From an optimization exercise on the open Yosys and OpenROAD flow, aimed at small area and a short achievable clock period; shortcuts taken in it are not production practice.
The RTL was checked by simulation tests, not by an equivalence proof against the original design.
The series may have gaps, and a smaller design here may also do less where the tests do not look.
Power figures rest on the tool's default switching activity, not on a simulated workload.

File: run.sh
#!/bin/bash
# synth_recipe.tcl (not shown) runs the flow's synth.tcl, then flattens the netlist and writes it again
# the make line also repeats each setting of config.mk as NAME=value (left out here)
make -C /OpenROAD-flow-scripts/flow DESIGN_CONFIG=/design/flow/config.mk WORK_HOME=/design/flow/orfs CLKGATE_MAP_FILE= SYNTH_SCRIPT=/design/flow/synth_recipe.tcl finish
File: config.mk
export PLATFORM = sky130hd
export DESIGN_NAME = cpu
export DESIGN_NICKNAME = cpu
export VERILOG_FILES = /design/flow/design.v
export SDC_FILE = /design/flow/constraint.sdc
export NUM_CORES = 4
export LEC_CHECK = 0
export CAP_MARGIN = 20
export CORE_MARGIN = 2
export CORE_UTILIZATION = 25
export SLEW_MARGIN = 20
File: constraint.sdc
create_clock -name core_clock -period 14.0 [get_ports {clk}]
set_input_delay 2.8000 -clock core_clock [delete_from_list [all_inputs] [get_ports {clk}]]
set_output_delay 2.8000 -clock core_clock [all_outputs]
set_load 0.01 [all_outputs]
File: design.v
module pc #(
    parameter COUNTER_WIDTH = 32,
    parameter CMD_WIDTH     = 32'h4,
    parameter START_ADDRESS = 32'h0
) (
    input   bit clk,
    input   bit a_reset_n,
    input   bit [COUNTER_WIDTH -1 : 0] cmd_address_next,
    output  bit [COUNTER_WIDTH -1 : 0] cmd_address_current
);
    always_ff @(posedge clk, negedge a_reset_n) begin
        if (~a_reset_n) cmd_address_current <= START_ADDRESS;
        else            cmd_address_current <= cmd_address_next;
    end
endmodule
module id #(
    parameter INSTRUCTON_WIDTH = 32
) (
    input   bit [INSTRUCTON_WIDTH -1 : 0] input_instruction,
    output  bit [6 : 0]     opcode,
    output  bit [4 : 0]     rd,
    output  bit [4 : 0]     rs1,
    output  bit [4 : 0]     rs2,
    output  bit [2 : 0]     func3,
    output  bit [31 : 0]    imm,
    output  bit [6 : 0]     func7
);
    localparam R_TYPE = 3'd0;
    localparam I_TYPE = 3'd1;
    localparam S_TYPE = 3'd2;
    localparam B_TYPE = 3'd3;
    localparam U_TYPE = 3'd4;
    localparam J_TYPE = 3'd5;
    bit [2 : 0] op_type;
    always_comb begin
        case (input_instruction[6:0])
            7'b0110011 : op_type = R_TYPE;
            7'b0010011 : op_type = I_TYPE;
            7'b0000011 : op_type = I_TYPE;
            7'b0100011 : op_type = S_TYPE;
            7'b1100011 : op_type = B_TYPE;
            7'b1101111 : op_type = J_TYPE;
            7'b1100111 : op_type = I_TYPE;
            7'b0010111 : op_type = U_TYPE;
            7'b0110111 : op_type = U_TYPE;
            7'b1110011 : op_type = I_TYPE;
            7'b0101111 : op_type = R_TYPE;
            default    : op_type = R_TYPE;
        endcase
    end
    assign  opcode   = input_instruction[6:0];
    always_comb begin
        rd      = input_instruction[11 : 7];
        func3   = input_instruction[14 : 12];
        rs1     = input_instruction[19 : 15];
        rs2     = input_instruction[24 : 20];
        imm     = '0;
        func7   = input_instruction[31 : 25];
        case (op_type)
            R_TYPE : begin    
                  rd      = input_instruction[11 : 7];
                  func3   = input_instruction[14 : 12];
                  rs1     = input_instruction[19 : 15];
                  rs2     = input_instruction[24 : 20];
                  imm     = '0;
                  func7   = input_instruction[31 : 25];
            end
            I_TYPE : begin    
                  rd      = input_instruction[11 : 7];
                  func3   = input_instruction[14 : 12];
                  rs1     = input_instruction[19 : 15];
                  rs2     = '0;
                  imm     = {{20{input_instruction[31]}}, input_instruction[31 : 20]};
                  func7   = (opcode == 7'b0010011 & (func3 == 3'h1 | func3 == 3'h5)) ? imm [11:5] : '0;
            end
            S_TYPE : begin    
                  rd      = '0;
                  func3   = input_instruction[14 : 12];
                  rs1     = input_instruction[19 : 15];
                  rs2     = input_instruction[24 : 20];
                  imm     = {{20{input_instruction[31]}}, input_instruction[31 : 25], input_instruction[11 : 7]};
                  func7   = '0;
            end
            B_TYPE : begin    
                  rd      = '0;
                  func3   = input_instruction[14 : 12];
                  rs1     = input_instruction[19 : 15];
                  rs2     = input_instruction[24 : 20];
                  imm     = { {19{input_instruction[31]}},
                                input_instruction[31], 
                                input_instruction[7],
                                input_instruction[30 : 25], 
                                input_instruction[11 : 8], 
                                1'b0};
                  func7   = '0;
            end
            U_TYPE : begin    
                  rd      = input_instruction[11 : 7];
                  func3   = '0;
                  rs1     = '0;
                  rs2     = '0;
                  imm     = {input_instruction[31 : 12], 12'b0};
                  func7   = '0;
            end
            J_TYPE : begin    
                  rd      = input_instruction[11 : 7];
                  func3   = '0;
                  rs1     = '0;
                  rs2     = '0;
                  imm     = { {11{input_instruction[31]}},
                                input_instruction[31], 
                                input_instruction[19 : 12], 
                                input_instruction[20], 
                                input_instruction[30 : 21], 
                                1'b0};
                  func7   = '0;
            end
            default : ;
        endcase
    end
endmodule
module rf #(
    parameter REGISTER_ADDRESS_WIDTH    = 5,
    parameter REGISTER_ADDRESS_DEPTH    = 32,
    parameter DATA_WIDTH                = 32
) (
    input   bit clk,
    input   bit a_reset_n,
    input   bit we,
    input   bit [REGISTER_ADDRESS_WIDTH - 1 : 0] address1,
    input   bit [REGISTER_ADDRESS_WIDTH - 1 : 0] address2,
    input   bit [REGISTER_ADDRESS_WIDTH - 1 : 0] address3,
    output  bit [DATA_WIDTH - 1 : 0] read_data_1,
    output  bit [DATA_WIDTH - 1 : 0] read_data_2,
    input   bit [DATA_WIDTH - 1 : 0] write_data
);
    bit [REGISTER_ADDRESS_DEPTH - 1 : 0] [DATA_WIDTH - 1: 0] RF_DATA ;    
    always_comb begin
        read_data_1 = RF_DATA[address1];
        read_data_2 = RF_DATA[address2];
    end
    always_ff @(posedge clk, negedge a_reset_n) begin
        if (~a_reset_n)  begin
            RF_DATA <= 'b0;
        end
        else begin
            if (we & address3 != 0 ) RF_DATA[address3] <= write_data;
        end 
    end
endmodule
module alu #(
    parameter DATA_WIDTH = 32,
    parameter RAM_WIDTH = 31,
    parameter FW_LENGTH = 8,
    parameter COUNTER_WIDTH = 12
) (
    input bit [2:0] func3,
    input bit [6:0] func7,
    input bit [6:0] opcode,
    input bit [DATA_WIDTH - 1:0]    rs1_data,
    input bit [DATA_WIDTH - 1:0]    rs2_data,
    output bit [DATA_WIDTH - 1:0]   rd_data,
    output bit                      rf_we,
    input bit [DATA_WIDTH - 1:0]    imm,
    input  bit clk,
    input  bit [DATA_WIDTH - 1:0]   ram_rdata,
    output bit [DATA_WIDTH - 1:0]   ram_wdata,
    output bit                      ram_we,
    output bit [RAM_WIDTH-1:0]      ram_address,
    input bit [COUNTER_WIDTH - 1:0]    pc_current_address,
    output bit [COUNTER_WIDTH - 1:0]   pc_next_address
);
    localparam FW_VOLUME = FW_LENGTH << 2;
    bit [DATA_WIDTH - 1:0] slt_calc_data;
    bit [DATA_WIDTH - 1:0] sltu_calc_data;
    bit [DATA_WIDTH - 1:0] slti_calc_data;
    bit [DATA_WIDTH - 1:0] sltiu_calc_data;
    bit [DATA_WIDTH - 1:0] jalr_target;
    assign slt_calc_data   = slt_calc(rs1_data, rs2_data);
    assign sltu_calc_data  = sltu_calc(rs1_data, rs2_data);
    assign slti_calc_data  = slt_calc(rs1_data, imm);
    assign sltiu_calc_data = sltu_calc(rs1_data, imm);
    assign jalr_target     = rs1_data + imm;
    function bit [DATA_WIDTH - 1:0] slt_calc (  input bit [DATA_WIDTH - 1:0] rs1_data,
                                                input bit [DATA_WIDTH - 1:0] rs2_data) ;
        case ({rs1_data[DATA_WIDTH - 1], rs2_data[DATA_WIDTH - 1]})
            2'b00:      slt_calc = rs1_data[DATA_WIDTH - 2:0] < rs2_data[DATA_WIDTH - 2:0] ? 1 : 0;
            2'b01:    slt_calc = 0;
            2'b10:    slt_calc = 1;
            2'b11:      slt_calc = rs1_data[DATA_WIDTH - 2:0] < rs2_data[DATA_WIDTH - 2:0] ? 1 : 0;
        endcase
    endfunction   
    function bit [DATA_WIDTH - 1:0] sltu_calc ( input bit [DATA_WIDTH - 1:0] rs1_data,
                                                input bit [DATA_WIDTH - 1:0] rs2_data) ;
        sltu_calc = rs1_data < rs2_data ? 1 : 0;
    endfunction   
    function bit [DATA_WIDTH - 1:0] sra_calc (  input bit [DATA_WIDTH - 1:0] rs1_data,
                                                input bit [4:0] shamt) ;
        reg [DATA_WIDTH - 1:0] output_data;
        output_data = rs1_data;
        for (int i = 0; i < DATA_WIDTH; i = i + 1) begin
            if (i < shamt) begin
                output_data = output_data >> 1;
                output_data[DATA_WIDTH - 1] = rs1_data[DATA_WIDTH - 1];
            end
        end
        sra_calc = output_data;
    endfunction  
    always_comb begin
        rd_data             = '0;
        ram_wdata           = 'b0;
        ram_we              = 1'b0;
        ram_address         = 'b0;
        pc_next_address     = (pc_current_address >= FW_VOLUME) ? 0 : pc_current_address + 4;
        rf_we               = 1'b1;
        case (opcode)
            7'b0110011 : begin
                case ({func7, func3})
                    10'b0000000000     :   rd_data = rs1_data + rs2_data;
                    10'b0100000000     :   rd_data = rs1_data - rs2_data;
                    10'b0000000100     :   rd_data = rs1_data ^ rs2_data;
                    10'b0000000110      :   rd_data = rs1_data | rs2_data;
                    10'b0000000111     :   rd_data = rs1_data & rs2_data;
                    10'b0000000001     :   rd_data = rs1_data << rs2_data[4:0];
                    10'b0000000101     :   rd_data = rs1_data >> rs2_data[4:0];
                    10'b0100000101     :   rd_data = sra_calc (rs1_data, rs2_data[4:0]);
                    10'b0000000010     :   rd_data = slt_calc_data;
                    10'b0000000011    :   rd_data = sltu_calc_data;
                    default  :   rd_data = '0;
                endcase
            end
            7'b0010011 : begin
                case ({func7, func3})
                    10'b0000000000     :   rd_data = rs1_data + imm;
                    10'b0000000100     :   rd_data = rs1_data ^ imm;
                    10'b0000000110      :   rd_data = rs1_data | imm;
                    10'b0000000111     :   rd_data = rs1_data & imm;
                    10'b0000000001     :   rd_data = rs1_data << imm[4:0];
                    10'b0000000101     :   rd_data = rs1_data >> imm[4:0];
                    10'b0100000101     :   rd_data = sra_calc (rs1_data, imm[4:0]);
                    10'b0000000010     :   rd_data = slti_calc_data;
                    10'b0000000011    :   rd_data = sltiu_calc_data;
                    default  :   rd_data = '0;  
                endcase          
            end
            7'b1100011 : begin    
                rf_we       = 1'b0;
                case ({func7, func3})
                    10'b0000000000     :   if (rs1_data == rs2_data)   pc_next_address = pc_current_address + imm;
                    10'b0000000001     :   if (rs1_data != rs2_data)   pc_next_address = pc_current_address + imm;
                    10'b0000000100     :   if (slt_calc_data[0])       pc_next_address = pc_current_address + imm;
                    10'b0000000101    :   if (sltu_calc_data[0])      pc_next_address = pc_current_address + imm;
                    10'b0000000110     :   if (~slt_calc_data[0])      pc_next_address = pc_current_address + imm;
                    10'b0000000111    :   if (~sltu_calc_data[0])     pc_next_address = pc_current_address + imm;
                    default  :   pc_next_address = (pc_current_address >= FW_VOLUME) ? 0 : pc_current_address + 4;
                endcase
            end
            7'b0000011 : begin
                ram_address = rs1_data + imm;      
                case ({func7, func3})
                    10'b0000000000     : rd_data = {{24{ram_rdata[7]}},  ram_rdata[7:0]};
                    10'b0000000001     : rd_data = {{16{ram_rdata[15]}}, ram_rdata[15:0]};
                    10'b0000000010     : rd_data = ram_rdata;
                    10'b0000000100    : rd_data = {24'b0, ram_rdata[7:0]};
                    10'b0000000101    : rd_data = {16'b0, ram_rdata[15:0]};
                endcase
            end
            7'b0100011 : begin
                ram_we      = 1'b1;        
                rf_we       = 1'b0;
                ram_address = rs1_data + imm;
                case ({func7, func3})
                    10'b0000000000 : ram_wdata = {24'b0, rs2_data[7:0]};
                    10'b0000000001 : ram_wdata = {16'b0, rs2_data[15:0]};
                    10'b0000000010 : ram_wdata = rs2_data;
                endcase         
            end
            7'b0110111 : begin  
                case ({func7, func3})
                    10'b0000000000 : rd_data = imm;
                endcase
            end
            7'b0010111  : begin                
                case ({func7, func3})
                    10'b0000000000  : rd_data = pc_current_address + imm;
                endcase
            end
            7'b1101111 : begin
                case ({func7, func3})
                    10'b0000000000    : begin
                        rd_data = pc_current_address + 4;
                        pc_next_address = pc_current_address + imm;
                    end
                endcase
            end
            7'b1100111 : begin                
                case ({func7, func3})
                    10'b0000000000   : begin
                        rd_data = pc_current_address + 4;
                        pc_next_address = {jalr_target[COUNTER_WIDTH - 1:1], 1'b0};
                    end
                endcase
            end
        endcase
    end
endmodule
module cpu #(   parameter CPU_WIDTH = 32, 
                parameter RAM_WIDTH = 31,
                parameter FW_LENGTH = 1024,
                parameter COUNTER_WIDTH = 12) (   
    input bit clk, 
    input bit a_reset_n,
    output bit [COUNTER_WIDTH - 1 : 0]  imem_addr,
    input  bit [CPU_WIDTH - 1 : 0]      imem_rdata,
    output bit [RAM_WIDTH - 1 : 0]      dmem_addr,
    output bit                          dmem_we,
    output bit [CPU_WIDTH - 1 : 0]      dmem_wdata,
    input  bit [CPU_WIDTH - 1 : 0]      dmem_rdata);
    localparam CMD_WIDTH        = 32'h4;
    localparam START_ADDRESS    = 32'h0;
    localparam DATA_WIDTH       = CPU_WIDTH;
    localparam INSTRUCTON_WIDTH = CPU_WIDTH;
    localparam REGISTER_ADDRESS_WIDTH = 5;
    localparam REGISTER_ADDRESS_DEPTH = 32;
    bit [COUNTER_WIDTH -1 : 0] cmd_address_next;
    bit [COUNTER_WIDTH -1 : 0] cmd_address_current;
    bit [CPU_WIDTH - 1:0] current_instruction; 
    bit [RAM_WIDTH - 1 :0]          ram_address;
    bit                             ram_we;
    bit [DATA_WIDTH - 1:0]          ram_wdata;
    bit [6 : 0]     id_opcode;
    bit [4 : 0]     id_rd;
    bit [4 : 0]     id_rs1;
    bit [4 : 0]     id_rs2;
    bit [2 : 0]     id_func3;
    bit [31 : 0]    id_imm;
    bit [6 : 0]     id_func7;
    bit[DATA_WIDTH - 1 : 0] rf_rd_data;
    bit[DATA_WIDTH - 1 : 0] rf_rs1_data;
    bit[DATA_WIDTH - 1 : 0] rf_rs2_data;
    bit                     rf_we;
    pc #(.COUNTER_WIDTH(COUNTER_WIDTH), 
         .CMD_WIDTH(CMD_WIDTH),
         .START_ADDRESS(START_ADDRESS)) 
        program_counter (
            .cmd_address_next(cmd_address_next),
            .cmd_address_current(cmd_address_current),
            .clk(clk),
            .a_reset_n(a_reset_n));
    assign imem_addr           = cmd_address_current;
    assign current_instruction = imem_rdata;
    id #( .INSTRUCTON_WIDTH(INSTRUCTON_WIDTH)
        ) instruction_decoder(
            .input_instruction(current_instruction),
            .opcode(id_opcode),
            .rd(id_rd),
            .rs1(id_rs1),
            .rs2(id_rs2),
            .func3(id_func3),
            .imm(id_imm),
            .func7(id_func7)
            );
    rf #(
        .REGISTER_ADDRESS_WIDTH(REGISTER_ADDRESS_WIDTH),
        .REGISTER_ADDRESS_DEPTH(REGISTER_ADDRESS_DEPTH),
        .DATA_WIDTH(DATA_WIDTH)
    ) register_file (
        .clk(clk),
        .a_reset_n(a_reset_n),
        .we(rf_we),
        .address1(id_rs1),
        .address2(id_rs2),
        .address3(id_rd),
        .read_data_1(rf_rs1_data),
        .read_data_2(rf_rs2_data),
        .write_data(rf_rd_data)
    );
    assign dmem_addr  = ram_address;
    assign dmem_we    = ram_we;
    assign dmem_wdata = ram_wdata;
    alu #(
        .RAM_WIDTH(RAM_WIDTH),
        .DATA_WIDTH(DATA_WIDTH),
        .FW_LENGTH(FW_LENGTH),
        .COUNTER_WIDTH(COUNTER_WIDTH)
        ) alu (
        .clk(clk),
        .func3(id_func3),
        .func7(id_func7),
        .opcode(id_opcode),
        .imm(id_imm),
        .rs1_data(rf_rs1_data),
        .rs2_data(rf_rs2_data),
        .rd_data(rf_rd_data),
        .rf_we(rf_we),
        .ram_rdata(dmem_rdata),
        .ram_wdata(ram_wdata),
        .ram_address(ram_address),
        .ram_we(ram_we),
        .pc_current_address(cmd_address_current),
        .pc_next_address(cmd_address_next)
        );
endmodule
Fig. 1: run 1, pin map
Pins as bars across the die edge, other pins in grey.
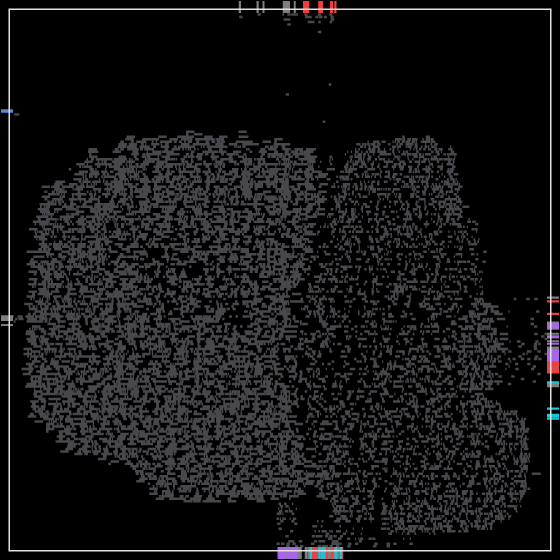
Key: cyan = `imem_addr` [pins 12, direction output, edge 7 bottom, 5 right]; purple = `dmem_wdata` [pins 32, direction output, edge 16 right, 16 bottom]; red = `dmem_addr` [pins 31, direction output, edge 13 top, 9 right, 9 bottom]; blue = `a_reset_n` [pins 1, direction input, edge left]

Fig. 2: run 1, metal layers overlaid
Scale: 1 px per um.
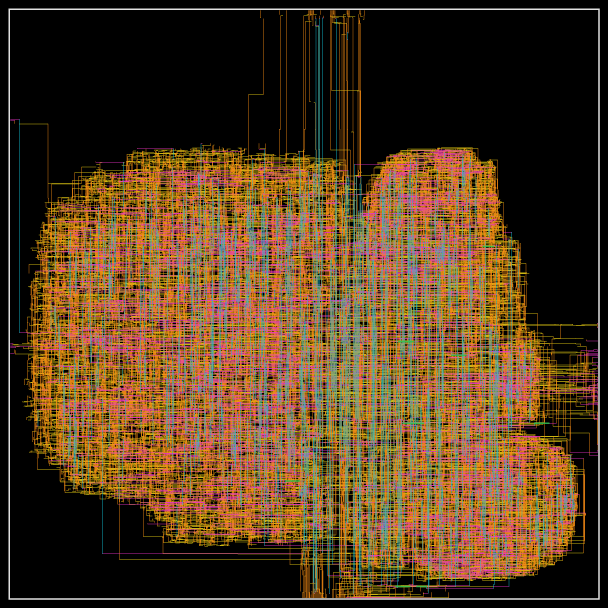
Key: magenta = met3 [wire length 67.1 mm]; yellow = met1 [wire length 197 mm]; cyan = met4 [wire length 47.8 mm]; green = met5 [wire length 110 um]; orange = met2 [wire length 216 mm]

Fig. 3: run 1, wires at chosen ports, followed through buffers
Scale: 1 px per um.
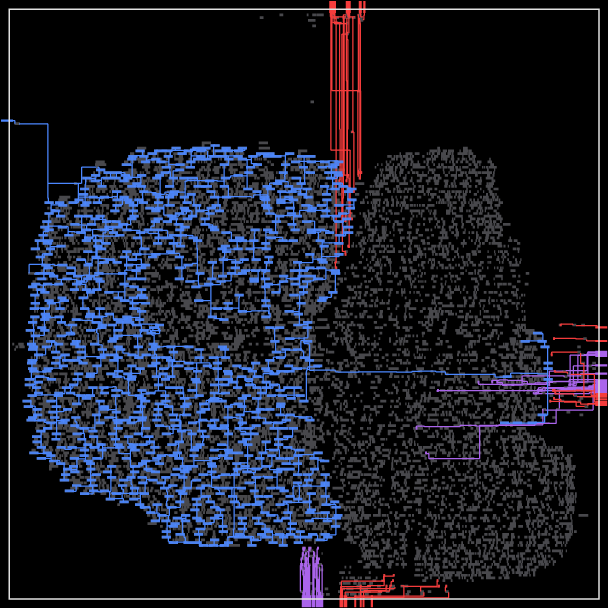
Key: purple = `dmem_wdata` [bits 32, direction output, end cells 32, buffers 32, wire 2230 um]; red = `dmem_addr` [bits 31, direction output, end cells 31, buffers 40, wire 3730 um]; blue = `a_reset_n` [bits 1, direction input, end cells 1036, buffers 15, wire 9490 um]

==> run 1: critical path: cells and delay by family <==
family	cells	cell delay, ps
simple gates	7	1710
xor+xnor	1	300
buf+inv	10	2690
fa+ha+maj	1	310
compound gates	15	3160
==> run 1: timing repair <==
action	in CTS	in global routing
gates cloned	0	1
gates resized for setup	1	6
setup buffers	1	1
pin swaps	2	2
endpoints found under the setup margin	1	5
==> run 1: how the worst max path moves through the flow <==
stage | startpoint | end | cells past startpoint
3_3_place_gp | imem_rdata[6] | dmem_addr[27] | 28
5_1_grt | imem_rdata[6] | dmem_addr[29] | 34
6_report | imem_rdata[6] | dmem_addr[29] | 34
2_1_floorplan | imem_rdata[5] | dmem_addr[29] | 34
3_5_place_dp | imem_rdata[6] | register_file.RF_DATA[288] | 43
4_1_cts | imem_rdata[2] | dmem_addr[27] | 29
==> run 1: layout make-up <==
type | count | area, sq um | area share, %
flip-flops and latches | 1036 | 25920 | 26.31
diodes | 23 | 57.56 | 0.05842
repair buffers | 790 | 6706 | 6.807
inverters | 231 | 872.1 | 0.8851
multi-input cells | 8537 | 55130 | 55.96
well taps | 4536 | 5675 | 5.760
clock inverters | 48 | 774.5 | 0.7861
clock buffers | 164 | 3385 | 3.435
==> run 1: flip-flops by register name, indices dropped and copies added (netlist names), named ones only <==
| signal | count |
|---|---|
| program_counter.cmd_address_current | 10 |
| register_file.RF_DATA | 1024 |
==> run 1: power groups by stage <==
stage | sequential [mW] | combinational [mW] | clock (mW)
3_5_place_dp | 4.07 | 5.20 | 0
3_3_place_gp | 4.07 | 5.20 | 0
5_1_grt | 4.10 | 5.72 | 3.55
4_1_cts | 4.02 | 5.22 | 3.42
6_report | 4.05 | 5.47 | 3.41
2_1_floorplan | 3.90 | 3.12 | 0
==> run 1: routing by layer <==
layer / up-vias / part of all wire [%] / wire length [um]
li1: 40430 / - / -
met4: 16 / 9.1 / 47810
met5: - / 0.021 / 109
met3: 1906 / 13 / 67050
met2: 7621 / 41 / 215700
met1: 48050 / 37 / 196900
==> run 1: kinds of logic (layout without fill, tap and decap cells) <==
family | count (synthesis) | count (layout) | synth area share (%)
fa+ha+maj | 215 | 215 | 3.195
mux | 738 | 738 | 10.11
buf+inv | 1317 | 1233 | 6.238
flops | 1036 | 1036 | 30.37
compound gates | 3932 | 3932 | 30.63
other cells | 0 | 23 | 0
simple gates | 3569 | 3570 | 18.61
xor+xnor | 82 | 82 | 0.8500
==> run 1: layout by cell type (no fill, tap or decap), types with 57 or more instances in the layout <==
master / Yosys / routed
a31oi_1: 253 / 250
nand2b_1: 66 / 65
nor4_1: 69 / 68
buf_4: 22 / 617
mux2_2: 458 / 458
inv_1: 213 / 210
mux2i_1: 226 / 226
nor3_1: 364 / 357
o22ai_1: 152 / 146
dfrtp_1: 1036 / 1036
nand2_1: 1226 / 1211
a221oi_1: 339 / 338
o211ai_1: 145 / 145
o21ai_0: 635 / 630
and3_1: 91 / 88
nand4_1: 57 / 57
nor2_1: 1191 / 1162
ha_1: 210 / 210
o221ai_1: 101 / 101
nand3_1: 254 / 248
xnor2_1: 70 / 68
a211oi_1: 231 / 227
a22oi_1: 83 / 83
a21oi_1: 1167 / 1161
clkdlybuf4s50_1: 0 / 132
clkbuf_16: 0 / 117
==> impl_results.md, run 1 <==
* Outcome: no timing/DRC/antenna violations
* Kind of critical path: in2out
* Clk sinks at 1036
* Hold Buf Count CTS at 0
* Power share of the combinational group at 42.3%
* Routed WL at 527600 um
* Port bufs at 141
* Hold path cells at 0
* Setup crit end kind: output pin
* Met2 Use GR at 41.75%
* Worst skew pair latency at 810 ps
* Post-synth cell types at 127
* GR Layer Usage met1 at 36.37%
* Area grow syn2layout at 15.41%
* GP Congestion at 1.065
* Max Fanout on Critical Path at 25
* Final total power at 12.93 mW
* Post-route setup slack at 209.1 ps
* Most used cell, CP: buf_4
* Share of total power in sequential cells at 31.3%
* GR peak layer: met2
* Power per cell area at 131.2 nW/um^2
* Final Util at 29.00%
* Count of mapped cells out of synthesis at 10890
* Worst hold slack at 378.2 ps
* Initial drt markers at 16290
* Core Area at 339800 sq um
* Slowest-stage cell, CP: clkdlybuf4s50_1
* WL/cell at 34.34 um
* CP Data Required Time at 11200 ps
* Dpl cells at 15120
* Overflow after GRT at 0
* Placed cell areas at 94180 sq um
* Via density at 6.379
* Layout cells sized above 1 at 15.41%
* Psw at 5.662 mW
* Setup_tns at 0 ps
* Num CTS Buffers at 116
* Arr. time, crit path at 10990 ps
* Fillers at 36720
* Period utilization at 98.51%
* CTS Buffer Depth at 3
* Synthesized area at 85370 sq um
* Worst r2r path cells at 23
* Hold EP: register_file.RF_DATA[14]
* Root buffer cell: clkbuf_16
* Max_cap viols at 0
* Via Count at 98020
* Static Leak at 39.38 nW
* Worst hold path type: reg2reg
* Worst Tran Pin Value at 1261 ps
* Drt pass-1 iters at 10
* Hold wc startpoint: register_file.RF_DATA[14]
* Finished Layout Cells at 15370
* Die height at 588.4 um
* Worst slack at placement at -210.5 ps
* Largest net degree at the start of global routing at 148
* Yosys top cell by area: dfrtp_1
* CP peak stage delay at 600 ps
* Number of register bits inferred by synthesis at 1036
Fig. 4: run 1, clock routing
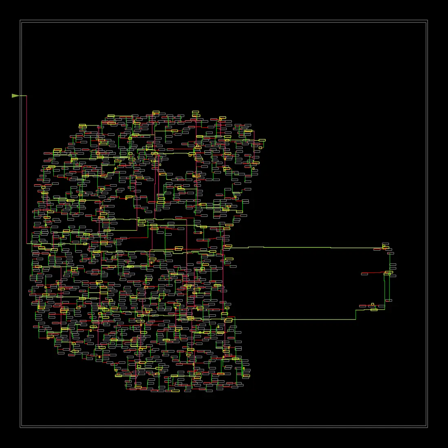

--- run 2 (changed files replaced; the others as in run 1) ---
==> design.v <==
module cpu (
    input  logic        clk,
    input  logic        a_reset_n,
    output logic [11:0] imem_addr,
    input  logic [31:0] imem_rdata,
    output logic [30:0] dmem_addr,
    output logic        dmem_we,
    output logic [31:0] dmem_wdata,
    input  logic [31:0] dmem_rdata
);
    logic [31:0] ins;
    assign ins = imem_rdata;
    logic [6:0] opc;
    logic [2:0] f3;
    logic [4:0] rd, rs1, rs2;
    assign opc = ins[6:0];
    assign f3  = ins[14:12];
    assign rd  = ins[11:7];
    assign rs1 = ins[19:15];
    assign rs2 = ins[24:20];
    logic is_lui, is_auipc, is_jal, is_jalr, is_br, is_load, is_store, is_opimm, is_op;
    assign is_lui   = (opc == 7'b0110111);
    assign is_auipc = (opc == 7'b0010111);
    assign is_jal   = (opc == 7'b1101111);
    assign is_jalr  = (opc == 7'b1100111);
    assign is_br    = (opc == 7'b1100011);
    assign is_load  = (opc == 7'b0000011);
    assign is_store = (opc == 7'b0100011);
    assign is_opimm = (opc == 7'b0010011);
    assign is_op    = (opc == 7'b0110011);
    logic [31:0] imm_i, imm_s, imm_u;
    logic [11:0] imm_b, imm_j;           
    assign imm_i = {{20{ins[31]}}, ins[31:20]};
    assign imm_s = {{20{ins[31]}}, ins[31:25], ins[11:7]};
    assign imm_u = {ins[31:12], 12'b0};
    assign imm_b = {ins[7],  ins[30:25], ins[11:8], 1'b0};
    assign imm_j = {ins[20], ins[30:21], 1'b0};
    logic [31:0] regs [1:31];
    logic [31:1] valid;
    logic [31:1] wsel;
    logic [31:0] wdata;
    logic        rf_we;
    assign rf_we = ~(is_br | is_store);
    always_comb begin
        for (int k = 1; k < 32; k++)
            wsel[k] = rf_we & (rd == k[4:0]);
    end
    always_ff @(posedge clk, negedge a_reset_n) begin
        if (~a_reset_n) valid <= '0;
        else            valid <= valid | wsel;
    end
    for (genvar k = 1; k < 32; k++) begin : g_reg
        always_ff @(posedge clk) begin
            if (wsel[k]) regs[k] <= wdata;
        end
    end
    logic [31:0] a, b;
    always_comb begin
        a = '0;
        b = '0;
        for (int k = 1; k < 32; k++) begin
            a = a | ({32{valid[k] & (rs1 == k[4:0])}} & regs[k]);
            b = b | ({32{valid[k] & (rs2 == k[4:0])}} & regs[k]);
        end
    end
    logic [11:0] pc, pc_next;
    logic [12:0] pc4;
    logic [11:0] pc_tgt;
    always_ff @(posedge clk, negedge a_reset_n) begin
        if (~a_reset_n) pc <= '0;
        else            pc <= pc_next;
    end
    assign imem_addr = pc;
    assign pc4    = {1'b0, pc} + 13'd4;
    assign pc_tgt = pc + (is_jal ? imm_j : imm_b);
    logic [31:0] asum;
    assign asum = a + (is_store ? imm_s : imm_i);
    assign dmem_addr  = asum[30:0];
    assign dmem_we    = is_store;
    assign dmem_wdata = {f3[1] ? b[31:16] : 16'b0,
                         (f3[1] | f3[0]) ? b[15:8] : 8'b0,
                         b[7:0]};
    logic [31:0] opb;
    assign opb = ins[5] ? b : imm_i;           
    logic        sub;
    assign sub = ~(is_op & (f3 == 3'b000) & ~ins[30]);
    logic [32:0] dsum;
    assign dsum = {1'b0, a} + {1'b0, opb ^ {32{sub}}} + {32'b0, sub};
    logic ltu, lt, eq;
    assign ltu = ~dsum[32];
    assign lt  = (a[31] ^ opb[31]) ? a[31] : dsum[31];
    assign eq  = (a == b);
    logic taken;
    assign taken = f3[2] ? ((f3[0] ? ltu : lt) ^ f3[1]) : (eq ^ f3[0]);
    logic [4:0]  shamt;
    logic [31:0] sh_in, sh_out, sh_rev;
    logic [31:0] sh_ext;
    logic        sh_fill;
    logic        sh_left;
    assign shamt   = ins[5] ? b[4:0] : ins[24:20];
    assign sh_left = ~f3[2];
    for (genvar k = 0; k < 32; k++) begin : g_rev
        assign sh_rev[k] = a[31 - k];
        assign sh_out[k] = sh_left ? sh_ext[31 - k] : sh_ext[k];
    end
    assign sh_in  = sh_left ? sh_rev : a;
    assign sh_fill = ins[30] & ~sh_left & a[31];
    logic [31:0] sh1, sh2, sh4, sh8;
    assign sh1    = shamt[0] ? {{1{sh_fill}},  sh_in[31:1]}  : sh_in;
    assign sh2    = shamt[1] ? {{2{sh_fill}},  sh1[31:2]}    : sh1;
    assign sh4    = shamt[2] ? {{4{sh_fill}},  sh2[31:4]}    : sh2;
    assign sh8    = shamt[3] ? {{8{sh_fill}},  sh4[31:8]}    : sh4;
    assign sh_ext = shamt[4] ? {{16{sh_fill}}, sh8[31:16]}   : sh8;
    logic [31:0] alu;
    always_comb begin
        case (f3)
            3'b000:  alu = is_opimm ? asum : dsum[31:0];
            3'b001:  alu = sh_out;
            3'b010:  alu = {31'b0, lt};
            3'b011:  alu = {31'b0, ltu};
            3'b100:  alu = a ^ opb;
            3'b101:  alu = sh_out;
            3'b110:  alu = a | opb;
            default: alu = a & opb;
        endcase
    end
    logic [31:0] ld;
    always_comb begin
        case (f3[1:0])
            2'b00:   ld = {{24{~f3[2] & dmem_rdata[7]}},  dmem_rdata[7:0]};
            2'b01:   ld = {{16{~f3[2] & dmem_rdata[15]}}, dmem_rdata[15:0]};
            default: ld = dmem_rdata;
        endcase
    end
    always_comb begin
        if (is_load)                wdata = ld;
        else if (is_lui)            wdata = imm_u;
        else if (is_auipc)          wdata = {ins[31:12], pc};
        else if (is_jal | is_jalr)  wdata = {19'b0, pc4};
        else                        wdata = alu;
    end
    always_comb begin
        if (is_jalr)                          pc_next = {asum[11:1], 1'b0};
        else if (is_jal | (is_br & taken))    pc_next = pc_tgt;
        else                                  pc_next = pc4[11:0];
    end
endmodule
Fig. 5: run 2, clock routing
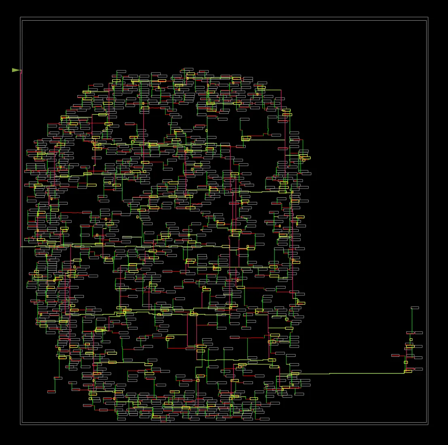
Final Skew: 116.2 ps
clkbuf count: 146

Fig. 6: run 2, metal layers overlaid
Scale: 1 px per um.
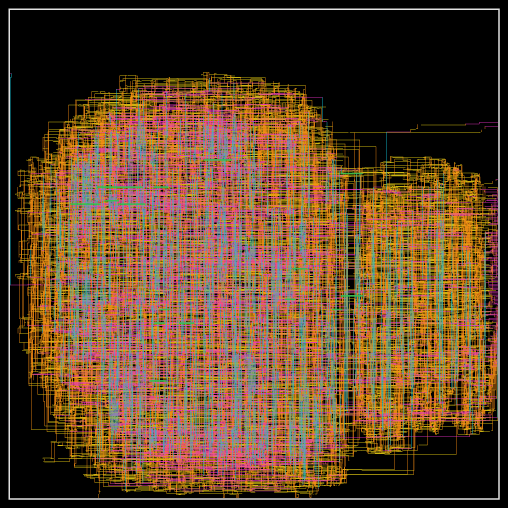
Key: yellow = met1 [wire length 159 mm]; orange = met2 [wire length 178 mm]; magenta = met3 [wire length 68.2 mm]; cyan = met4 [wire length 42.4 mm]; green = met5 [wire length 282 um]

Fig. 7: run 2, wires at chosen ports, followed through buffers
Scale: 1 px per um.
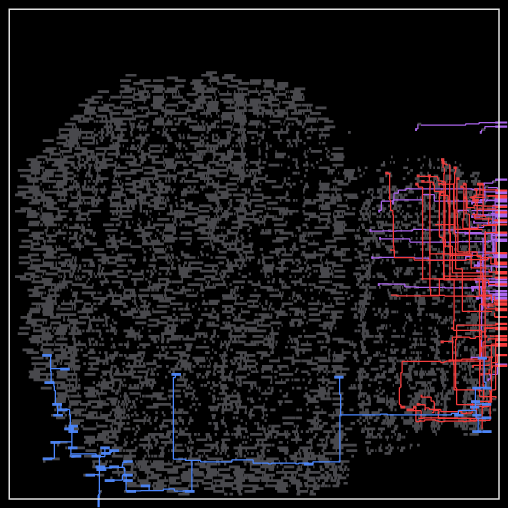
Key: purple = `dmem_wdata` [bits 32, direction output, end cells 32, buffers 32, wire 1710 um]; red = `dmem_addr` [bits 31, direction output, end cells 31, buffers 39, wire 4130 um]; blue = `a_reset_n` [bits 1, direction input, end cells 42, buffers 2, wire 1070 um]

==> run 2 against run 1 <==
Against the previous run:
- still clean
- global-route usage is 7.2 points higher
- critical path depth is 12 lower
- hold slack better by 98 ps
- synthesized area is 31% lower
- clock skew is 34 ps higher
- sequential power is 6.9% lower
- non-clock buffer count is 182 lower
- via count is 35% lower
- critical endpoint is now dmem_addr[16]
- largest power group is now sequential cells
==> impl_results.md, run 2 <==
* Outcome: no timing/DRC/antenna violations
* Hold Buf Count CTS at 0
* Post-CTS setup buffers at 0
* FMAX at 0.07506 GHz
* Largest register FFs at 992
* Max_cap viols at 0
* Relative slew slack at 7.169%
* Die height at 488.2 um
* Port bufs at 140
* Overflow after GRT at 0
* Final setup vio count at 0
* Nets@finish at 6308
* Avg Inst Size Synth at 10.01 sq um
* Slowest-stage cell, CP: a211oi_1
* Share of Yosys cell area claimed by the top area cell type at 50.82%
* Vias in the first global route at 58600
* RSZ-0062 raised after global routing: no
* Min cycle time layout at 13320 ps
* Initial drt markers at 12720
* Dpl hpwl at 308100 um
* Row Count at 177
* Root buffer cell: clkbuf_16
* Crit start category: primary input
* Synthesized area at 58620 sq um
* Num CTS Buffers at 116
* GP Congestion at 1.099
* Kind of critical path: in2out
* Syn_nets at 6064
* Top FF cell, synth: edfxtp_1
* Worst hold path type: reg2reg
* Fillers at 24310
* Total Routing Usage GR at 36.28%
* Biggest register: regs
* Commonest cells after routing, fill and taps aside: nand2_1, edfxtp_1, o22ai_1, buf_4, nor2_1
* CP bufs+invs at 6
* DRC viols at 0
* Most used cell, CP: buf_4
* Finished Cell Area at 70470 sq um
* Setup_tns at 0 ps
* Final Util at 30.25%
* CP Data Required Time at 11200 ps
* Largest net degree at the start of global routing at 46
* CP Cell Sequence: clkdlybuf4s50_1 > buf_4 > and3b_2 > nand2_1 > buf_4 > o22ai_1 > nor4_1 > and4_1 > inv_1 > ha_1 > o21ai_0 > a21oi_1 > nor2_1 > a211oi_1 > buf_4 > a31o_2 > o21ai_0 > nand2b_1 > a21o_1 > a21oi_1 > xnor2_1 > clkdlybuf4s50_1
* Worst Tran Pin Value at 1389 ps
* Post-cts resize count at 0
* Placed cell areas at 66230 sq um
* Max rail drop VDD at 0.1147 mV
* Power per cell area at 147.7 nW/um^2
* Antenna violations before repair at 47
* CTS tree: built
* CP peak stage delay at 890 ps
* Post-synth cell types at 94
* Period utilization at 95.16%
* Static Leak at 24.74 nW
* Slew Limit Fails at 0
* Area grow syn2layout at 20.22%
* Final hold vios at 0
* Max Fanout on Critical Path at 16
* Commonest cells in the netlist: nand2_1, edfxtp_1, o22ai_1, nor2_1, clkbuf_1
* Dominant cells by area after synthesis: edfxtp_1, nand2_1, o22ai_1
* Core Area at 233000 sq um
* First-pass GRT wire length at 576200 um
* YS warnings at 2
* Via Count at 63860
* Count of mapped cells out of synthesis at 5858
* Initial core utilization at 25.16%
* Number of register bits inferred by synthesis at 1034
* Via density at 6.819
* Layout cells sized above 1 at 14.23%
* Max H-tree Level at 3
* Clk pin slew, worst setup/hold paths at 60 ps
* Setup crit end kind: output pin
* Routed Antenna Nets at 0
* Delay-heaviest family, CP: buffers and inverters
* Routed WL at 448500 um
* FFs w/ async S/R, synth at 4.062%
* Io pins at 142
* Most common cell in the netlist: nand2_1
* Worst skew pair latency at 870 ps
* Yosys top cell by area: edfxtp_1
* Arr. time, crit path at 10520 ps
* Die ar. at 238400 sq um
* Commonest non-fill, non-tap cell in the layout: nand2_1
* Die width at 488.2 um
* Clk sinks at 1034
* WL/cell at 47.89 um
* CTS Buffer Depth at 3
* Sequential element share of the synthesized area at 52.61%
* Drt pass-1 iters at 7
* Post-synth EDFFs at 992
* Biggest regs: regs (992), valid (31), pc (11)
run 2: logic make-up (layout without fill, tap and decap cells):
family | after synthesis | count (layout) | synth area share, %
AND/OR/NAND/NOR | 2473 | 2473 | 20.48
AO/OA/AOI/OAI | 1404 | 1404 | 16.04
flip-flops | 1034 | 1034 | 52.61
buffers and inverters | 590 | 936 | 4.186
adder cells (fa/ha/maj) | 140 | 140 | 3.027
XOR/XNOR | 136 | 136 | 2.032
multiplexers | 80 | 80 | 1.620
other | 1 | 31 | 0.006397
run 2: per-layer routing:
layer	wire (um)	share of wire (%)	up-vias	GRT usage, %
met3	68190	15	2119	15.78
li1	-	-	23130	-
met4	42400	9.5	32	26.70
met5	281	0.063	-	0
met1	159400	36	31740	43.68
met2	178300	40	6844	51.02
run 2: cell type report:
class	count	area (sq um)	share of cell area, %
well taps	3132	3919	5.561
repair buffers	608	5135	7.287
clock buffers	146	3055	4.336
diodes	30	75.07	0.1065
multi-input cells	4234	25930	36.80
inverters	108	405.4	0.5753
clock inverters	74	1070	1.518
flip-flops and latches	1034	30880	43.82
run 2: per-stage QoR:
step / setup WS (ps) / power (mW) / hold WS (ps) / cells
detailed placement: 779.8 / 6.875 / 462.1 / 9115
global placement: 807.6 / 6.893 / 459.2 / 9113
global route: 770.1 / 10.50 / 488.5 / 9343
CTS: 744.5 / 10.20 / 477.3 / 9335
floorplan: 3944 / 5.130 / 636.2 / 5858
finish: 677.1 / 10.41 / 476.0 / 9366
run 2: worst paths after layout:
kind                                 from            end  slack (ps)  cells after the start
setup / recovery           imem_rdata[17]  dmem_addr[16]         680                     22
hold / removal                  valid[14]      valid[14]         480                      1
setup reg to reg                valid[10]   regs[31][30]        5880                     23
hold reg to reg                 valid[14]      valid[14]         480                      1
max in group asynchronous       a_reset_n       valid[2]       11110                      2
min in group asynchronous       a_reset_n      valid[23]        2180                      2
run 2: report_power, final:
part           internal (mW)  leakage, nW  total [mW]  switching, mW
registers               3.62         9.51        3.77          0.147
clock network           1.92         1.99        3.39           1.47
logic                  0.847         13.2        3.26           2.41
total                   6.38         24.7        10.4           4.03
==> run 3, diff against run 2 <==
--- a/design.v
+++ b/design.v
@@ -1,2 +1,52 @@
+module rf_dec (
+    input  logic [4:0]  rs,
+    input  logic [31:1] valid,
+    output logic [31:1] sel
+);
+    always_comb
+        for (int k = 1; k < 32; k++) sel[k] = valid[k] & (rs == k[4:0]);
+endmodule
+module rf_ao3n (
+    input  logic [2:0] s,
+    input  logic [2:0] d,
+    output logic       y
+);
+    assign y = ~((s[0] & d[0]) | (s[1] & d[1]) | (s[2] & d[2]));
+endmodule
+module rf_mux (
+    input  logic [31:1] sel,
+    input  logic [31:1] d,
+    output logic        y
+);
+    logic [10:0] t;
+    for (genvar g = 0; g < 10; g++) begin : g_ao
+        rf_ao3n u (.s(sel[3*g+3:3*g+1]), .d(d[3*g+3:3*g+1]), .y(t[g]));
+    end
+    assign t[10] = ~(sel[31] & d[31]);
+    assign y = ~&t;
+endmodule
+module add_ks #(parameter N = 32) (
+    input  logic [N-1:0] x,
+    input  logic [N-1:0] y,
+    output logic [N-1:0] s
+);
+    localparam L = 5;    
+    logic [N-1:0] g [0:L];
+    logic [N-1:0] p [0:L];
+    assign g[0] = x & y;
+    assign p[0] = x ^ y;
+    for (genvar l = 0; l < L; l++) begin : g_lvl
+        for (genvar i = 0; i < N; i++) begin : g_bit
+            if (i >= (1 << l)) begin : g_op
+                assign g[l+1][i] = g[l][i] | (p[l][i] & g[l][i - (1 << l)]);
+                assign p[l+1][i] = p[l][i] & p[l][i - (1 << l)];
+            end else begin : g_pass
+                assign g[l+1][i] = g[l][i];
+                assign p[l+1][i] = p[l][i];
+            end
+        end
+    end
+    assign s = p[0] ^ {g[L][N-2:0], 1'b0};
+endmodule
 module cpu (
     input  logic        clk,
@@ -56,11 +106,14 @@
     end
     logic [31:0] a, b;
-    always_comb begin
-        a = '0;
-        b = '0;
-        for (int k = 1; k < 32; k++) begin
-            a = a | ({32{valid[k] & (rs1 == k[4:0])}} & regs[k]);
-            b = b | ({32{valid[k] & (rs2 == k[4:0])}} & regs[k]);
+    logic [31:1] sel_a, sel_b;
+    rf_dec dec_a (.rs(rs1), .valid(valid), .sel(sel_a));
+    rf_dec dec_b (.rs(rs2), .valid(valid), .sel(sel_b));
+    for (genvar i = 0; i < 32; i++) begin : g_bit
+        logic [31:1] col;
+        for (genvar k = 1; k < 32; k++) begin : g_col
+            assign col[k] = regs[k][i];
         end
+        rf_mux mux_a (.sel(sel_a), .d(col), .y(a[i]));
+        rf_mux mux_b (.sel(sel_b), .d(col), .y(b[i]));
     end
     logic [11:0] pc, pc_next;
@@ -75,5 +128,5 @@
     assign pc_tgt = pc + (is_jal ? imm_j : imm_b);
     logic [31:0] asum;
-    assign asum = a + (is_store ? imm_s : imm_i);
+    add_ks #(.N(32)) addr_add (.x(a), .y(is_store ? imm_s : imm_i), .s(asum));
     assign dmem_addr  = asum[30:0];
     assign dmem_we    = is_store;
--- a/config.mk
+++ b/config.mk
@@ -8,4 +8,7 @@
 export CAP_MARGIN = 20
 export CORE_MARGIN = 2
-export CORE_UTILIZATION = 25
+export CORE_UTILIZATION = 45
+export SETUP_SLACK_MARGIN = 5
 export SLEW_MARGIN = 20
+export SYNTH_HIERARCHICAL = 1
+export SYNTH_MINIMUM_KEEP_SIZE = 0
Fig. 8: run 3, wires at chosen ports, followed through buffers
Scale: 1.5 px per um.
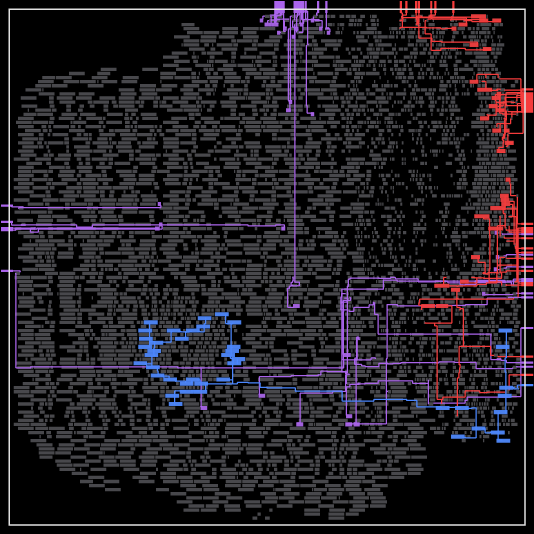
port bufs: 140
io pins: 142

Fig. 9: run 3, routing congestion
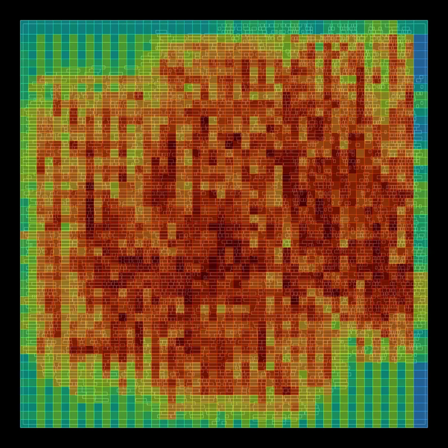
GR Layer Usage met1: 48.94%
WL/cell: 42.25 um

==> run 3 against run 2 <==
Against the previous run:
- still clean on timing, DRC and antenna
- fmax rose by 34%
- utilization is 26 points higher
- critical path depth shrank 4
- synthesized area fell by 12%
- critical endpoint is now dmem_addr[18]
==> impl_results.md, run 3 <==
* Max Fanout on Critical Path at 8
* Hold path cells at 1
* Worst flop-to-flop path endpoint: pc[11]
* Routed WL at 252600 um
* Kind of critical path: in2out
* Clk sinks at 1034
* FMAX at 0.1006 GHz
* Die width at 342.9 um
* FFs w/ async S/R, synth at 4.062%
* First-pass GRT wire length at 336800 um
* Biggest regs: regs (992), valid (31), pc (11)
* CP peak stage delay at 660 ps
* Worst hold slack at 515.7 ps
* GP Congestion at 1.029
* Largest net degree at the start of global routing at 60
* Static Leak at 22.64 nW
* Avg Inst Size Synth at 13.60 sq um
* Arr. time, crit path at 7140 ps
* Initial drt markers at 11300
* Via density at 7.774
* CTS tree: built
* Clk pwr share at 29.7%
* Minimum setup slack among reg-to-reg paths at 7360 ps
* Min cycle time layout at 9940 ps
* Layout cells sized above 1 at 24.27%
* Worst r2r path cells at 21
* Largest register FFs at 992
* Area grow syn2layout at 24.54%
* Final total power at 9.224 mW
* Most common cell in the netlist: edfxtp_1
* Yosys top cell by area: edfxtp_1
* Max H-tree Level at 3
* Post-route setup slack at 4060 ps
* Reg2Reg Launch Point: valid[1]
* Clk pin slew, worst setup/hold paths at 60 ps
* Total Routing Usage GR at 41.05%
* Biggest register: regs
* Commonest cells in the netlist: edfxtp_1, a222oi_1, a21oi_1, nand2_1, nor2_1
* Share of total power in sequential cells at 40.5%
* Psw at 3.058 mW
* Commonest non-fill, non-tap cell in the layout: edfxtp_1
* DRC viols at 0
* Dominant cells by area after synthesis: edfxtp_1, a222oi_1, ha_1
* Hold wc startpoint: valid[24]
* CTS Buffer Depth at 3
* Root buffer cell: clkbuf_16
* Outcome: no timing/DRC/antenna violations
* Slew Limit Fails at 0
* Crit start category: primary input
* Worst Tran Pin Value at 1427 ps
* Final setup vio count at 0
* Antenna violations before repair at 17
* Final hold vios at 0
* Num CTS Buffers at 106
* Syn_nets at 4008
* Worst hold path type: reg2reg
* Power per cell area at 143.3 nW/um^2
* Nets@finish at 4580
* Period utilization at 71.00%
* CP Data Required Time at 11200 ps
* Dpl hpwl at 144100 um
* Vias in the first global route at 42860
* Via Count at 46480
* Routed Antenna Nets at 0
* Relative slew slack at 4.893%
* Share of Yosys cell area claimed by the top area cell type at 57.64%
* Worst slack at placement at 2487 ps
* Internal at 6.166 mW
* Post-synth EDFFs at 992
* Setup crit end kind: output pin
* Max_cap viols at 0
* Setup_tns at 0 ps
* YS warnings at 12
* Synthesized area at 51680 sq um
* Number of register bits inferred by synthesis at 1034
* Slowest-stage cell, CP: a2111o_1
* Core Area at 114200 sq um
* Worst skew pair latency at 740 ps
* Overflow after GRT at 0
* CP Cell Sequence: buf_12 > and3b_2 > and3_4 > buf_12 > a222oi_1 > nand4_1 > a2111o_1 > ha_4 > fa_2 > a21oi_2 > nand4b_1 > a21oi_4 > buf_4 > nor3_4 > o21ai_2 > a21oi_2 > xnor2_2 > buf_2
* Die ar. at 117600 sq um
* Die height at 342.9 um
* RSZ-0062 raised after global routing: yes
* Power share of the combinational group at 29.8%
* Hold EP: valid[24]
* Top FF cell, synth: edfxtp_1
* Net Sw Frac at 33.16%
* Post-synth cell types at 104
* Initial core utilization at 45.26%
* Count of mapped cells out of synthesis at 3800
* Sequential element share of the synthesized area at 59.67%
* Row Count at 124
* Final Skew at 56.56 ps
* Max rail drop VDD at 0.1401 mV
* Commonest cells after routing, fill and taps aside: edfxtp_1, a222oi_1, buf_4, nand2_1, a21oi_1
* Drt pass-1 iters at 15
Fig. 10: run 3, metal 1
Scale: 1.5 px per um. Supply wires on this layer in grey.
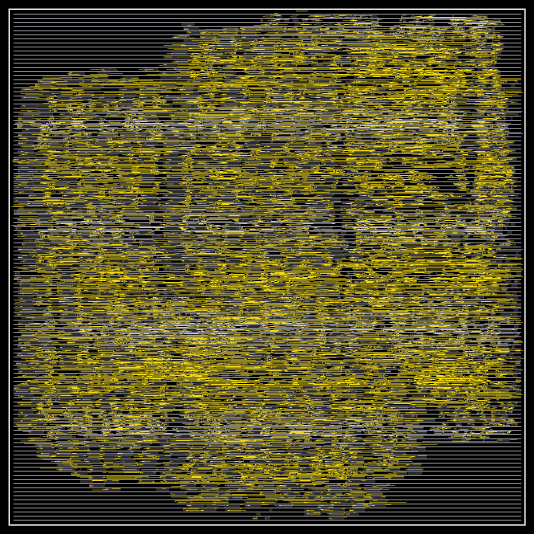
The layer carries 81.6 mm of wire. The wires run mostly horizontal. The longest straight run is 133 um.

run 3: cell count changes after synthesis, sizes merged, moves of 156 or more:
cell | previous run | this run
nand2 | 1078 | 220
a222oi | 0 | 640
o22ai | 596 | 14
clkbuf | 286 | 87
or3 | 200 | 12
nor3 | 194 | 36
buf | 196 | 39
nor2 | 317 | 161
run 3: final cells by class:
| type | count | area (sq um) |
|---|---|---|
| inverters | 83 | 319.1 |
| multi-input cells | 2601 | 22790 |
| fillers | 9345 | 49820 |
| clock inverters | 62 | 498.0 |
| flip-flops and latches | 1034 | 30840 |
| well taps | 1512 | 1892 |
| repair buffers | 546 | 5211 |
| diodes | 9 | 22.52 |
| clock buffers | 132 | 2791 |
run 3: timing repair:
action / CTS / global route
hold buffers: 0 / 0
pin swaps: 252 / 173
endpoints found under the hold margin: 0 / 0
gates resized for setup: 538 / 138
gates cloned: 39 / 13
buffers inserted: 200 / 62
setup endpoints to repair: 849 / 861
run 3: per-layer routing:
layer	routed length [um]	vias to the layer above	global-route usage [%]
met5	696	-	2.364
met4	23440	28	27.33
met3	41530	1156	17.49
met2	105300	4655	60.30
met1	81600	22550	48.94
li1	-	18090	-
run 3: per-module statistics from Yosys, one instance, submodules excluded, a selection:
module | cells | cell area [sq um] | copies in the design | flip-flops and latches
cpu | 2565 | 41060 | 1 | 1034
rf_ao3n | 1 | 10.01 | 640 | 0
rf_dec | 47 | 317.8 | 2 | 0
rf_mux | 4 | 27.53 | 64 | 0
run 3: worst max-delay path by stage:
stage / from / end / cells past startpoint
finish: imem_rdata[17] / dmem_addr[18] / 18
floorplan: imem_rdata[19] / dmem_addr[10] / 14
CTS: imem_rdata[18] / dmem_addr[28] / 17
detailed placement: imem_rdata[15] / dmem_addr[26] / 14
global placement: imem_rdata[15] / dmem_addr[28] / 14
global route: imem_rdata[17] / dmem_addr[18] / 18
run 3: logic make-up (layout without fill, tap and decap cells):
group,Yosys count,in the layout,synth area share (%)
DFF,1034,1034,59.67
and+or+nand+nor,830,868,8.255
muxes,101,101,2.895
AOI/OAI and AO/OA,1345,1351,21.64
adders and majority gates,142,142,3.481
other,1,10,0.007256
buffers and inverters,209,823,1.716
xor gates and xnor gates,138,138,2.339
run 3: critical path: cells and delay by family:
family | cells | cell delay, ps
xor+xnor | 1 | 140
compound gates | 6 | 1660
fa+ha+maj | 2 | 580
simple gates | 5 | 1310
buf+inv | 4 | 620
run 3: metrics by stage:
stage,cell area (sq um),instances,util (%)
final,64370,5979,56.37
after global routing,64350,5971,56.35
after CTS,63030,5895,55.19
after detailed placement,56020,5462,49.06
after global placement,56010,5462,49.05
after floorplan,51730,3800,-
run 3: power groups by stage:
stage                     Clock, mW  Combinational [mW]  Sequential [mW]
after floorplan                   0                1.22             3.75
after global placement            0                2.16             3.76
after detailed placement          0                2.16             3.77
after CTS                      2.75                2.47             3.72
after global routing           2.86                2.84             3.73
final                          2.74                2.75             3.73
Fig. 11: run 3, pin map
Scale: 1.5 px per um. Pins as bars across the die edge, other pins in grey.
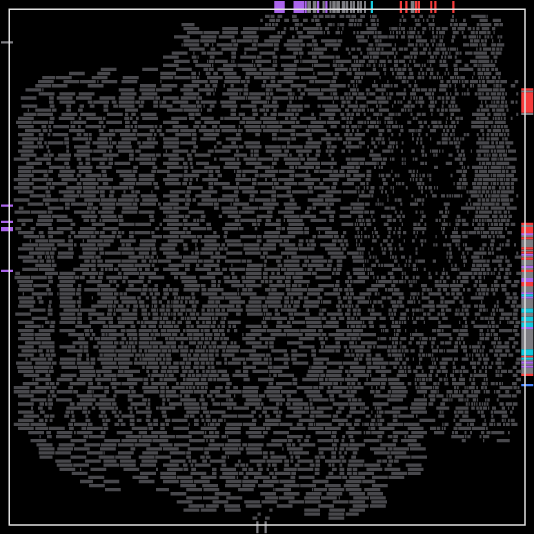

--- run 4 (changed files replaced; the others as in run 3) ---
==> design.v <==
module rf_dec (
    input  logic [4:0]  rs,
    input  logic [31:1] valid,
    output logic [31:1] sel
);
    always_comb
        for (int k = 1; k < 32; k++) sel[k] = valid[k] & (rs == k[4:0]);
endmodule
module rf_ao3n (
    input  logic [2:0] s,
    input  logic [2:0] d,
    output logic       y
);
    assign y = ~((s[0] & d[0]) | (s[1] & d[1]) | (s[2] & d[2]));
endmodule
module rf_nand4 (input logic [3:0] x, output logic y);  assign y = ~&x;  endmodule
module rf_and3  (input logic [2:0] x, output logic y);  assign y = &x;   endmodule
module rf_nor2  (input logic [1:0] x, output logic y);  assign y = ~|x;  endmodule
module rf_nand2 (input logic [1:0] x, output logic y);  assign y = ~&x;  endmodule
module rf_mux (
    input  logic [31:1] sel,
    input  logic [31:1] d,
    output logic        y
);
    logic [11:0] t;                  
    logic        u0, u1, u2, v0;
    for (genvar g = 0; g < 10; g++) begin : g_ao
        rf_ao3n u (.s(sel[3*g+3:3*g+1]), .d(d[3*g+3:3*g+1]), .y(t[g]));
    end
    rf_nand2 u_t10 (.x({sel[31], d[31]}), .y(t[10]));
    assign t[11] = 1'b1;
    rf_nand4 u_u0 (.x(t[3:0]), .y(u0));
    rf_nand4 u_u1 (.x(t[7:4]), .y(u1));
    rf_and3  u_u2 (.x(t[10:8]), .y(u2));           
    rf_nor2  u_v0 (.x({u1, u0}), .y(v0));          
    rf_nand2 u_y  (.x({u2, v0}), .y(y));
endmodule
module ks_g (input logic x, y, output logic g);  assign g = x & y;  endmodule
module ks_p (input logic x, y, output logic p);  assign p = x ^ y;  endmodule
module ks_inv (input logic x, output logic y);  assign y = ~x;  endmodule
module ks_node_n (
    input  logic gh, ph, gl, pl,
    output logic gn, pn
);
    assign gn = ~(gh | (ph & gl));
    assign pn = ~(ph & pl);
endmodule
module ks_node_p (
    input  logic gnh, pnh, gnl, pnl,
    output logic g, p
);
    assign g = ~(gnh & (pnh | gnl));
    assign p = ~(pnh | pnl);
endmodule
module ks_sum (input logic p, gn, output logic s);  assign s = ~(p ^ gn);  endmodule
module add_ks (
    input  logic [31:0] x,
    input  logic [31:0] y,
    output logic [31:0] s
);
    logic [31:0] g [0:5];
    logic [31:0] p [0:5];
    for (genvar i = 0; i < 32; i++) begin : g_in
        ks_g ug (.x(x[i]), .y(y[i]), .g(g[0][i]));
        ks_p up (.x(x[i]), .y(y[i]), .p(p[0][i]));
    end
    for (genvar l = 0; l < 5; l++) begin : g_lvl
        for (genvar i = 0; i < 32; i++) begin : g_bit
            if (i >= (1 << l)) begin : g_op
                if (l % 2 == 0) begin : g_n
                    ks_node_n u (.gh(g[l][i]), .ph(p[l][i]), .gl(g[l][i - (1 << l)]), .pl(p[l][i - (1 << l)]),
                                 .gn(g[l+1][i]), .pn(p[l+1][i]));
                end else begin : g_p
                    ks_node_p u (.gnh(g[l][i]), .pnh(p[l][i]), .gnl(g[l][i - (1 << l)]), .pnl(p[l][i - (1 << l)]),
                                 .g(g[l+1][i]), .p(p[l+1][i]));
                end
            end else begin : g_pass
                ks_inv ug (.x(g[l][i]), .y(g[l+1][i]));
                assign p[l+1][i] = 1'b0;     
            end
        end
    end
    assign s[0] = p[0][0];
    for (genvar i = 1; i < 32; i++) begin : g_sum
        ks_sum us (.p(p[0][i]), .gn(g[5][i - 1]), .s(s[i]));
    end
endmodule
module add_bk (
    input  logic [31:0] x,
    input  logic [31:0] y,
    input  logic        ci,
    output logic [31:0] s,
    output logic        co,
    output logic [31:0] p,
    output logic [31:0] g0
);
    logic [32:0] c;
    logic [31:0] gu [0:5];
    logic [31:0] pu [0:5];
    assign p  = x ^ y;
    assign g0 = x & y;
    assign gu[0] = {g0[31:1], g0[0] | (p[0] & ci)};
    assign pu[0] = p;
    for (genvar l = 0; l < 5; l++) begin : g_up
        for (genvar i = 0; i < 32; i++) begin : g_bit
            if ((i % (2 << l)) == (2 << l) - 1) begin : g_op
                assign gu[l+1][i] = gu[l][i] | (pu[l][i] & gu[l][i - (1 << l)]);
                assign pu[l+1][i] = pu[l][i] & pu[l][i - (1 << l)];
            end else begin : g_pass
                assign gu[l+1][i] = gu[l][i];
                assign pu[l+1][i] = pu[l][i];
            end
        end
    end
    logic [31:0] gd [0:5];
    assign gd[5] = gu[5];
    for (genvar l = 4; l >= 0; l--) begin : g_dn
        for (genvar i = 0; i < 32; i++) begin : g_bit
            if (((i + 1) % (2 << l)) == (1 << l) && (i + 1) >= (3 << l)) begin : g_op
                assign gd[l][i] = gd[l+1][i] | (pu[l][i] & gd[l+1][i - (1 << l)]);
            end else begin : g_pass
                assign gd[l][i] = gd[l+1][i];
            end
        end
    end
    assign c  = {gd[0], ci};
    assign s  = p ^ c[31:0];
    assign co = c[32];
endmodule
module sh_ao4 (
    input  logic [3:0] s,
    input  logic [3:0] d,
    output logic       y
);
    assign y = |(s & d);
endmodule
module sh_mux2i (
    input  logic s,
    input  logic d0,
    input  logic d1,
    output logic y
);
    assign y = ~(s ? d1 : d0);
endmodule
module shifter (
    input  logic [31:0] a,
    input  logic [4:0]  shamt,
    input  logic        left,
    input  logic        fill_in,
    output logic [31:0] y
);
    logic [31:0] x, s1, s2;
    logic [3:0]  d1, d2;
    logic        fill;
    assign fill = ~fill_in;
    assign d1 = 4'b0001 << shamt[1:0];
    assign d2 = 4'b0001 << shamt[3:2];
    for (genvar i = 0; i < 32; i++) begin : g_bit
        sh_mux2i u_in (.s(left), .d0(a[i]), .d1(a[31 - i]), .y(x[i]));
        sh_ao4 u_s1 (.s(d1), .y(s1[i]),
            .d({i + 3 < 32 ? x[(i + 3) % 32] : fill,
                i + 2 < 32 ? x[(i + 2) % 32] : fill,
                i + 1 < 32 ? x[(i + 1) % 32] : fill,
                x[i]}));
        sh_ao4 u_s2 (.s(d2), .y(s2[i]),
            .d({i + 12 < 32 ? s1[(i + 12) % 32] : fill,
                i + 8  < 32 ? s1[(i + 8) % 32]  : fill,
                i + 4  < 32 ? s1[(i + 4) % 32]  : fill,
                s1[i]}));
        sh_mux2i u_s3 (.s(shamt[4]), .d0(s2[i]), .d1(i + 16 < 32 ? s2[(i + 16) % 32] : fill), .y(y[i]));
    end
endmodule
module wb_bit (
    input  logic add, shr, shl, prop, gen, misc,
    input  logic v_add, v_shr, v_shl, v_prop, v_gen, v_misc,
    output logic y
);
    assign y = (add & v_add) | (shr & v_shr) | (shl & v_shl)
             | (prop & v_prop) | (gen & v_gen) | (misc & v_misc);
endmodule
module rf_wdec (
    input  logic        we,
    input  logic [4:0]  rd,
    output logic [31:1] wsel
);
    always_comb
        for (int k = 1; k < 32; k++) wsel[k] = we & (rd == k[4:0]);
endmodule
module cpu (
    input  logic        clk,
    input  logic        a_reset_n,
    output logic [11:0] imem_addr,
    input  logic [31:0] imem_rdata,
    output logic [30:0] dmem_addr,
    output logic        dmem_we,
    output logic [31:0] dmem_wdata,
    input  logic [31:0] dmem_rdata
);
    logic [31:0] ins;
    assign ins = imem_rdata;
    logic [6:0] opc;
    logic [2:0] f3;
    logic [4:0] rd, rs1, rs2;
    assign opc = ins[6:0];
    assign f3  = ins[14:12];
    assign rd  = ins[11:7];
    assign rs1 = ins[19:15];
    assign rs2 = ins[24:20];
    logic is_lui, is_auipc, is_jal, is_jalr, is_br, is_load, is_store, is_opimm, is_op;
    assign is_lui   = ins[5] & ins[4] & ins[2];
    assign is_auipc = ~ins[5] & ins[4] & ins[2];
    assign is_jal   = ins[6] & ins[3];
    assign is_jalr  = ins[6] & ~ins[3] & ins[2];
    assign is_br    = ins[6] & ~ins[2];
    assign is_load  = ~ins[6] & ~ins[5] & ~ins[4];
    assign is_store = ~ins[6] & ins[5] & ~ins[4];
    assign is_opimm = ~ins[5] & ins[4] & ~ins[2];
    assign is_op    = ins[5] & ins[4] & ~ins[2];
    logic [31:0] imm_i, imm_s, imm_u;
    logic [11:0] imm_b, imm_j;           
    assign imm_i = {{20{ins[31]}}, ins[31:20]};
    assign imm_s = {{20{ins[31]}}, ins[31:25], ins[11:7]};
    assign imm_u = {ins[31:12], 12'b0};
    assign imm_b = {ins[7],  ins[30:25], ins[11:8], 1'b0};
    assign imm_j = {ins[20], ins[30:21], 1'b0};
    logic [31:0] regs [1:31];
    logic [31:1] valid;
    logic [31:1] wsel;
    logic [31:0] wdata;
    logic        rf_we;
    assign rf_we = ~(is_br | is_store);        
    rf_wdec wdec (.we(rf_we), .rd(rd), .wsel(wsel));
    always_ff @(posedge clk, negedge a_reset_n) begin
        if (~a_reset_n) valid <= '0;
        else            valid <= valid | wsel;
    end
    for (genvar k = 1; k < 32; k++) begin : g_reg
        always_ff @(posedge clk) begin
            if (wsel[k]) regs[k] <= wdata;
        end
    end
    logic [31:0] a, b;
    logic [31:1] sel_a, sel_b;
    rf_dec dec_a (.rs(rs1), .valid(valid), .sel(sel_a));
    rf_dec dec_b (.rs(rs2), .valid(valid), .sel(sel_b));
    for (genvar i = 0; i < 32; i++) begin : g_bit
        logic [31:1] col;
        for (genvar k = 1; k < 32; k++) begin : g_col
            assign col[k] = regs[k][i];
        end
        rf_mux mux_a (.sel(sel_a), .d(col), .y(a[i]));
        rf_mux mux_b (.sel(sel_b), .d(col), .y(b[i]));
    end
    logic [11:0] pc, pc_next;
    logic [12:0] pc4;
    logic [11:0] pc_tgt;
    always_ff @(posedge clk, negedge a_reset_n) begin
        if (~a_reset_n) pc <= '0;
        else            pc <= pc_next;
    end
    assign imem_addr = pc;
    assign pc4    = {1'b0, pc} + 13'd4;
    assign pc_tgt = pc + (is_jal ? imm_j : imm_b);
    logic [31:0] asum;
    logic [31:0] imm_ls;
    assign imm_ls = {imm_i[31:5], (ins[5] & ~ins[6]) ? ins[11:7] : ins[24:20]};
    add_ks addr_add (.x(a), .y(imm_ls), .s(asum));
    assign dmem_addr  = asum[30:0];
    assign dmem_we    = is_store;
    assign dmem_wdata = {f3[1] ? b[31:16] : 16'b0,
                         (f3[1] | f3[0]) ? b[15:8] : 8'b0,
                         b[7:0]};
    logic [31:0] opb;
    assign opb = ins[5] ? b : imm_i;           
    logic        sub;
    assign sub = ins[6] | (f3[2:1] == 2'b01) | (ins[5] & (f3 == 3'b000) & ins[30]);
    logic [31:0] dsum, dprop, dgen;
    logic        dco;
    add_bk sub_add (.x(a), .y(opb ^ {32{sub}}), .ci(sub), .s(dsum), .co(dco), .p(dprop), .g0(dgen));
    logic ltu, lt, eq;
    assign ltu = ~dco;
    assign lt  = (a[31] ^ opb[31]) ? a[31] : dsum[31];
    assign eq  = &dprop;                       
    logic taken;
    assign taken = f3[2] ? ((f3[0] ? ltu : lt) ^ f3[1]) : (eq ^ f3[0]);
    logic [4:0]  shamt;
    logic [31:0] sh;
    logic        sh_left;
    assign shamt   = ins[5] ? b[4:0] : ins[24:20];
    assign sh_left = ~f3[2];
    shifter shf (.a(a), .shamt(shamt), .left(sh_left), .fill_in(ins[30] & f3[2] & a[31]), .y(sh));
    logic [31:0] ld, misc;
    always_comb begin
        case (f3[1:0])
            2'b00:   ld = {{24{~f3[2] & dmem_rdata[7]}},  dmem_rdata[7:0]};
            2'b01:   ld = {{16{~f3[2] & dmem_rdata[15]}}, dmem_rdata[15:0]};
            default: ld = dmem_rdata;
        endcase
    end
    always_comb begin
        if (is_load)        misc = ld;
        else if (is_lui)    misc = imm_u;
        else if (is_auipc)  misc = {ins[31:12], pc};
        else                misc = {19'b0, pc4};
    end
    logic is_alu, w_add, w_shr, w_shl, w_prop, w_gen, w_misc;
    assign is_alu = ins[4] & ~ins[2];
    assign w_add  = is_alu & (f3 == 3'b000);
    assign w_shr  = is_alu & (f3 == 3'b101);
    assign w_shl  = is_alu & (f3 == 3'b001);
    assign w_prop = is_alu & ((f3 == 3'b100) | (f3 == 3'b110));
    assign w_gen  = is_alu & ((f3 == 3'b111) | (f3 == 3'b110));
    assign w_misc = ~is_alu;
    logic [31:0] wb;
    for (genvar i = 0; i < 32; i++) begin : g_wb
        wb_bit u (.add(w_add), .shr(w_shr), .shl(w_shl), .prop(w_prop), .gen(w_gen), .misc(w_misc),
                  .v_add(dsum[i]), .v_shr(sh[i]), .v_shl(sh[31 - i]),
                  .v_prop(dprop[i]), .v_gen(dgen[i]), .v_misc(misc[i]), .y(wb[i]));
    end
    assign wdata = {wb[31:1], wb[0] | (is_alu & (f3 == 3'b010) & lt) | (is_alu & (f3 == 3'b011) & ltu)};
    always_comb begin
        if (is_jalr)                          pc_next = {asum[11:1], 1'b0};
        else if (is_jal | (is_br & taken))    pc_next = pc_tgt;
        else                                  pc_next = pc4[11:0];
    end
endmodule
==> config.mk <==
export PLATFORM = sky130hd
export DESIGN_NAME = cpu
export DESIGN_NICKNAME = cpu
export VERILOG_FILES = /design/flow/design.v
export SDC_FILE = /design/flow/constraint.sdc
export NUM_CORES = 4
export LEC_CHECK = 0
export CAP_MARGIN = 20
export CORE_MARGIN = 2
export CORE_UTILIZATION = 60
export CTS_BUF_LIST = sky130_fd_sc_hd__clkbuf_8
export SETUP_SLACK_MARGIN = 5
export SLEW_MARGIN = 20
export SYNTH_HIERARCHICAL = 1
export SYNTH_MINIMUM_KEEP_SIZE = 0
Fig. 12: run 4, pin map
Scale: 1.5 px per um. Pins as bars across the die edge, other pins in grey.
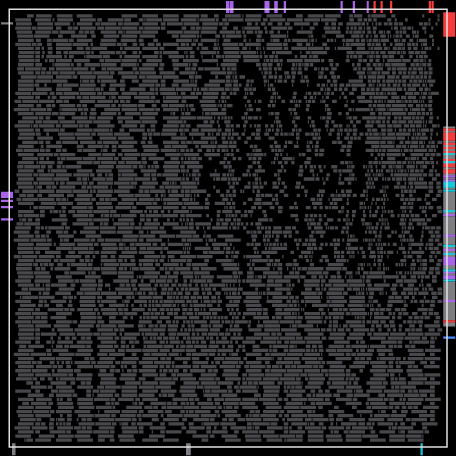
port bufs: 138
die height: 290.8 um

Fig. 13: run 4, clock routing
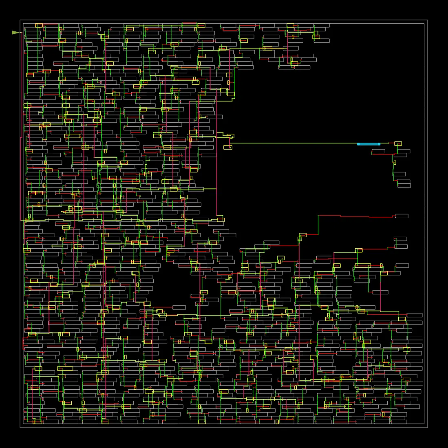
clkbuf count: 163
clk sinks: 1034
Final Skew: 63.82 ps
Num CTS Buffers: 160
sequential cells: 1034

==> run 4 against run 3 <==
Against the previous run:
- global-route usage is 6.2 points higher
- synthesized area shrank 4.5%
- combinational power shrank 17%
- power down 9.9%
- hold slack got worse by 28 ps
- final area decreased by 6.6%
- worst setup slack improved by 550 ps
- critical path depth down 2
- die area shrank 28%
- clock power decreased by 14%
- sequential power barely moved
- non-clock buffer count is 89 lower
- largest cell class unchanged
==> impl_results.md, run 4 <==
* Setup crit end kind: output pin
* Max H-tree Level at 4
* Area grow syn2layout at 21.78%
* YS warnings at 18
* Initial core utilization at 60.41%
* Biggest register: regs
* Period utilization at 67.04%
* Worst Tran Pin Value at 1233 ps
* WL/cell at 39.55 um
* Count of mapped cells out of synthesis at 3548
* Via Count at 43240
* Outcome: no timing/DRC/antenna violations
* Largest net degree at the start of global routing at 47
* Setup_tns at 0 ps
* Worst slack at placement at 2644 ps
* Total Routing Usage GR at 47.29%
* Slew Limit Fails at 0
* Max rail drop VDD at 0.1323 mV
* Biggest regs: regs (992), valid (31), pc (11)
* Max Fanout on Critical Path at 16
* Layout cells sized above 1 at 24.06%
* Final setup vio count at 0
* Min cycle time layout at 9386 ps
* Die ar. at 84580 sq um
* Arr. time, crit path at 6590 ps
* GP Congestion at 1.047
* Routed WL at 210100 um
* First-pass GRT wire length at 286100 um
* Final hold vios at 0
* Io pins at 142
* Commonest cells after routing, fill and taps aside: edfxtp_1, a222oi_1, nand2_1, a22oi_1, buf_4
* Initial drt markers at 11450
* CP Data Required Time at 11200 ps
* Worst hold path type: reg2reg
* Synthesized area at 49360 sq um
* Nets@finish at 4249
* Fillers at 5165
* Final total power at 8.313 mW
* Die width at 290.8 um
* Routed Antenna Nets at 0
* RSZ-0062 raised after global routing: yes
* Crit start category: primary input
* Root buffer cell: clkbuf_8
* Vias in the first global route at 40780
* Antenna violations before repair at 13
* FMAX at 0.1065 GHz
* Dpl hpwl at 122700 um
* Avg Inst Size Synth at 13.91 sq um
* CTS tree: built
* Kind of critical path: in2out
* Overflow after GRT at 0
* Core Area at 81720 sq um
* Hold Buf Count CTS at 0
* CTS Buffer Depth at 3
* Clk pin slew, worst setup/hold paths at 60 ps
* Power per cell area at 138.3 nW/um^2
* Static Leak at 20.52 nW
* Post-route setup slack at 4614 ps
* DRC viols at 0
* Largest register FFs at 992
* Via density at 8.141
* Max_cap viols at 0
* Commonest non-fill, non-tap cell in the layout: edfxtp_1
* Relative slew slack at 17.79%
* Worst skew pair latency at 880 ps
* Drt pass-1 iters at 14
* Row Count at 105
* Syn_nets at 3675
Fig. 14: run 4, metal layers overlaid
Scale: 1.5 px per um.
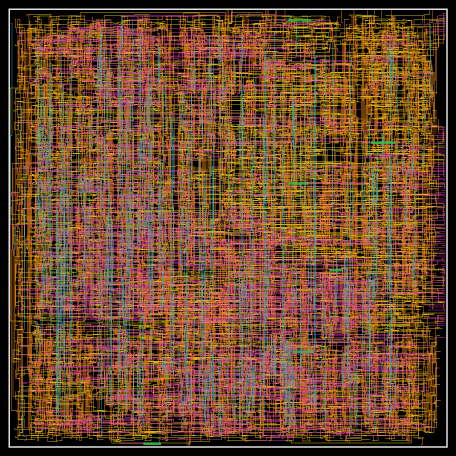
Key: yellow = met1 [wire length 65.7 mm]; cyan = met4 [wire length 18500 um]; orange = met2 [wire length 87.0 mm]; green = met5 [wire length 70.8 um]; magenta = met3 [wire length 38.9 mm]

## run 4: power breakdown
part | switching, mW | internal [mW] | total [mW] | leakage (nW)
Sequential | 0.0754 | 3.63 | 3.70 | 9.57
Clock | 1.21 | 1.14 | 2.35 | 1.63
Combinational | 1.48 | 0.785 | 2.27 | 9.33
## run 4: cell type report
cell class	instances	area, sq um	share of cell area, %
clock inverter	112	610.6	1.016
clock buffer	163	2243	3.732
multi-input combinational	2406	20060	33.38
timing repair buffer	457	4758	7.915
antenna	7	17.52	0.02914
inverter	63	241.5	0.4017
sequential	1034	30840	51.30
tap	1070	1339	2.227
## run 4: worst max-delay path, cell delays in order
cell and delay, ps:
clkbuf_16 140, and3b_2 250, and3_4 230, bufbuf_16 330
a222oi_1 260, nand4_1 500, nor2_1 310, nand2_2 200
xor2_2 370, nand2_2 200, nor2_4 200, nand2_1 130
nor2_1 150, a21oi_2 90, xnor2_1 210, buf_2 190
## run 4: per-layer routing
metal	vias up	track usage (%)	part of all wire, %	routed length (um)
met3	1037	18.66	19	38890
met5	-	0	0.033	70
met4	12	31.42	8.8	18500
li1	16920	-	-	-
met1	20580	60.27	31	65660
met2	4691	67.08	41	86980
## run 4: final timing paths
check | from | cells after the start | end | slack [ps]
worst max-delay path | imem_rdata[16] | 16 | dmem_addr[22] | 4610
worst min-delay path | valid[28] | 1 | valid[28] | 490
worst max register to register | valid[12] | 25 | pc[2] | 7240
worst min register to register | valid[28] | 1 | valid[28] | 490
max in group asynchronous | a_reset_n | 2 | valid[10] | 11470
min in group asynchronous | a_reset_n | 2 | pc[5] | 2030
## run 4: through the flow
stage / hold WS, ps / util [%] / instances / cell area [sq um]
floorplan: 442.7 / - / 3548 / 49360
global placement: 455.5 / 65.17 / 4862 / 53250
detailed placement: 462.0 / 65.20 / 4863 / 53280
CTS: 481.7 / 71.87 / 5247 / 58730
global route: 503.1 / 73.55 / 5306 / 60100
finish: 487.8 / 73.56 / 5312 / 60110
## run 4: what timing repair did
| item | in CTS | in global routing |
|---|---|---|
| pin swaps | 182 | 163 |
| resized for setup | 474 | 203 |
| gates cloned | 17 | 10 |
| setup endpoints to repair | 434 | 174 |
| setup buffers | 92 | 47 |
==> run 5, diff against run 4 <==
--- a/config.mk
+++ b/config.mk
@@ -8,8 +8,11 @@
 export CAP_MARGIN = 20
 export CORE_MARGIN = 2
-export CORE_UTILIZATION = 60
+export CORE_UTILIZATION = 70
 export CTS_BUF_LIST = sky130_fd_sc_hd__clkbuf_8
+export CTS_CLUSTER_DIAMETER = 60
+export CTS_CLUSTER_SIZE = 20
 export SETUP_SLACK_MARGIN = 5
 export SLEW_MARGIN = 20
 export SYNTH_HIERARCHICAL = 1
 export SYNTH_MINIMUM_KEEP_SIZE = 0
+export TNS_END_PERCENT = 20
==> run 5 against run 4 <==
Against the previous run:
- synthesized cell count unchanged
- the run now fails in global routing
- synthesized area unchanged
==> impl_results.md, run 5 <==
* Clk sinks at 1034
* CTS Buffer Depth at 3
* Num CTS Buffers at 61
* Largest net degree at the start of global routing at 47
* Max H-tree Level at 2
* Row Count at 97
* Failed at: global routing
* GP Congestion at 1.052
* Initial core utilization at 70.61%
* Total Routing Usage GR at 82.67%
* Outcome: stopped before the end
* Worst slack at placement at 2789 ps
* Stop Error: [ERROR GRT-0232] Routing congestion too high. Check the congestion heatmap in the GUI.
* Root buffer cell: clkbuf_8
* Avg Inst Size Synth at 13.91 sq um
* Io pins at 142
* Die height at 269.6 um
* Die width at 269.6 um
* Syn_nets at 3675
* YS warnings at 18
* Dpl hpwl at 121400 um
* Overflow after GRT at 16
* Count of mapped cells out of synthesis at 3548
* Synthesized area at 49360 sq um
* Port bufs at 138
-- run 5: per-stage QoR --
step                area (sq um)  hold WS [ps]  util [%]  std cells  total power, mW
CTS                        56340         495.4     80.59       4873            7.143
detailed placement         52900         464.7     75.67       4703            5.666
global placement           52860         457.1     75.61       4701            5.604
floorplan                  49360         442.7         -       3548            4.853
-- run 5: layer usage --
metal,track usage (%),GRT overflow
met5,59.80,0
met4,79.93,5
met3,74.70,0
met2,93.62,8
met1,81.49,3
-- run 5: worst max path at each step --
| stage | start | to | slack (ps) |
|---|---|---|---|
| after CTS | imem_rdata[24] | regs[25][31] | 4880 |
| after detailed placement | imem_rdata[17] | dmem_addr[9] | 2790 |
| after global placement | imem_rdata[17] | dmem_addr[9] | 2880 |
| after floorplan | imem_rdata[17] | dmem_addr[17] | 5710 |
-- run 5: power by group through the flow --
stage	registers (mW)	logic [mW]	clock network, mW
floorplan	3.75	1.11	0
global placement	3.76	1.84	0
detailed placement	3.77	1.89	0
CTS	3.71	2.08	1.36
-- run 5: repair_timing --
action                                 4_1_cts
setup endpoints to repair                  842
buffers inserted                            66
endpoints found under the hold margin        0
hold buffers                                 0
resized for setup                          471
gates cloned                                11
pin swaps                                  146
==> run 6: a larger rewrite; changed files in full <==
removed: run.sh
==> design.v <==
module rf_dec (
    input  logic [4:0]  rs,
    input  logic [31:1] valid,
    output logic [31:1] sel
);
    always_comb
        for (int k = 1; k < 32; k++) sel[k] = valid[k] & (rs == k[4:0]);
endmodule
module rf_ao3n (
    input  logic [2:0] s,
    input  logic [2:0] d,
    output logic       y
);
    assign y = ~((s[0] & d[0]) | (s[1] & d[1]) | (s[2] & d[2]));
endmodule
module rf_nand4 (input logic [3:0] x, output logic y);  assign y = ~&x;  endmodule
module rf_ao2n  (input logic [1:0] s, input logic [1:0] d, output logic y);
    assign y = ~((s[0] & d[0]) | (s[1] & d[1]));
endmodule
module rf_inv   (input logic x, output logic y);  assign y = ~x;  endmodule
module rf_nor2  (input logic [1:0] x, output logic y);  assign y = ~|x;  endmodule
module rf_nand2 (input logic [1:0] x, output logic y);  assign y = ~&x;  endmodule
module rf_mux (
    input  logic [31:1] sel,
    input  logic [31:1] d,
    input  logic        sel_x,       
    input  logic        x,
    output logic        y
);
    logic [11:0] t;                  
    logic        u0, u1, u2, v0, v1;
    for (genvar g = 0; g < 10; g++) begin : g_ao
        rf_ao3n u (.s(sel[3*g+3:3*g+1]), .d(d[3*g+3:3*g+1]), .y(t[g]));
    end
    rf_nand2 u_t10 (.x({sel[31], d[31]}), .y(t[10]));
    rf_nand2 u_t11 (.x({sel_x, x}), .y(t[11]));
    rf_nand4 u_u0 (.x(t[3:0]), .y(u0));
    rf_nand4 u_u1 (.x(t[7:4]), .y(u1));
    rf_nand4 u_u2 (.x(t[11:8]), .y(u2));
    rf_nor2  u_v0 (.x({u1, u0}), .y(v0));          
    rf_inv   u_v1 (.x(u2), .y(v1));                
    rf_nand2 u_y  (.x({v1, v0}), .y(y));
endmodule
module rf_ao7 (
    input  logic [6:0] s,
    input  logic [6:0] d,
    output logic       y
);
    assign y = |(s & d);
endmodule
module rf_ao8 (
    input  logic [7:0] s,
    input  logic [7:0] d,
    output logic       y
);
    assign y = |(s & d);
endmodule
module rf_mux_fast (
    input  logic [31:1] sel,
    input  logic [31:1] d,
    output logic        y,           
    output logic        y2           
);
    logic [3:0]  u;
    logic [1:0]  v;
    rf_ao7 uu0 (.s(sel[7:1]), .d(d[7:1]), .y(u[0]));
    for (genvar g = 1; g < 4; g++) begin : g_u
        rf_ao8 uu (.s(sel[8*g+7:8*g]), .d(d[8*g+7:8*g]), .y(u[g]));
    end
    rf_nor2  u_v0 (.x(u[1:0]), .y(v[0]));          
    rf_nor2  u_v1 (.x(u[3:2]), .y(v[1]));          
    rf_nand2 u_y  (.x(v), .y(y));
    rf_nand2 u_y2 (.x(v), .y(y2));
endmodule
module ks_gn (input logic x, y, output logic gn);  assign gn = ~(x & y);  endmodule
module ks_tn (input logic x, y, output logic tn);  assign tn = ~(x | y);  endmodule
module ks_p  (input logic x, y, output logic p);   assign p  = x ^ y;     endmodule
module ks_inv (input logic x, output logic y);  assign y = ~x;  endmodule
module ks_node_n (
    input  logic gh, ph, gl, pl,
    output logic gn, pn
);
    assign gn = ~(gh | (ph & gl));
    assign pn = ~(ph & pl);
endmodule
module ks_node_p (
    input  logic gnh, pnh, gnl, pnl,
    output logic g, p
);
    assign g = ~(gnh & (pnh | gnl));
    assign p = ~(pnh | pnl);
endmodule
module ks_sum (input logic p, c, output logic s);  assign s = p ^ c;  endmodule
module add_ks (
    input  logic [31:0] x,
    input  logic [31:0] y,
    output logic [31:0] s
);
    logic [31:0] g [0:5];
    logic [31:0] p [0:5];
    logic [31:0] pz;
    for (genvar i = 0; i < 32; i++) begin : g_in
        ks_gn ug (.x(x[i]), .y(y[i]), .gn(g[0][i]));
        ks_tn ut (.x(x[i]), .y(y[i]), .tn(p[0][i]));
        ks_p  up (.x(x[i]), .y(y[i]), .p(pz[i]));
    end
    for (genvar l = 0; l < 5; l++) begin : g_lvl
        for (genvar i = 0; i < 32; i++) begin : g_bit
            if (i >= (1 << l)) begin : g_op
                if (l % 2 == 1) begin : g_n
                    ks_node_n u (.gh(g[l][i]), .ph(p[l][i]), .gl(g[l][i - (1 << l)]), .pl(p[l][i - (1 << l)]),
                                 .gn(g[l+1][i]), .pn(p[l+1][i]));
                end else begin : g_p
                    ks_node_p u (.gnh(g[l][i]), .pnh(p[l][i]), .gnl(g[l][i - (1 << l)]), .pnl(p[l][i - (1 << l)]),
                                 .g(g[l+1][i]), .p(p[l+1][i]));
                end
            end else begin : g_pass
                ks_inv ug (.x(g[l][i]), .y(g[l+1][i]));
                assign p[l+1][i] = 1'b0;     
            end
        end
    end
    assign s[0] = pz[0];
    for (genvar i = 1; i < 32; i++) begin : g_sum
        ks_sum us (.p(pz[i]), .c(g[5][i - 1]), .s(s[i]));
    end
endmodule
module ks_g0c (input logic x, y, ci, output logic gn);
    assign gn = ~((x & y) | ((x | y) & ci));
endmodule
module add_ksc (
    input  logic [31:0] x,
    input  logic [31:0] y,
    input  logic        ci,
    output logic [31:0] s,
    output logic        co,
    output logic [31:0] pz,
    output logic [31:0] gz_n
);
    logic [31:0] g [0:5];
    logic [31:0] p [0:5];
    for (genvar i = 0; i < 32; i++) begin : g_in
        ks_gn ug (.x(x[i]), .y(y[i]), .gn(gz_n[i]));
        ks_p  up (.x(x[i]), .y(y[i]), .p(pz[i]));
        if (i == 0) begin : g_c
            ks_g0c uc (.x(x[0]), .y(y[0]), .ci(ci), .gn(g[0][0]));
            assign p[0][0] = 1'b0;       
        end else begin : g_t
            ks_tn ut (.x(x[i]), .y(y[i]), .tn(p[0][i]));
            assign g[0][i] = gz_n[i];
        end
    end
    for (genvar l = 0; l < 5; l++) begin : g_lvl
        for (genvar i = 0; i < 32; i++) begin : g_bit
            if (i >= (1 << l)) begin : g_op
                if (l % 2 == 1) begin : g_n
                    ks_node_n u (.gh(g[l][i]), .ph(p[l][i]), .gl(g[l][i - (1 << l)]), .pl(p[l][i - (1 << l)]),
                                 .gn(g[l+1][i]), .pn(p[l+1][i]));
                end else begin : g_p
                    ks_node_p u (.gnh(g[l][i]), .pnh(p[l][i]), .gnl(g[l][i - (1 << l)]), .pnl(p[l][i - (1 << l)]),
                                 .g(g[l+1][i]), .p(p[l+1][i]));
                end
            end else begin : g_pass
                ks_inv ug (.x(g[l][i]), .y(g[l+1][i]));
                assign p[l+1][i] = 1'b0;
            end
        end
    end
    ks_sum us0 (.p(pz[0]), .c(ci), .s(s[0]));
    for (genvar i = 1; i < 32; i++) begin : g_sum
        ks_sum us (.p(pz[i]), .c(g[5][i - 1]), .s(s[i]));
    end
    assign co = g[5][31];
endmodule
module sh_ao4 (
    input  logic [3:0] s,
    input  logic [3:0] d,
    output logic       y
);
    assign y = |(s & d);
endmodule
module sh_mux2i (
    input  logic s,
    input  logic d0,
    input  logic d1,
    output logic y
);
    assign y = ~(s ? d1 : d0);
endmodule
module shifter (
    input  logic [31:0] a,
    input  logic [4:0]  shamt,
    input  logic        left,
    input  logic        fill_in,
    output logic [31:0] y
);
    logic [31:0] x, s1, s2;
    logic [3:0]  d1, d2;
    logic        fill;
    assign fill = ~fill_in;
    assign d1 = 4'b0001 << shamt[1:0];
    assign d2 = 4'b0001 << shamt[3:2];
    for (genvar i = 0; i < 32; i++) begin : g_bit
        sh_mux2i u_in (.s(left), .d0(a[i]), .d1(a[31 - i]), .y(x[i]));
        sh_ao4 u_s1 (.s(d1), .y(s1[i]),
            .d({i + 3 < 32 ? x[(i + 3) % 32] : fill,
                i + 2 < 32 ? x[(i + 2) % 32] : fill,
                i + 1 < 32 ? x[(i + 1) % 32] : fill,
                x[i]}));
        sh_ao4 u_s2 (.s(d2), .y(s2[i]),
            .d({i + 12 < 32 ? s1[(i + 12) % 32] : fill,
                i + 8  < 32 ? s1[(i + 8) % 32]  : fill,
                i + 4  < 32 ? s1[(i + 4) % 32]  : fill,
                s1[i]}));
        sh_mux2i u_s3 (.s(shamt[4]), .d0(s2[i]), .d1(i + 16 < 32 ? s2[(i + 16) % 32] : fill), .y(y[i]));
    end
endmodule
module wb_bit (
    input  logic add, shr, shl, prop, gen, misc,
    input  logic v_add, v_shr, v_shl, v_prop, v_gen_n, v_misc,
    output logic y
);
    assign y = (add & v_add) | (shr & v_shr) | (shl & v_shl)
             | (prop & v_prop) | (gen & ~v_gen_n) | (misc & v_misc);
endmodule
module rf_wdec (
    input  logic        we,
    input  logic [4:0]  rd,
    output logic [31:1] wsel
);
    always_comb
        for (int k = 1; k < 32; k++) wsel[k] = we & (rd == k[4:0]);
endmodule
module cpu (
    input  logic        clk,
    input  logic        a_reset_n,
    output logic [11:0] imem_addr,
    input  logic [31:0] imem_rdata,
    output logic [30:0] dmem_addr,
    output logic        dmem_we,
    output logic [31:0] dmem_wdata,
    input  logic [31:0] dmem_rdata
);
    logic [31:0] ins;
    assign ins = imem_rdata;
    logic [6:0] opc;
    logic [2:0] f3;
    logic [4:0] rd, rs1, rs2;
    assign opc = ins[6:0];
    assign f3  = ins[14:12];
    assign rd  = ins[11:7];
    assign rs1 = ins[19:15];
    assign rs2 = ins[24:20];
    logic is_lui, is_auipc, is_jal, is_jalr, is_br, is_load, is_store, is_opimm, is_op;
    assign is_lui   = ins[5] & ins[4] & ins[2];
    assign is_auipc = ~ins[5] & ins[4] & ins[2];
    assign is_jal   = ins[6] & ins[3];
    assign is_jalr  = ins[6] & ~ins[3] & ins[2];
    assign is_br    = ins[6] & ~ins[2];
    assign is_load  = ~ins[6] & ~ins[5] & ~ins[4];
    assign is_store = ~ins[6] & ins[5] & ~ins[4];
    assign is_opimm = ~ins[5] & ins[4] & ~ins[2];
    assign is_op    = ins[5] & ins[4] & ~ins[2];
    logic [31:0] imm_i, imm_s, imm_u;
    logic [11:0] imm_b, imm_j;           
    assign imm_i = {{20{ins[31]}}, ins[31:20]};
    assign imm_s = {{20{ins[31]}}, ins[31:25], ins[11:7]};
    assign imm_u = {ins[31:12], 12'b0};
    assign imm_b = {ins[7],  ins[30:25], ins[11:8], 1'b0};
    assign imm_j = {ins[20], ins[30:21], 1'b0};
    logic [31:0] regs [1:31];
    logic [31:1] valid;
    logic [31:1] wsel;
    logic [31:0] wdata;
    logic        rf_we;
    assign rf_we = ~(is_br | is_store);        
    rf_wdec wdec (.we(rf_we), .rd(rd), .wsel(wsel));
    always_ff @(posedge clk, negedge a_reset_n) begin
        if (~a_reset_n) valid <= '0;
        else            valid <= valid | wsel;
    end
    for (genvar k = 1; k < 32; k++) begin : g_reg
        always_ff @(posedge clk) begin
            if (wsel[k]) regs[k] <= wdata;
        end
    end
    logic [31:0] a, b, a_addr;
    logic [31:1] sel_a, sel_b;
    rf_dec dec_a (.rs(rs1), .valid(valid), .sel(sel_a));
    rf_dec dec_b (.rs(rs2), .valid(valid & {31{ins[5]}}), .sel(sel_b));
    for (genvar i = 0; i < 32; i++) begin : g_bit
        logic [31:1] col;
        for (genvar k = 1; k < 32; k++) begin : g_col
            assign col[k] = regs[k][i];
        end
        rf_mux_fast mux_a (.sel(sel_a), .d(col), .y(a_addr[i]), .y2(a[i]));
        rf_mux mux_b (.sel(sel_b), .d(col), .sel_x(~ins[5]), .x(imm_i[i]), .y(b[i]));
    end
    logic [11:0] pc, pc_next;
    logic [12:0] pc4;
    logic [11:0] pc_tgt;
    always_ff @(posedge clk, negedge a_reset_n) begin
        if (~a_reset_n) pc <= '0;
        else            pc <= pc_next;
    end
    assign imem_addr = pc;
    assign pc4    = {1'b0, pc} + 13'd4;
    assign pc_tgt = pc + (is_jal ? imm_j : imm_b);
    logic [31:0] asum;
    logic [31:0] imm_ls;
    assign imm_ls = {imm_i[31:5], (ins[5] & ~ins[6]) ? ins[11:7] : ins[24:20]};
    add_ks addr_add (.x(a_addr), .y(imm_ls), .s(asum));
    assign dmem_addr  = asum[30:0];
    assign dmem_we    = is_store;
    assign dmem_wdata = {f3[1] ? b[31:16] : 16'b0,
                         (f3[1] | f3[0]) ? b[15:8] : 8'b0,
                         b[7:0]};
    logic [31:0] opb;
    assign opb = b;                            
    logic        sub;
    assign sub = ins[6] | (f3[2:1] == 2'b01) | (ins[5] & (f3 == 3'b000) & ins[30]);
    logic [31:0] dsum, dprop, dgen_n;
    logic        dco;
    add_ksc sub_add (.x(a), .y(opb ^ {32{sub}}), .ci(sub), .s(dsum), .co(dco), .pz(dprop), .gz_n(dgen_n));
    logic ltu, lt, eq;
    assign ltu = ~dco;
    assign lt  = (a[31] ^ opb[31]) ? a[31] : dsum[31];
    assign eq  = &dprop;                       
    logic taken;
    assign taken = f3[2] ? ((f3[0] ? ltu : lt) ^ f3[1]) : (eq ^ f3[0]);
    logic [4:0]  shamt;
    logic [31:0] sh;
    logic        sh_left;
    assign shamt   = opb[4:0];
    assign sh_left = ~f3[2];
    shifter shf (.a(a), .shamt(shamt), .left(sh_left), .fill_in(ins[30] & f3[2] & a[31]), .y(sh));
    logic [31:0] ld, misc;
    always_comb begin
        case (f3[1:0])
            2'b00:   ld = {{24{~f3[2] & dmem_rdata[7]}},  dmem_rdata[7:0]};
            2'b01:   ld = {{16{~f3[2] & dmem_rdata[15]}}, dmem_rdata[15:0]};
            default: ld = dmem_rdata;
        endcase
    end
    always_comb begin
        if (is_load)        misc = ld;
        else if (is_lui)    misc = imm_u;
        else if (is_auipc)  misc = {ins[31:12], pc};
        else                misc = {19'b0, pc4};
    end
    logic is_alu, w_add, w_shr, w_shl, w_prop, w_gen, w_misc;
    assign is_alu = ins[4] & ~ins[2];
    assign w_add  = is_alu & (f3 == 3'b000);
    assign w_shr  = is_alu & (f3 == 3'b101);
    assign w_shl  = is_alu & (f3 == 3'b001);
    assign w_prop = is_alu & ((f3 == 3'b100) | (f3 == 3'b110));
    assign w_gen  = is_alu & ((f3 == 3'b111) | (f3 == 3'b110));
    assign w_misc = ~is_alu;
    logic [31:0] wb;
    for (genvar i = 0; i < 32; i++) begin : g_wb
        wb_bit u (.add(w_add), .shr(w_shr), .shl(w_shl), .prop(w_prop), .gen(w_gen), .misc(w_misc),
                  .v_add(dsum[i]), .v_shr(sh[i]), .v_shl(sh[31 - i]),
                  .v_prop(dprop[i]), .v_gen_n(dgen_n[i]), .v_misc(misc[i]), .y(wb[i]));
    end
    assign wdata = {wb[31:1], wb[0] | (is_alu & (f3 == 3'b010) & lt) | (is_alu & (f3 == 3'b011) & ltu)};
    always_comb begin
        if (is_jalr)                          pc_next = {asum[11:1], 1'b0};
        else if (is_jal | (is_br & taken))    pc_next = pc_tgt;
        else                                  pc_next = pc4[11:0];
    end
endmodule
==> flow/run.sh <==
#!/bin/bash
# The standard layout, except that:
#  - the port buffers are plain buffers (buf_4) rather than the delay buffers
#    buffer_ports picks by default, so that timing repair can size them;
#  - clock tree synthesis adds no dummy loads.
set -euo pipefail
CTS="-sink_clustering_enable -repair_clock_nets -dont_use_dummy_load"
CTS="$CTS -sink_clustering_size 12 -sink_clustering_max_diameter 45"
CTS="$CTS -buf_list sky130_fd_sc_hd__clkbuf_8"
export BUFFER_PORTS_ARGS="-buffer_cell sky130_fd_sc_hd__buf_4"
export CTS_ARGS="$CTS"
bash standard.sh BUFFER_PORTS_ARGS="$BUFFER_PORTS_ARGS" CTS_ARGS="$CTS" SETUP_SLACK_MARGIN=6 finish > standard.log 2>&1
==> standard.sh <==
#!/bin/bash
# synth_recipe.tcl (not shown) runs the flow's synth.tcl, then flattens the netlist and writes it again
# the make line also repeats each setting of config.mk as NAME=value (left out here)
make -C /OpenROAD-flow-scripts/flow DESIGN_CONFIG=/design/flow/config.mk WORK_HOME=/design/flow/orfs CLKGATE_MAP_FILE= SYNTH_SCRIPT=/design/flow/synth_recipe.tcl "${@:-finish}"
==> config.mk <==
export PLATFORM = sky130hd
export DESIGN_NAME = cpu
export DESIGN_NICKNAME = cpu
export VERILOG_FILES = /design/flow/design.v
export SDC_FILE = /design/flow/constraint.sdc
export NUM_CORES = 4
export LEC_CHECK = 0
export CAP_MARGIN = 20
export CORE_MARGIN = 2
export CORE_UTILIZATION = 50
export CTS_BUF_LIST = sky130_fd_sc_hd__clkbuf_8
export CTS_CLUSTER_DIAMETER = 45
export CTS_CLUSTER_SIZE = 12
export SLEW_MARGIN = 20
export SYNTH_HIERARCHICAL = 1
export SYNTH_MINIMUM_KEEP_SIZE = 0
export TNS_END_PERCENT = 20
Fig. 15: run 6, routing congestion
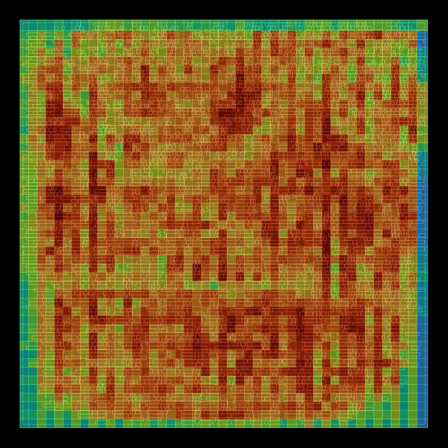
GR Layer Usage met3: 11.82%
met2 Use GR: 57.70%
WL/cell: 37.86 um
GR peak layer: met2

Fig. 16: run 6, clock routing
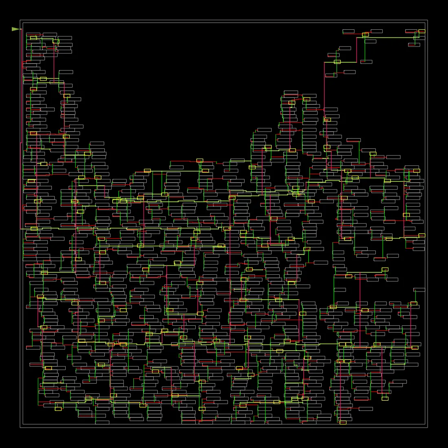
Final Skew: 113.3 ps
clk pwr: 1.74 mW
Num CTS Buffers: 118
worst skew pair latency: 840 ps

==> run 6 against run 5 <==
Against the previous run:
- the run now finishes clean
- synthesized area rose by 4.9%
- synthesized cell count rose by 16%
==> impl_results.md, run 6 <==
* Outcome: no timing/DRC/antenna violations
* Port bufs at 138
* Overflow after GRT at 0
* Storage cell area at 30840 sq um
* GP Congestion at 1.013
* Area grow syn2layout at 17.28%
* Hold EP: valid[29]
* Minimum setup slack among reg-to-reg paths at 8090 ps
* YS warnings at 19
* Hold wc startpoint: valid[29]
* Biggest regs: regs (992), valid (31), pc (11)
* Final setup vio count at 0
* Max rail drop VDD at 0.1083 mV
* Largest net degree at the start of global routing at 81
* Slew Limit Fails at 0
* Syn_nets at 4206
* Min cycle time layout at 8631 ps
* Commonest cells after routing, fill and taps aside: edfxtp_1, a22oi_1, nand2_1, a222oi_1, buf_4
* Avg Inst Size Synth at 12.55 sq um
* Die ar. at 106200 sq um
* Max H-tree Level at 3
* Max_cap viols at 0
* Commonest non-fill, non-tap cell in the layout: edfxtp_1
* FMAX at 0.1159 GHz
* Worst flop-to-flop path endpoint: pc[6]
* RSZ-0062 raised after global routing: yes
* Placed cell areas at 55630 sq um
* DRC viols at 0
* CTS Buffer Depth at 3
* Initial drt markers at 8652
* Vias in the first global route at 40720
* Multi-input gate area at 22320 sq um
* Static Leak at 20.30 nW
* Worst Tran Pin Value at 1096 ps
* Power per cell area at 126.6 nW/um^2
* Period utilization at 61.65%
* Layout cells sized above 1 at 26.95%
* Relative slew slack at 26.96%
* Routed WL at 224000 um
* Fillers at 8305
* Synthesized area at 51800 sq um
* Routed Antenna Nets at 0
* Root buffer cell: clkbuf_8
* Reg2Reg Launch Point: valid[13]
* Count of mapped cells out of synthesis at 4128
* Io pins at 142
* CP Data Required Time at 11200 ps
* Setup crit end kind: output pin
* Row Count at 118
* Crit start category: primary input
* Via Count at 43900
* Clk pin slew, worst setup/hold paths at 60 ps
* Finished Cell Area at 60750 sq um
* Max Fanout on Critical Path at 32
* First-pass GRT wire length at 304300 um
* Core Area at 103200 sq um
* Total Routing Usage GR at 40.45%
* Hold path cells at 1
* Final hold vios at 0
* Initial core utilization at 50.20%
* Die width at 325.9 um
* Worst hold path type: reg2reg
* Arr. time, crit path at 5830 ps
* Clk sinks at 1034
* Biggest register: regs
* Drt pass-1 iters at 12
* Worst r2r path cells at 21
* Setup_tns at 0 ps
* CTS tree: built
* Via density at 7.422
* Antenna violations before repair at 5
* Nets@finish at 4607
* Dpl hpwl at 137600 um
* Die height at 325.9 um
* Kind of critical path: in2out
* Largest register FFs at 992
Fig. 17: run 6, pin map
Scale: 1.5 px per um. Pins as bars across the die edge, other pins in grey.
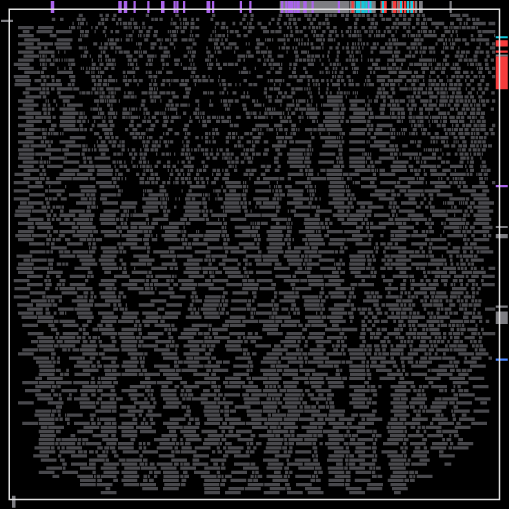
Key: blue = `a_reset_n` [pins 1, direction input, edge right]; purple = `dmem_wdata` [pins 32, direction output, edge 31 top, 1 right]; red = `dmem_addr` [pins 31, direction output, edge 20 right, 11 top]; cyan = `imem_addr` [pins 12, direction output, edge 11 top, 1 right]
All pins by edge: 105 top, 34 right, 2 bottom, 1 left.

run 6: through the flow:
stage | power [mW] | instances | hold WS, ps | worst slack (ps) | utilization [%]
5_1_grt | 7.921 | 5913 | 496.7 | 5360 | 58.87
3_5_place_dp | 5.759 | 5709 | 466.4 | 4204 | 53.91
3_3_place_gp | 5.750 | 5709 | 460.6 | 4210 | 53.91
4_1_cts | 7.559 | 5876 | 479.8 | 5408 | 57.54
6_report | 7.691 | 5915 | 483.0 | 5369 | 58.87
2_1_floorplan | 4.977 | 4128 | 446.1 | 5994 | -
run 6: timing repair:
action / in CTS / in global routing
hold buffers: 0 / 0
resized for setup: 380 / 203
pin swaps: 79 / 138
endpoints found under the setup margin: 105 / 123
cloned: 16 / 11
setup buffers: 33 / 20
run 6: power breakdown:
group	internal, mW	switching, mW
clock network	0.739	1.00
registers	3.62	0.0768
logic	0.721	1.53
total	5.08	2.61
run 6: per-layer routing:
layer  global-route usage (%)  part of all wire (%)
met5                        0                 0.047
met4                    21.43                   6.7
met3                    11.82                    15
met2                    57.70                    42
met1                    55.94                    36
run 6: worst max-delay path: stages:
cell	delay, ps
buf_4	240
and3b_2	300
and3_1	170
buf_4	320
a222oi_1	890
nand4_1	200
nor2_1	180
nand2_1	270
and2_1	270
buf_4	150
run 6: how the worst max path moves through the flow:
stage,end,depth (start not counted),start
floorplan,dmem_addr[9],11,imem_rdata[5]
global placement,dmem_addr[30],16,imem_rdata[15]
global route,dmem_addr[30],16,imem_rdata[17]
finish,dmem_wdata[23],10,imem_rdata[21]
CTS,dmem_wdata[4],9,imem_rdata[21]
detailed placement,dmem_addr[30],16,imem_rdata[15]
run 6: final cells by class:
type	instances	share of cell area, %
well taps	1380	2.842
repair buffers	354	6.137
inverters	132	0.8238
diodes	8	0.03295
clock buffers	118	2.673
multi-input cells	2889	36.73
flip-flops and latches	1034	50.76
==> run 7, diff against run 6 <==
--- a/design.v
+++ b/design.v
@@ -42,11 +42,4 @@
     rf_nand2 u_y  (.x({v1, v0}), .y(y));
 endmodule
-module rf_ao7 (
-    input  logic [6:0] s,
-    input  logic [6:0] d,
-    output logic       y
-);
-    assign y = |(s & d);
-endmodule
 module rf_ao8 (
     input  logic [7:0] s,
@@ -64,5 +57,5 @@
     logic [3:0]  u;
     logic [1:0]  v;
-    rf_ao7 uu0 (.s(sel[7:1]), .d(d[7:1]), .y(u[0]));
+    rf_ao8 uu0 (.s({sel[7:1], 1'b0}), .d({d[7:1], d[1]}), .y(u[0]));
     for (genvar g = 1; g < 4; g++) begin : g_u
         rf_ao8 uu (.s(sel[8*g+7:8*g]), .d(d[8*g+7:8*g]), .y(u[g]));
Fig. 18: run 7, clock routing
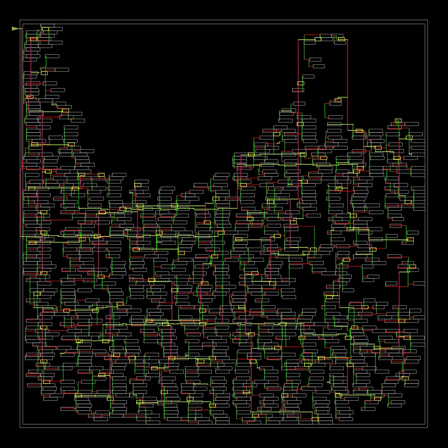
Final Skew: 131.3 ps
clkbuf count: 118

Fig. 19: run 7, pin map
Scale: 1.5 px per um. Pins as bars across the die edge, other pins in grey.
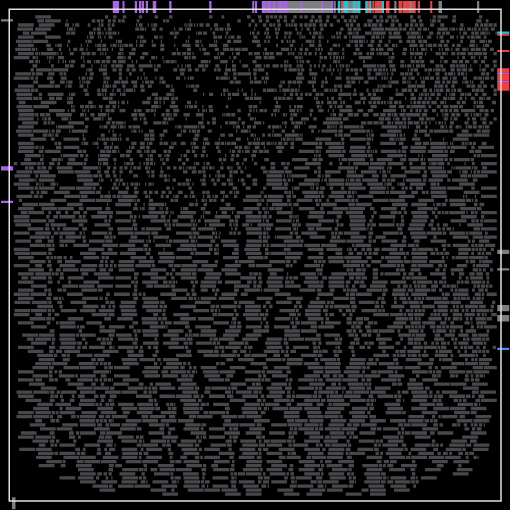
die height: 326.9 um
die width: 326.9 um

==> run 7 against run 6 <==
Against the previous run:
- fmax shrank 0.13%
- non-clock buffer count grew 11
- critical path type unchanged
- sequential power is essentially flat
- die area grew 0.61%
- clock power is essentially flat
==> impl_results.md, run 7 <==
* Antenna violations before repair at 7
* Storage cell area at 30840 sq um
* Hold Buf Count CTS at 0
* Num CTS Buffers at 118
* Delay-heaviest family, CP: simple AND/OR/NAND/NOR gates
* CP bufs+invs at 4
* Worst hold path type: reg2reg
* Max Fanout on Critical Path at 16
* Area grow syn2layout at 17.74%
* Final hold vios at 0
* GP Congestion at 1.008
* Syn_nets at 4270
* Min cycle time layout at 8642 ps
* Arr. time, crit path at 5840 ps
* Layout cells sized above 1 at 26.85%
* Dpl cells at 5774
* Routed WL at 227300 um
* Drt pass-1 iters at 11
* Worst slack at placement at 4258 ps
* Fillers at 8467
* Die ar. at 106800 sq um
* Root buffer cell: clkbuf_8
* Period utilization at 61.73%
* Initial core utilization at 50.36%
* Finished Layout Cells at 5987
* Biggest register: regs
* Largest net degree at the start of global routing at 48
* Final Util at 59.30%
* Max_cap viols at 0
* Core Area at 103500 sq um
* Via density at 7.434
* Post-route setup slack at 5358 ps
* Nets@finish at 4683
* First-pass GRT wire length at 311900 um
* WL/cell at 37.97 um
* CTS Buffer Depth at 3
* RSZ-0062 raised after global routing: yes
* Outcome: no timing/DRC/antenna violations
* Max rail drop VDD at 0.08433 mV
* Max H-tree Level at 3
* Clk sinks at 1034
* Row Count at 118
* Worst Tran Pin Value at 1126 ps
* Clk pin slew, worst setup/hold paths at 50 ps
* Dpl hpwl at 140400 um
* DRC viols at 0
* Kind of critical path: in2out
* Setup crit end kind: output pin
* Largest register FFs at 992
* Crit start category: primary input
* Synthesized area at 52120 sq um
* YS warnings at 19
* CTS tree: built
* Avg Inst Size Synth at 12.43 sq um
* Slowest-stage cell, CP: nand4_1
* Multi-input gate area at 22640 sq um
* Routed Antenna Nets at 0
* Worst skew pair latency at 840 ps
* Commonest cells after routing, fill and taps aside: edfxtp_1, a22oi_1, nand2_1, a222oi_1, buf_4
* Io pins at 142
* Port bufs at 138
* Power per cell area at 125.0 nW/um^2
* Biggest regs: regs (992), valid (31), pc (11)
* Via Count at 44510
* Overflow after GRT at 0
* CP Cell Sequence: buf_12 > and3b_2 > and3_4 > buf_12 > a22oi_1 > nand4_1 > nor2_2 > nand2_4 > nor2_4 > buf_4 > nor2_4 > a21oi_2 > o21ai_2 > a21oi_2 > o21ai_2 > xor2_2 > buf_4
* Initial drt markers at 8588
* CP peak stage delay at 320 ps
* Static Leak at 20.33 nW
* Setup_tns at 0 ps
* Vias in the first global route at 41740
* Relative slew slack at 24.94%
* Slew Limit Fails at 0
* FMAX at 0.1157 GHz
* CP Data Required Time at 11200 ps
* Count of mapped cells out of synthesis at 4192
* Commonest non-fill, non-tap cell in the layout: edfxtp_1
* Final setup vio count at 0
* Total Routing Usage GR at 41.22%
Fig. 20: run 7, metal 1
Scale: 1.5 px per um. Supply wires on this layer in grey.
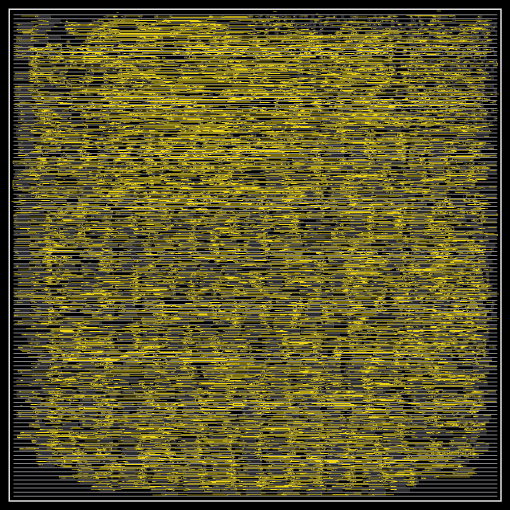
The layer holds 36% of the routed length. The longest straight run is 118 um. The wires run mostly horizontal.

==> run 7: area by class of cell <==
cell class	count	share of cell area, %
inverters	132	0.8237
clock buffers	118	2.646
multi-input cells	2954	36.89
flip-flops and latches	1034	50.25
diodes	4	0.01631
well taps	1380	2.814
repair buffers	365	6.557
==> run 7: what timing repair did <==
action | in CTS | in global routing
endpoints found under the setup margin | 132 | 136
gates resized for setup | 501 | 112
cloned | 27 | 5
buffers inserted | 44 | 14
pin swaps | 145 | 79
==> run 7: path summary, 6_finish.rpt <==
| path | startpoint | end | slack (ps) | cells after the start |
|---|---|---|---|---|
| max | imem_rdata[16] | dmem_addr[18] | 5360 | 17 |
| min in group asynchronous | a_reset_n | valid[29] | 2020 | 1 |
| max in group asynchronous | a_reset_n | pc[4] | 11470 | 1 |
| min | valid[24] | valid[24] | 490 | 1 |
| min reg2reg | valid[24] | valid[24] | 490 | 1 |
| max reg2reg | valid[15] | pc[6] | 7970 | 22 |
==> run 7: per-stage QoR <==
step | cell area [sq um] | hold slack, ps | power, mW
floorplan | 52130 | 446.1 | 4.961
global placement | 55930 | 460.7 | 5.719
detailed placement | 55950 | 463.4 | 5.731
CTS | 60640 | 483.9 | 7.552
global route | 61360 | 506.9 | 7.903
finish | 61370 | 491.7 | 7.672
==> run 7: layer usage <==
layer | track usage [%] | routed length [um] | up-vias
met3 | 10.67 | 32080 | 739
met1 | 55.93 | 82620 | 21990
met4 | 23.52 | 15960 | 6
li1 | - | - | 18140
met5 | 0 | 55 | -
met2 | 60.23 | 96620 | 3640
==> run 7: where the power goes <==
group / internal, mW / switching, mW
Sequential: 3.62 / 0.0781
Clock: 0.739 / 1.00
Combinational: 0.718 / 1.51
Fig. 21: run 7, metal layers overlaid
Scale: 1.5 px per um.
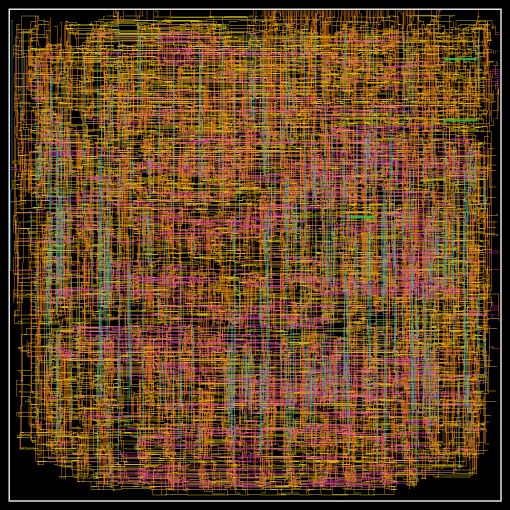

==> run 8, diff against run 7 <==
--- a/config.mk
+++ b/config.mk
@@ -15,3 +15,3 @@
 export SYNTH_HIERARCHICAL = 1
 export SYNTH_MINIMUM_KEEP_SIZE = 0
-export TNS_END_PERCENT = 20
+export TNS_END_PERCENT = 5
Fig. 22: run 8, metal layers overlaid
Scale: 1.5 px per um.
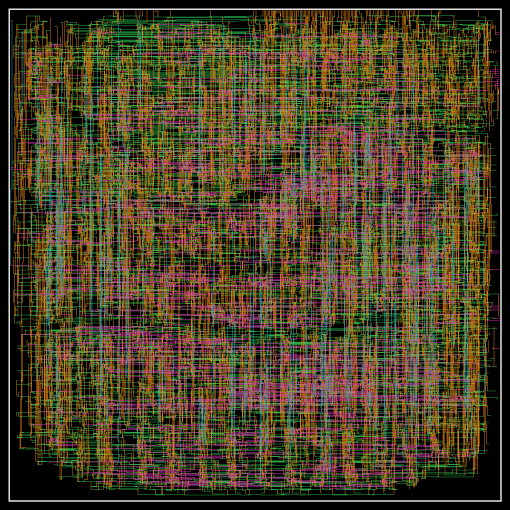
Key: magenta = met3 [wire length 31.3 mm]; orange = met2 [wire length 96.3 mm]; green = met1 [wire length 82.2 mm]; cyan = met4 [wire length 15200 um]

Fig. 23: run 8, metal 1
Scale: 1.5 px per um. Supply wires on this layer in grey.
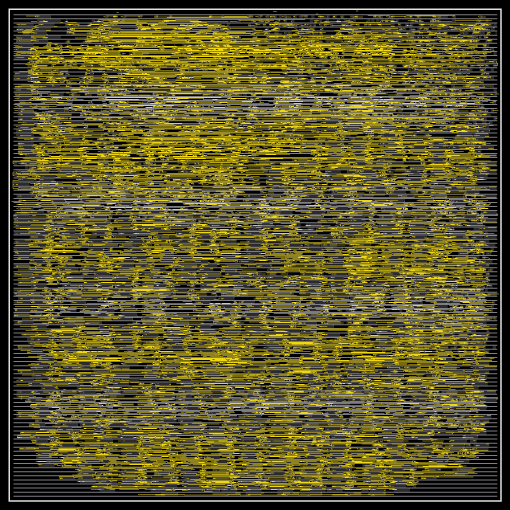
The layer carries 82.2 mm of wire. 4390 nets have wire on it. The layer holds 37% of the routed length.

Fig. 24: run 8, wires at chosen ports, followed through buffers
Scale: 1.5 px per um.
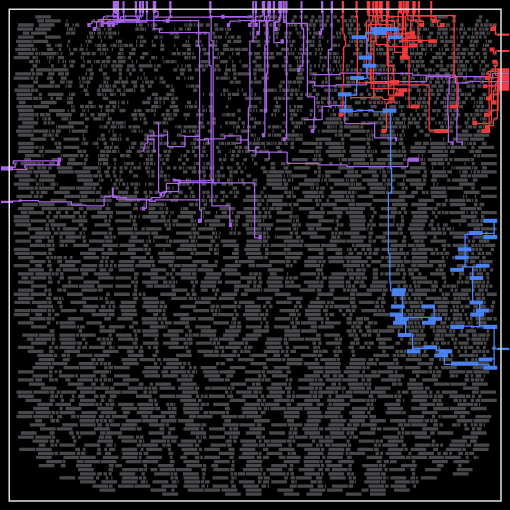

==> run 8 against run 7 <==
Against the previous run:
- synthesized cell count is the same
- wire length shrank 1.0%
- sequential cell count unchanged
- first-iteration DRC count increased by 0.44%
- combinational power about the same
- critical path depth fell by 1
- utilization fell by 0.47 points
- synthesized area did not move
- die area unchanged
- critical path type unchanged
==> impl_results.md, run 8 <==
* Area grow syn2layout at 16.81%
* Worst Tran Pin Value at 1109 ps
* Dpl cells at 5774
* Worst hold slack at 495.8 ps
* FMAX at 0.1160 GHz
* Worst skew pair latency at 840 ps
* Clk pin slew, worst setup/hold paths at 70 ps
* Net Sw Frac at 33.72%
* Setup crit end kind: output pin
* Initial core utilization at 50.36%
* Root buffer cell: clkbuf_8
* Via density at 7.418
* WL/cell at 37.71 um
* Die width at 326.9 um
* Placed cell areas at 55950 sq um
* Initial drt markers at 8626
* Outcome: no timing/DRC/antenna violations
* Commonest cells after routing, fill and taps aside: edfxtp_1, a22oi_1, nand2_1, a222oi_1, buf_4
* Arr. time, crit path at 5820 ps
* Total Routing Usage GR at 40.94%
* Reg2Reg Launch Point: valid[15]
* First-pass GRT wire length at 310100 um
* Port bufs at 138
* Avg Inst Size Synth at 12.43 sq um
* Syn_nets at 4270
* Nets@finish at 4662
* Fillers at 8514
* Dpl hpwl at 140400 um
* Core Area at 103500 sq um
* Worst setup path start: imem_rdata[19]
* YS warnings at 19
* Die ar. at 106800 sq um
* Clk sinks at 1034
* Overflow after GRT at 0
* CP Data Required Time at 11200 ps
* Crit start category: primary input
* Period utilization at 61.56%
* Die height at 326.9 um
* CTS Buffer Depth at 3
* Worst r2r path cells at 22
* Routed WL at 225000 um
* Commonest non-fill, non-tap cell in the layout: edfxtp_1
* Num CTS Buffers at 118
* Power share of the combinational group at 28.7%
* Largest register FFs at 992
* Layout cells sized above 1 at 25.82%
* Count of mapped cells out of synthesis at 4192
* Psw at 2.576 mW
* Max_cap viols at 0
* CTS tree: built
* Drt pass-1 iters at 11
* Worst flop-to-flop path endpoint: pc[3]
* Final hold vios at 0
* Biggest register: regs
* Storage cell area at 30840 sq um
* Min cycle time layout at 8618 ps
* Max Fanout on Critical Path at 16
* Multi-input gate area at 22470 sq um
* Minimum setup slack among reg-to-reg paths at 8030 ps
* Largest net degree at the start of global routing at 48
* Synthesized area at 52120 sq um
* RSZ-0062 raised after global routing: yes
* Vias in the first global route at 41550
* Finished Layout Cells at 5965
* GP Congestion at 1.008
* DRC viols at 0
* Static Leak at 20.16 nW
* Worst hold path type: reg2reg
* Share of total power in sequential cells at 48.5%
* Clk pwr share at 22.8%
* Row Count at 118
* Setup_tns at 0 ps
* Max rail drop VDD at 0.08441 mV
* Routed Antenna Nets at 0
* Final Skew at 119.4 ps
* Via Count at 44250
* Hold Buf Count CTS at 0
* Biggest regs: regs (992), valid (31), pc (11)
* Slew Limit Fails at 0
* Final setup vio count at 0
* Max H-tree Level at 3
* Internal at 5.064 mW
* Critical path destination: dmem_addr[19]
* Antenna violations before repair at 2
* Finished Cell Area at 60880 sq um
* Power per cell area at 125.5 nW/um^2
* Io pins at 142
* Relative slew slack at 26.09%
* Kind of critical path: in2out
==> run 8: cell type report <==
cell class,instances,share of cell area (%)
antenna,3,0.01233
clock buffer,118,2.667
inverter,132,0.8138
multi-input combinational,2953,36.91
sequential,1034,50.65
tap,1380,2.836
timing repair buffer,345,6.108
==> run 8: worst max-delay path: stages <==
cell and delay, ps:
buf_4 180, nor3b_4 190, and3_4 220, buf_12 160, a22oi_1 200, nand4_1 310
nor2_2 270, nand2_4 170, nor2_4 240, o21ai_4 130, a21oi_4 190, o21ai_2 100
a21oi_2 140, o21ai_2 70, xor2_1 200, buf_4 160
==> run 8: metal layers <==
| layer | up-vias | share of wire, % | track usage [%] |
|---|---|---|---|
| met1 | 21750 | 37 | 55.90 |
| li1 | 18080 | - | - |
| met2 | 3709 | 43 | 59.72 |
| met5 | - | 0 | 0 |
| met3 | 707 | 14 | 10.19 |
| met4 | 0 | 6.8 | 23.41 |
==> run 8: through the flow <==
step                worst slack, ps  utilization, %  total power [mW]
floorplan                      5994               -             4.961
finish                         5382           58.83             7.640
global route                   5338           58.82             7.872
CTS                            5496           58.14             7.523
global placement               4290           54.04             5.719
detailed placement             4258           54.06             5.731
==> run 8: power by group through the flow <==
stage | registers (mW) | clock network [mW] | logic [mW]
floorplan | 3.76 | 0 | 1.20
CTS | 3.70 | 1.75 | 2.08
finish | 3.70 | 1.74 | 2.20
global route | 3.71 | 1.86 | 2.30
global placement | 3.76 | 0 | 1.96
detailed placement | 3.76 | 0 | 1.97
==> run 8: how the worst min path moves through the flow <==
stage,start,end,depth (start not counted)
floorplan,valid[10],valid[10],1
global placement,valid[20],valid[20],1
detailed placement,valid[1],valid[1],1
CTS,valid[2],valid[2],1
global route,valid[2],valid[2],1
finish,valid[30],valid[30],1
==> run 8: what timing repair did <==
item                       in CTS  in global routing
gates cloned                   23                  2
pin swaps                     121                 84
gates resized for setup       436                124
setup endpoints to repair     132                136
buffers inserted               29                 15

==> gallery <==
Wires at chosen ports, followed through buffers.
Scale: 2 px per um.
image #1
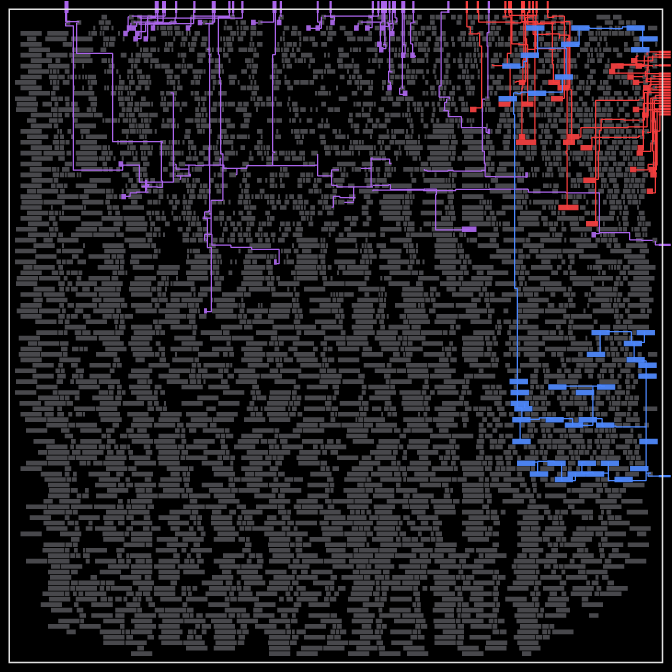
image #2
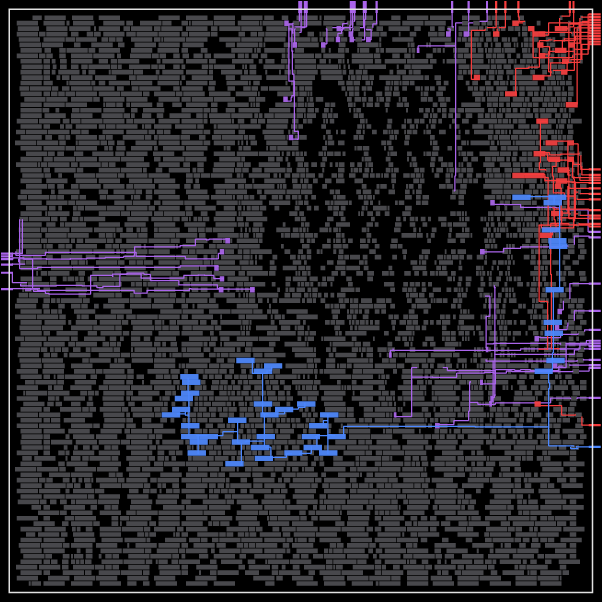
Of these, largest die: image #1
Image #2 is run 4.
Image #1 is run 6.


==> notes/layouts.md <==
Pictures saved along the way, in no particular order.

Metal 1.
Plate I
Scale: 2 px per um. Supply wires on this layer in grey.
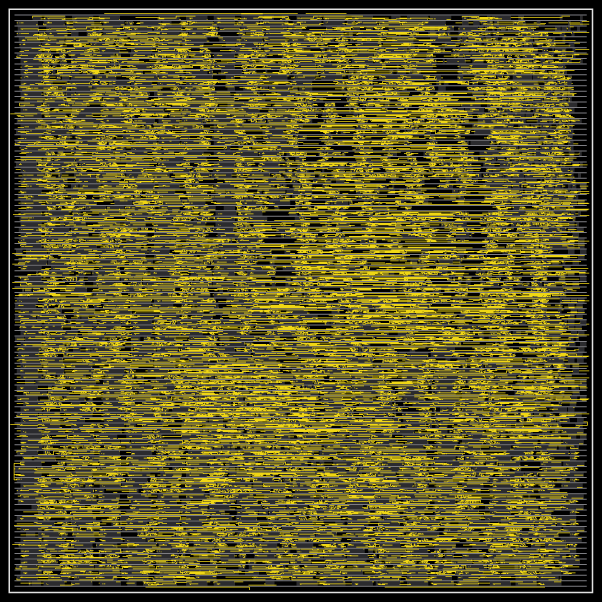
Plate II
Scale: 1 px per um. Supply wires on this layer in grey.
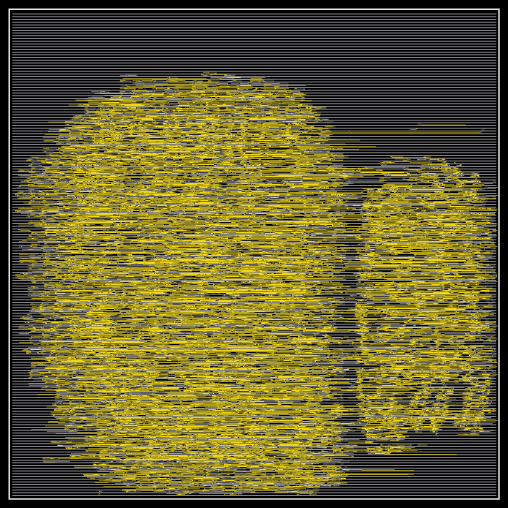
Plate III
Scale: 2 px per um. Supply wires on this layer in grey.
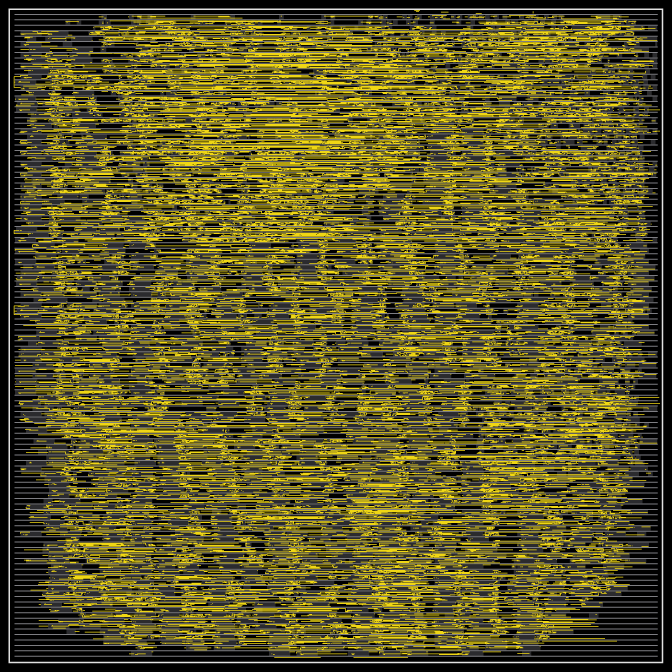
Plate II -> run 2
Plate III -> run 6
Plate I -> run 4

-- re-timing with driven ports --
The results above use ideal ports. As a check the final layouts listed here were re-extracted and re-timed, cells and wires unchanged. Step 1 (the two cells are an assumption about what drives the block):
set clk [get_ports {clk}]
set_driving_cell -lib_cell sky130_fd_sc_hd__clkbuf_16 $clk
set_driving_cell -lib_cell sky130_fd_sc_hd__buf_2 [delete_from_list [all_inputs] $clk]
Step 2, shift: input delay + t, output delay - t, t = (earliest + latest rising clock arrival at the registers) / 2. This alone moves slack from input paths to output paths. a / b / c = ideal ports / drivers / drivers and shift; a / b = the first two.
run | t, ns | setup WS [ns] | worst hold slack (ns)
run 1 | 0.880 | 0.209 / 0.115 / -0.430 | 0.378 / 0.378 / 0.378
run 2 | 0.904 | 0.677 / 0.654 / 0.654 | 0.476 / 0.476 / 0.476
run 3 | 0.781 | 4.060 / 3.867 / 3.867 | 0.516 / 0.516 / 0.516
run 4 | 0.916 | 4.614 / 4.399 / 3.970 | 0.488 / 0.488 / 0.488
run 6 | 0.854 | 5.369 / 5.260 / 5.179 | 0.483 / 0.483 / 0.483
run 7 | 0.849 | 5.358 / 5.175 / 5.124 | 0.492 / 0.492 / 0.492
run 8 | 0.848 | 5.382 / 5.317 / 5.193 | 0.496 / 0.496 / 0.496
Met with ideal ports but missed after step 2: setup timing in run 1. For run 4, which loses most, drivers alone change the setup slack by -0.215 ns; drivers and shift together by -0.644 ns.
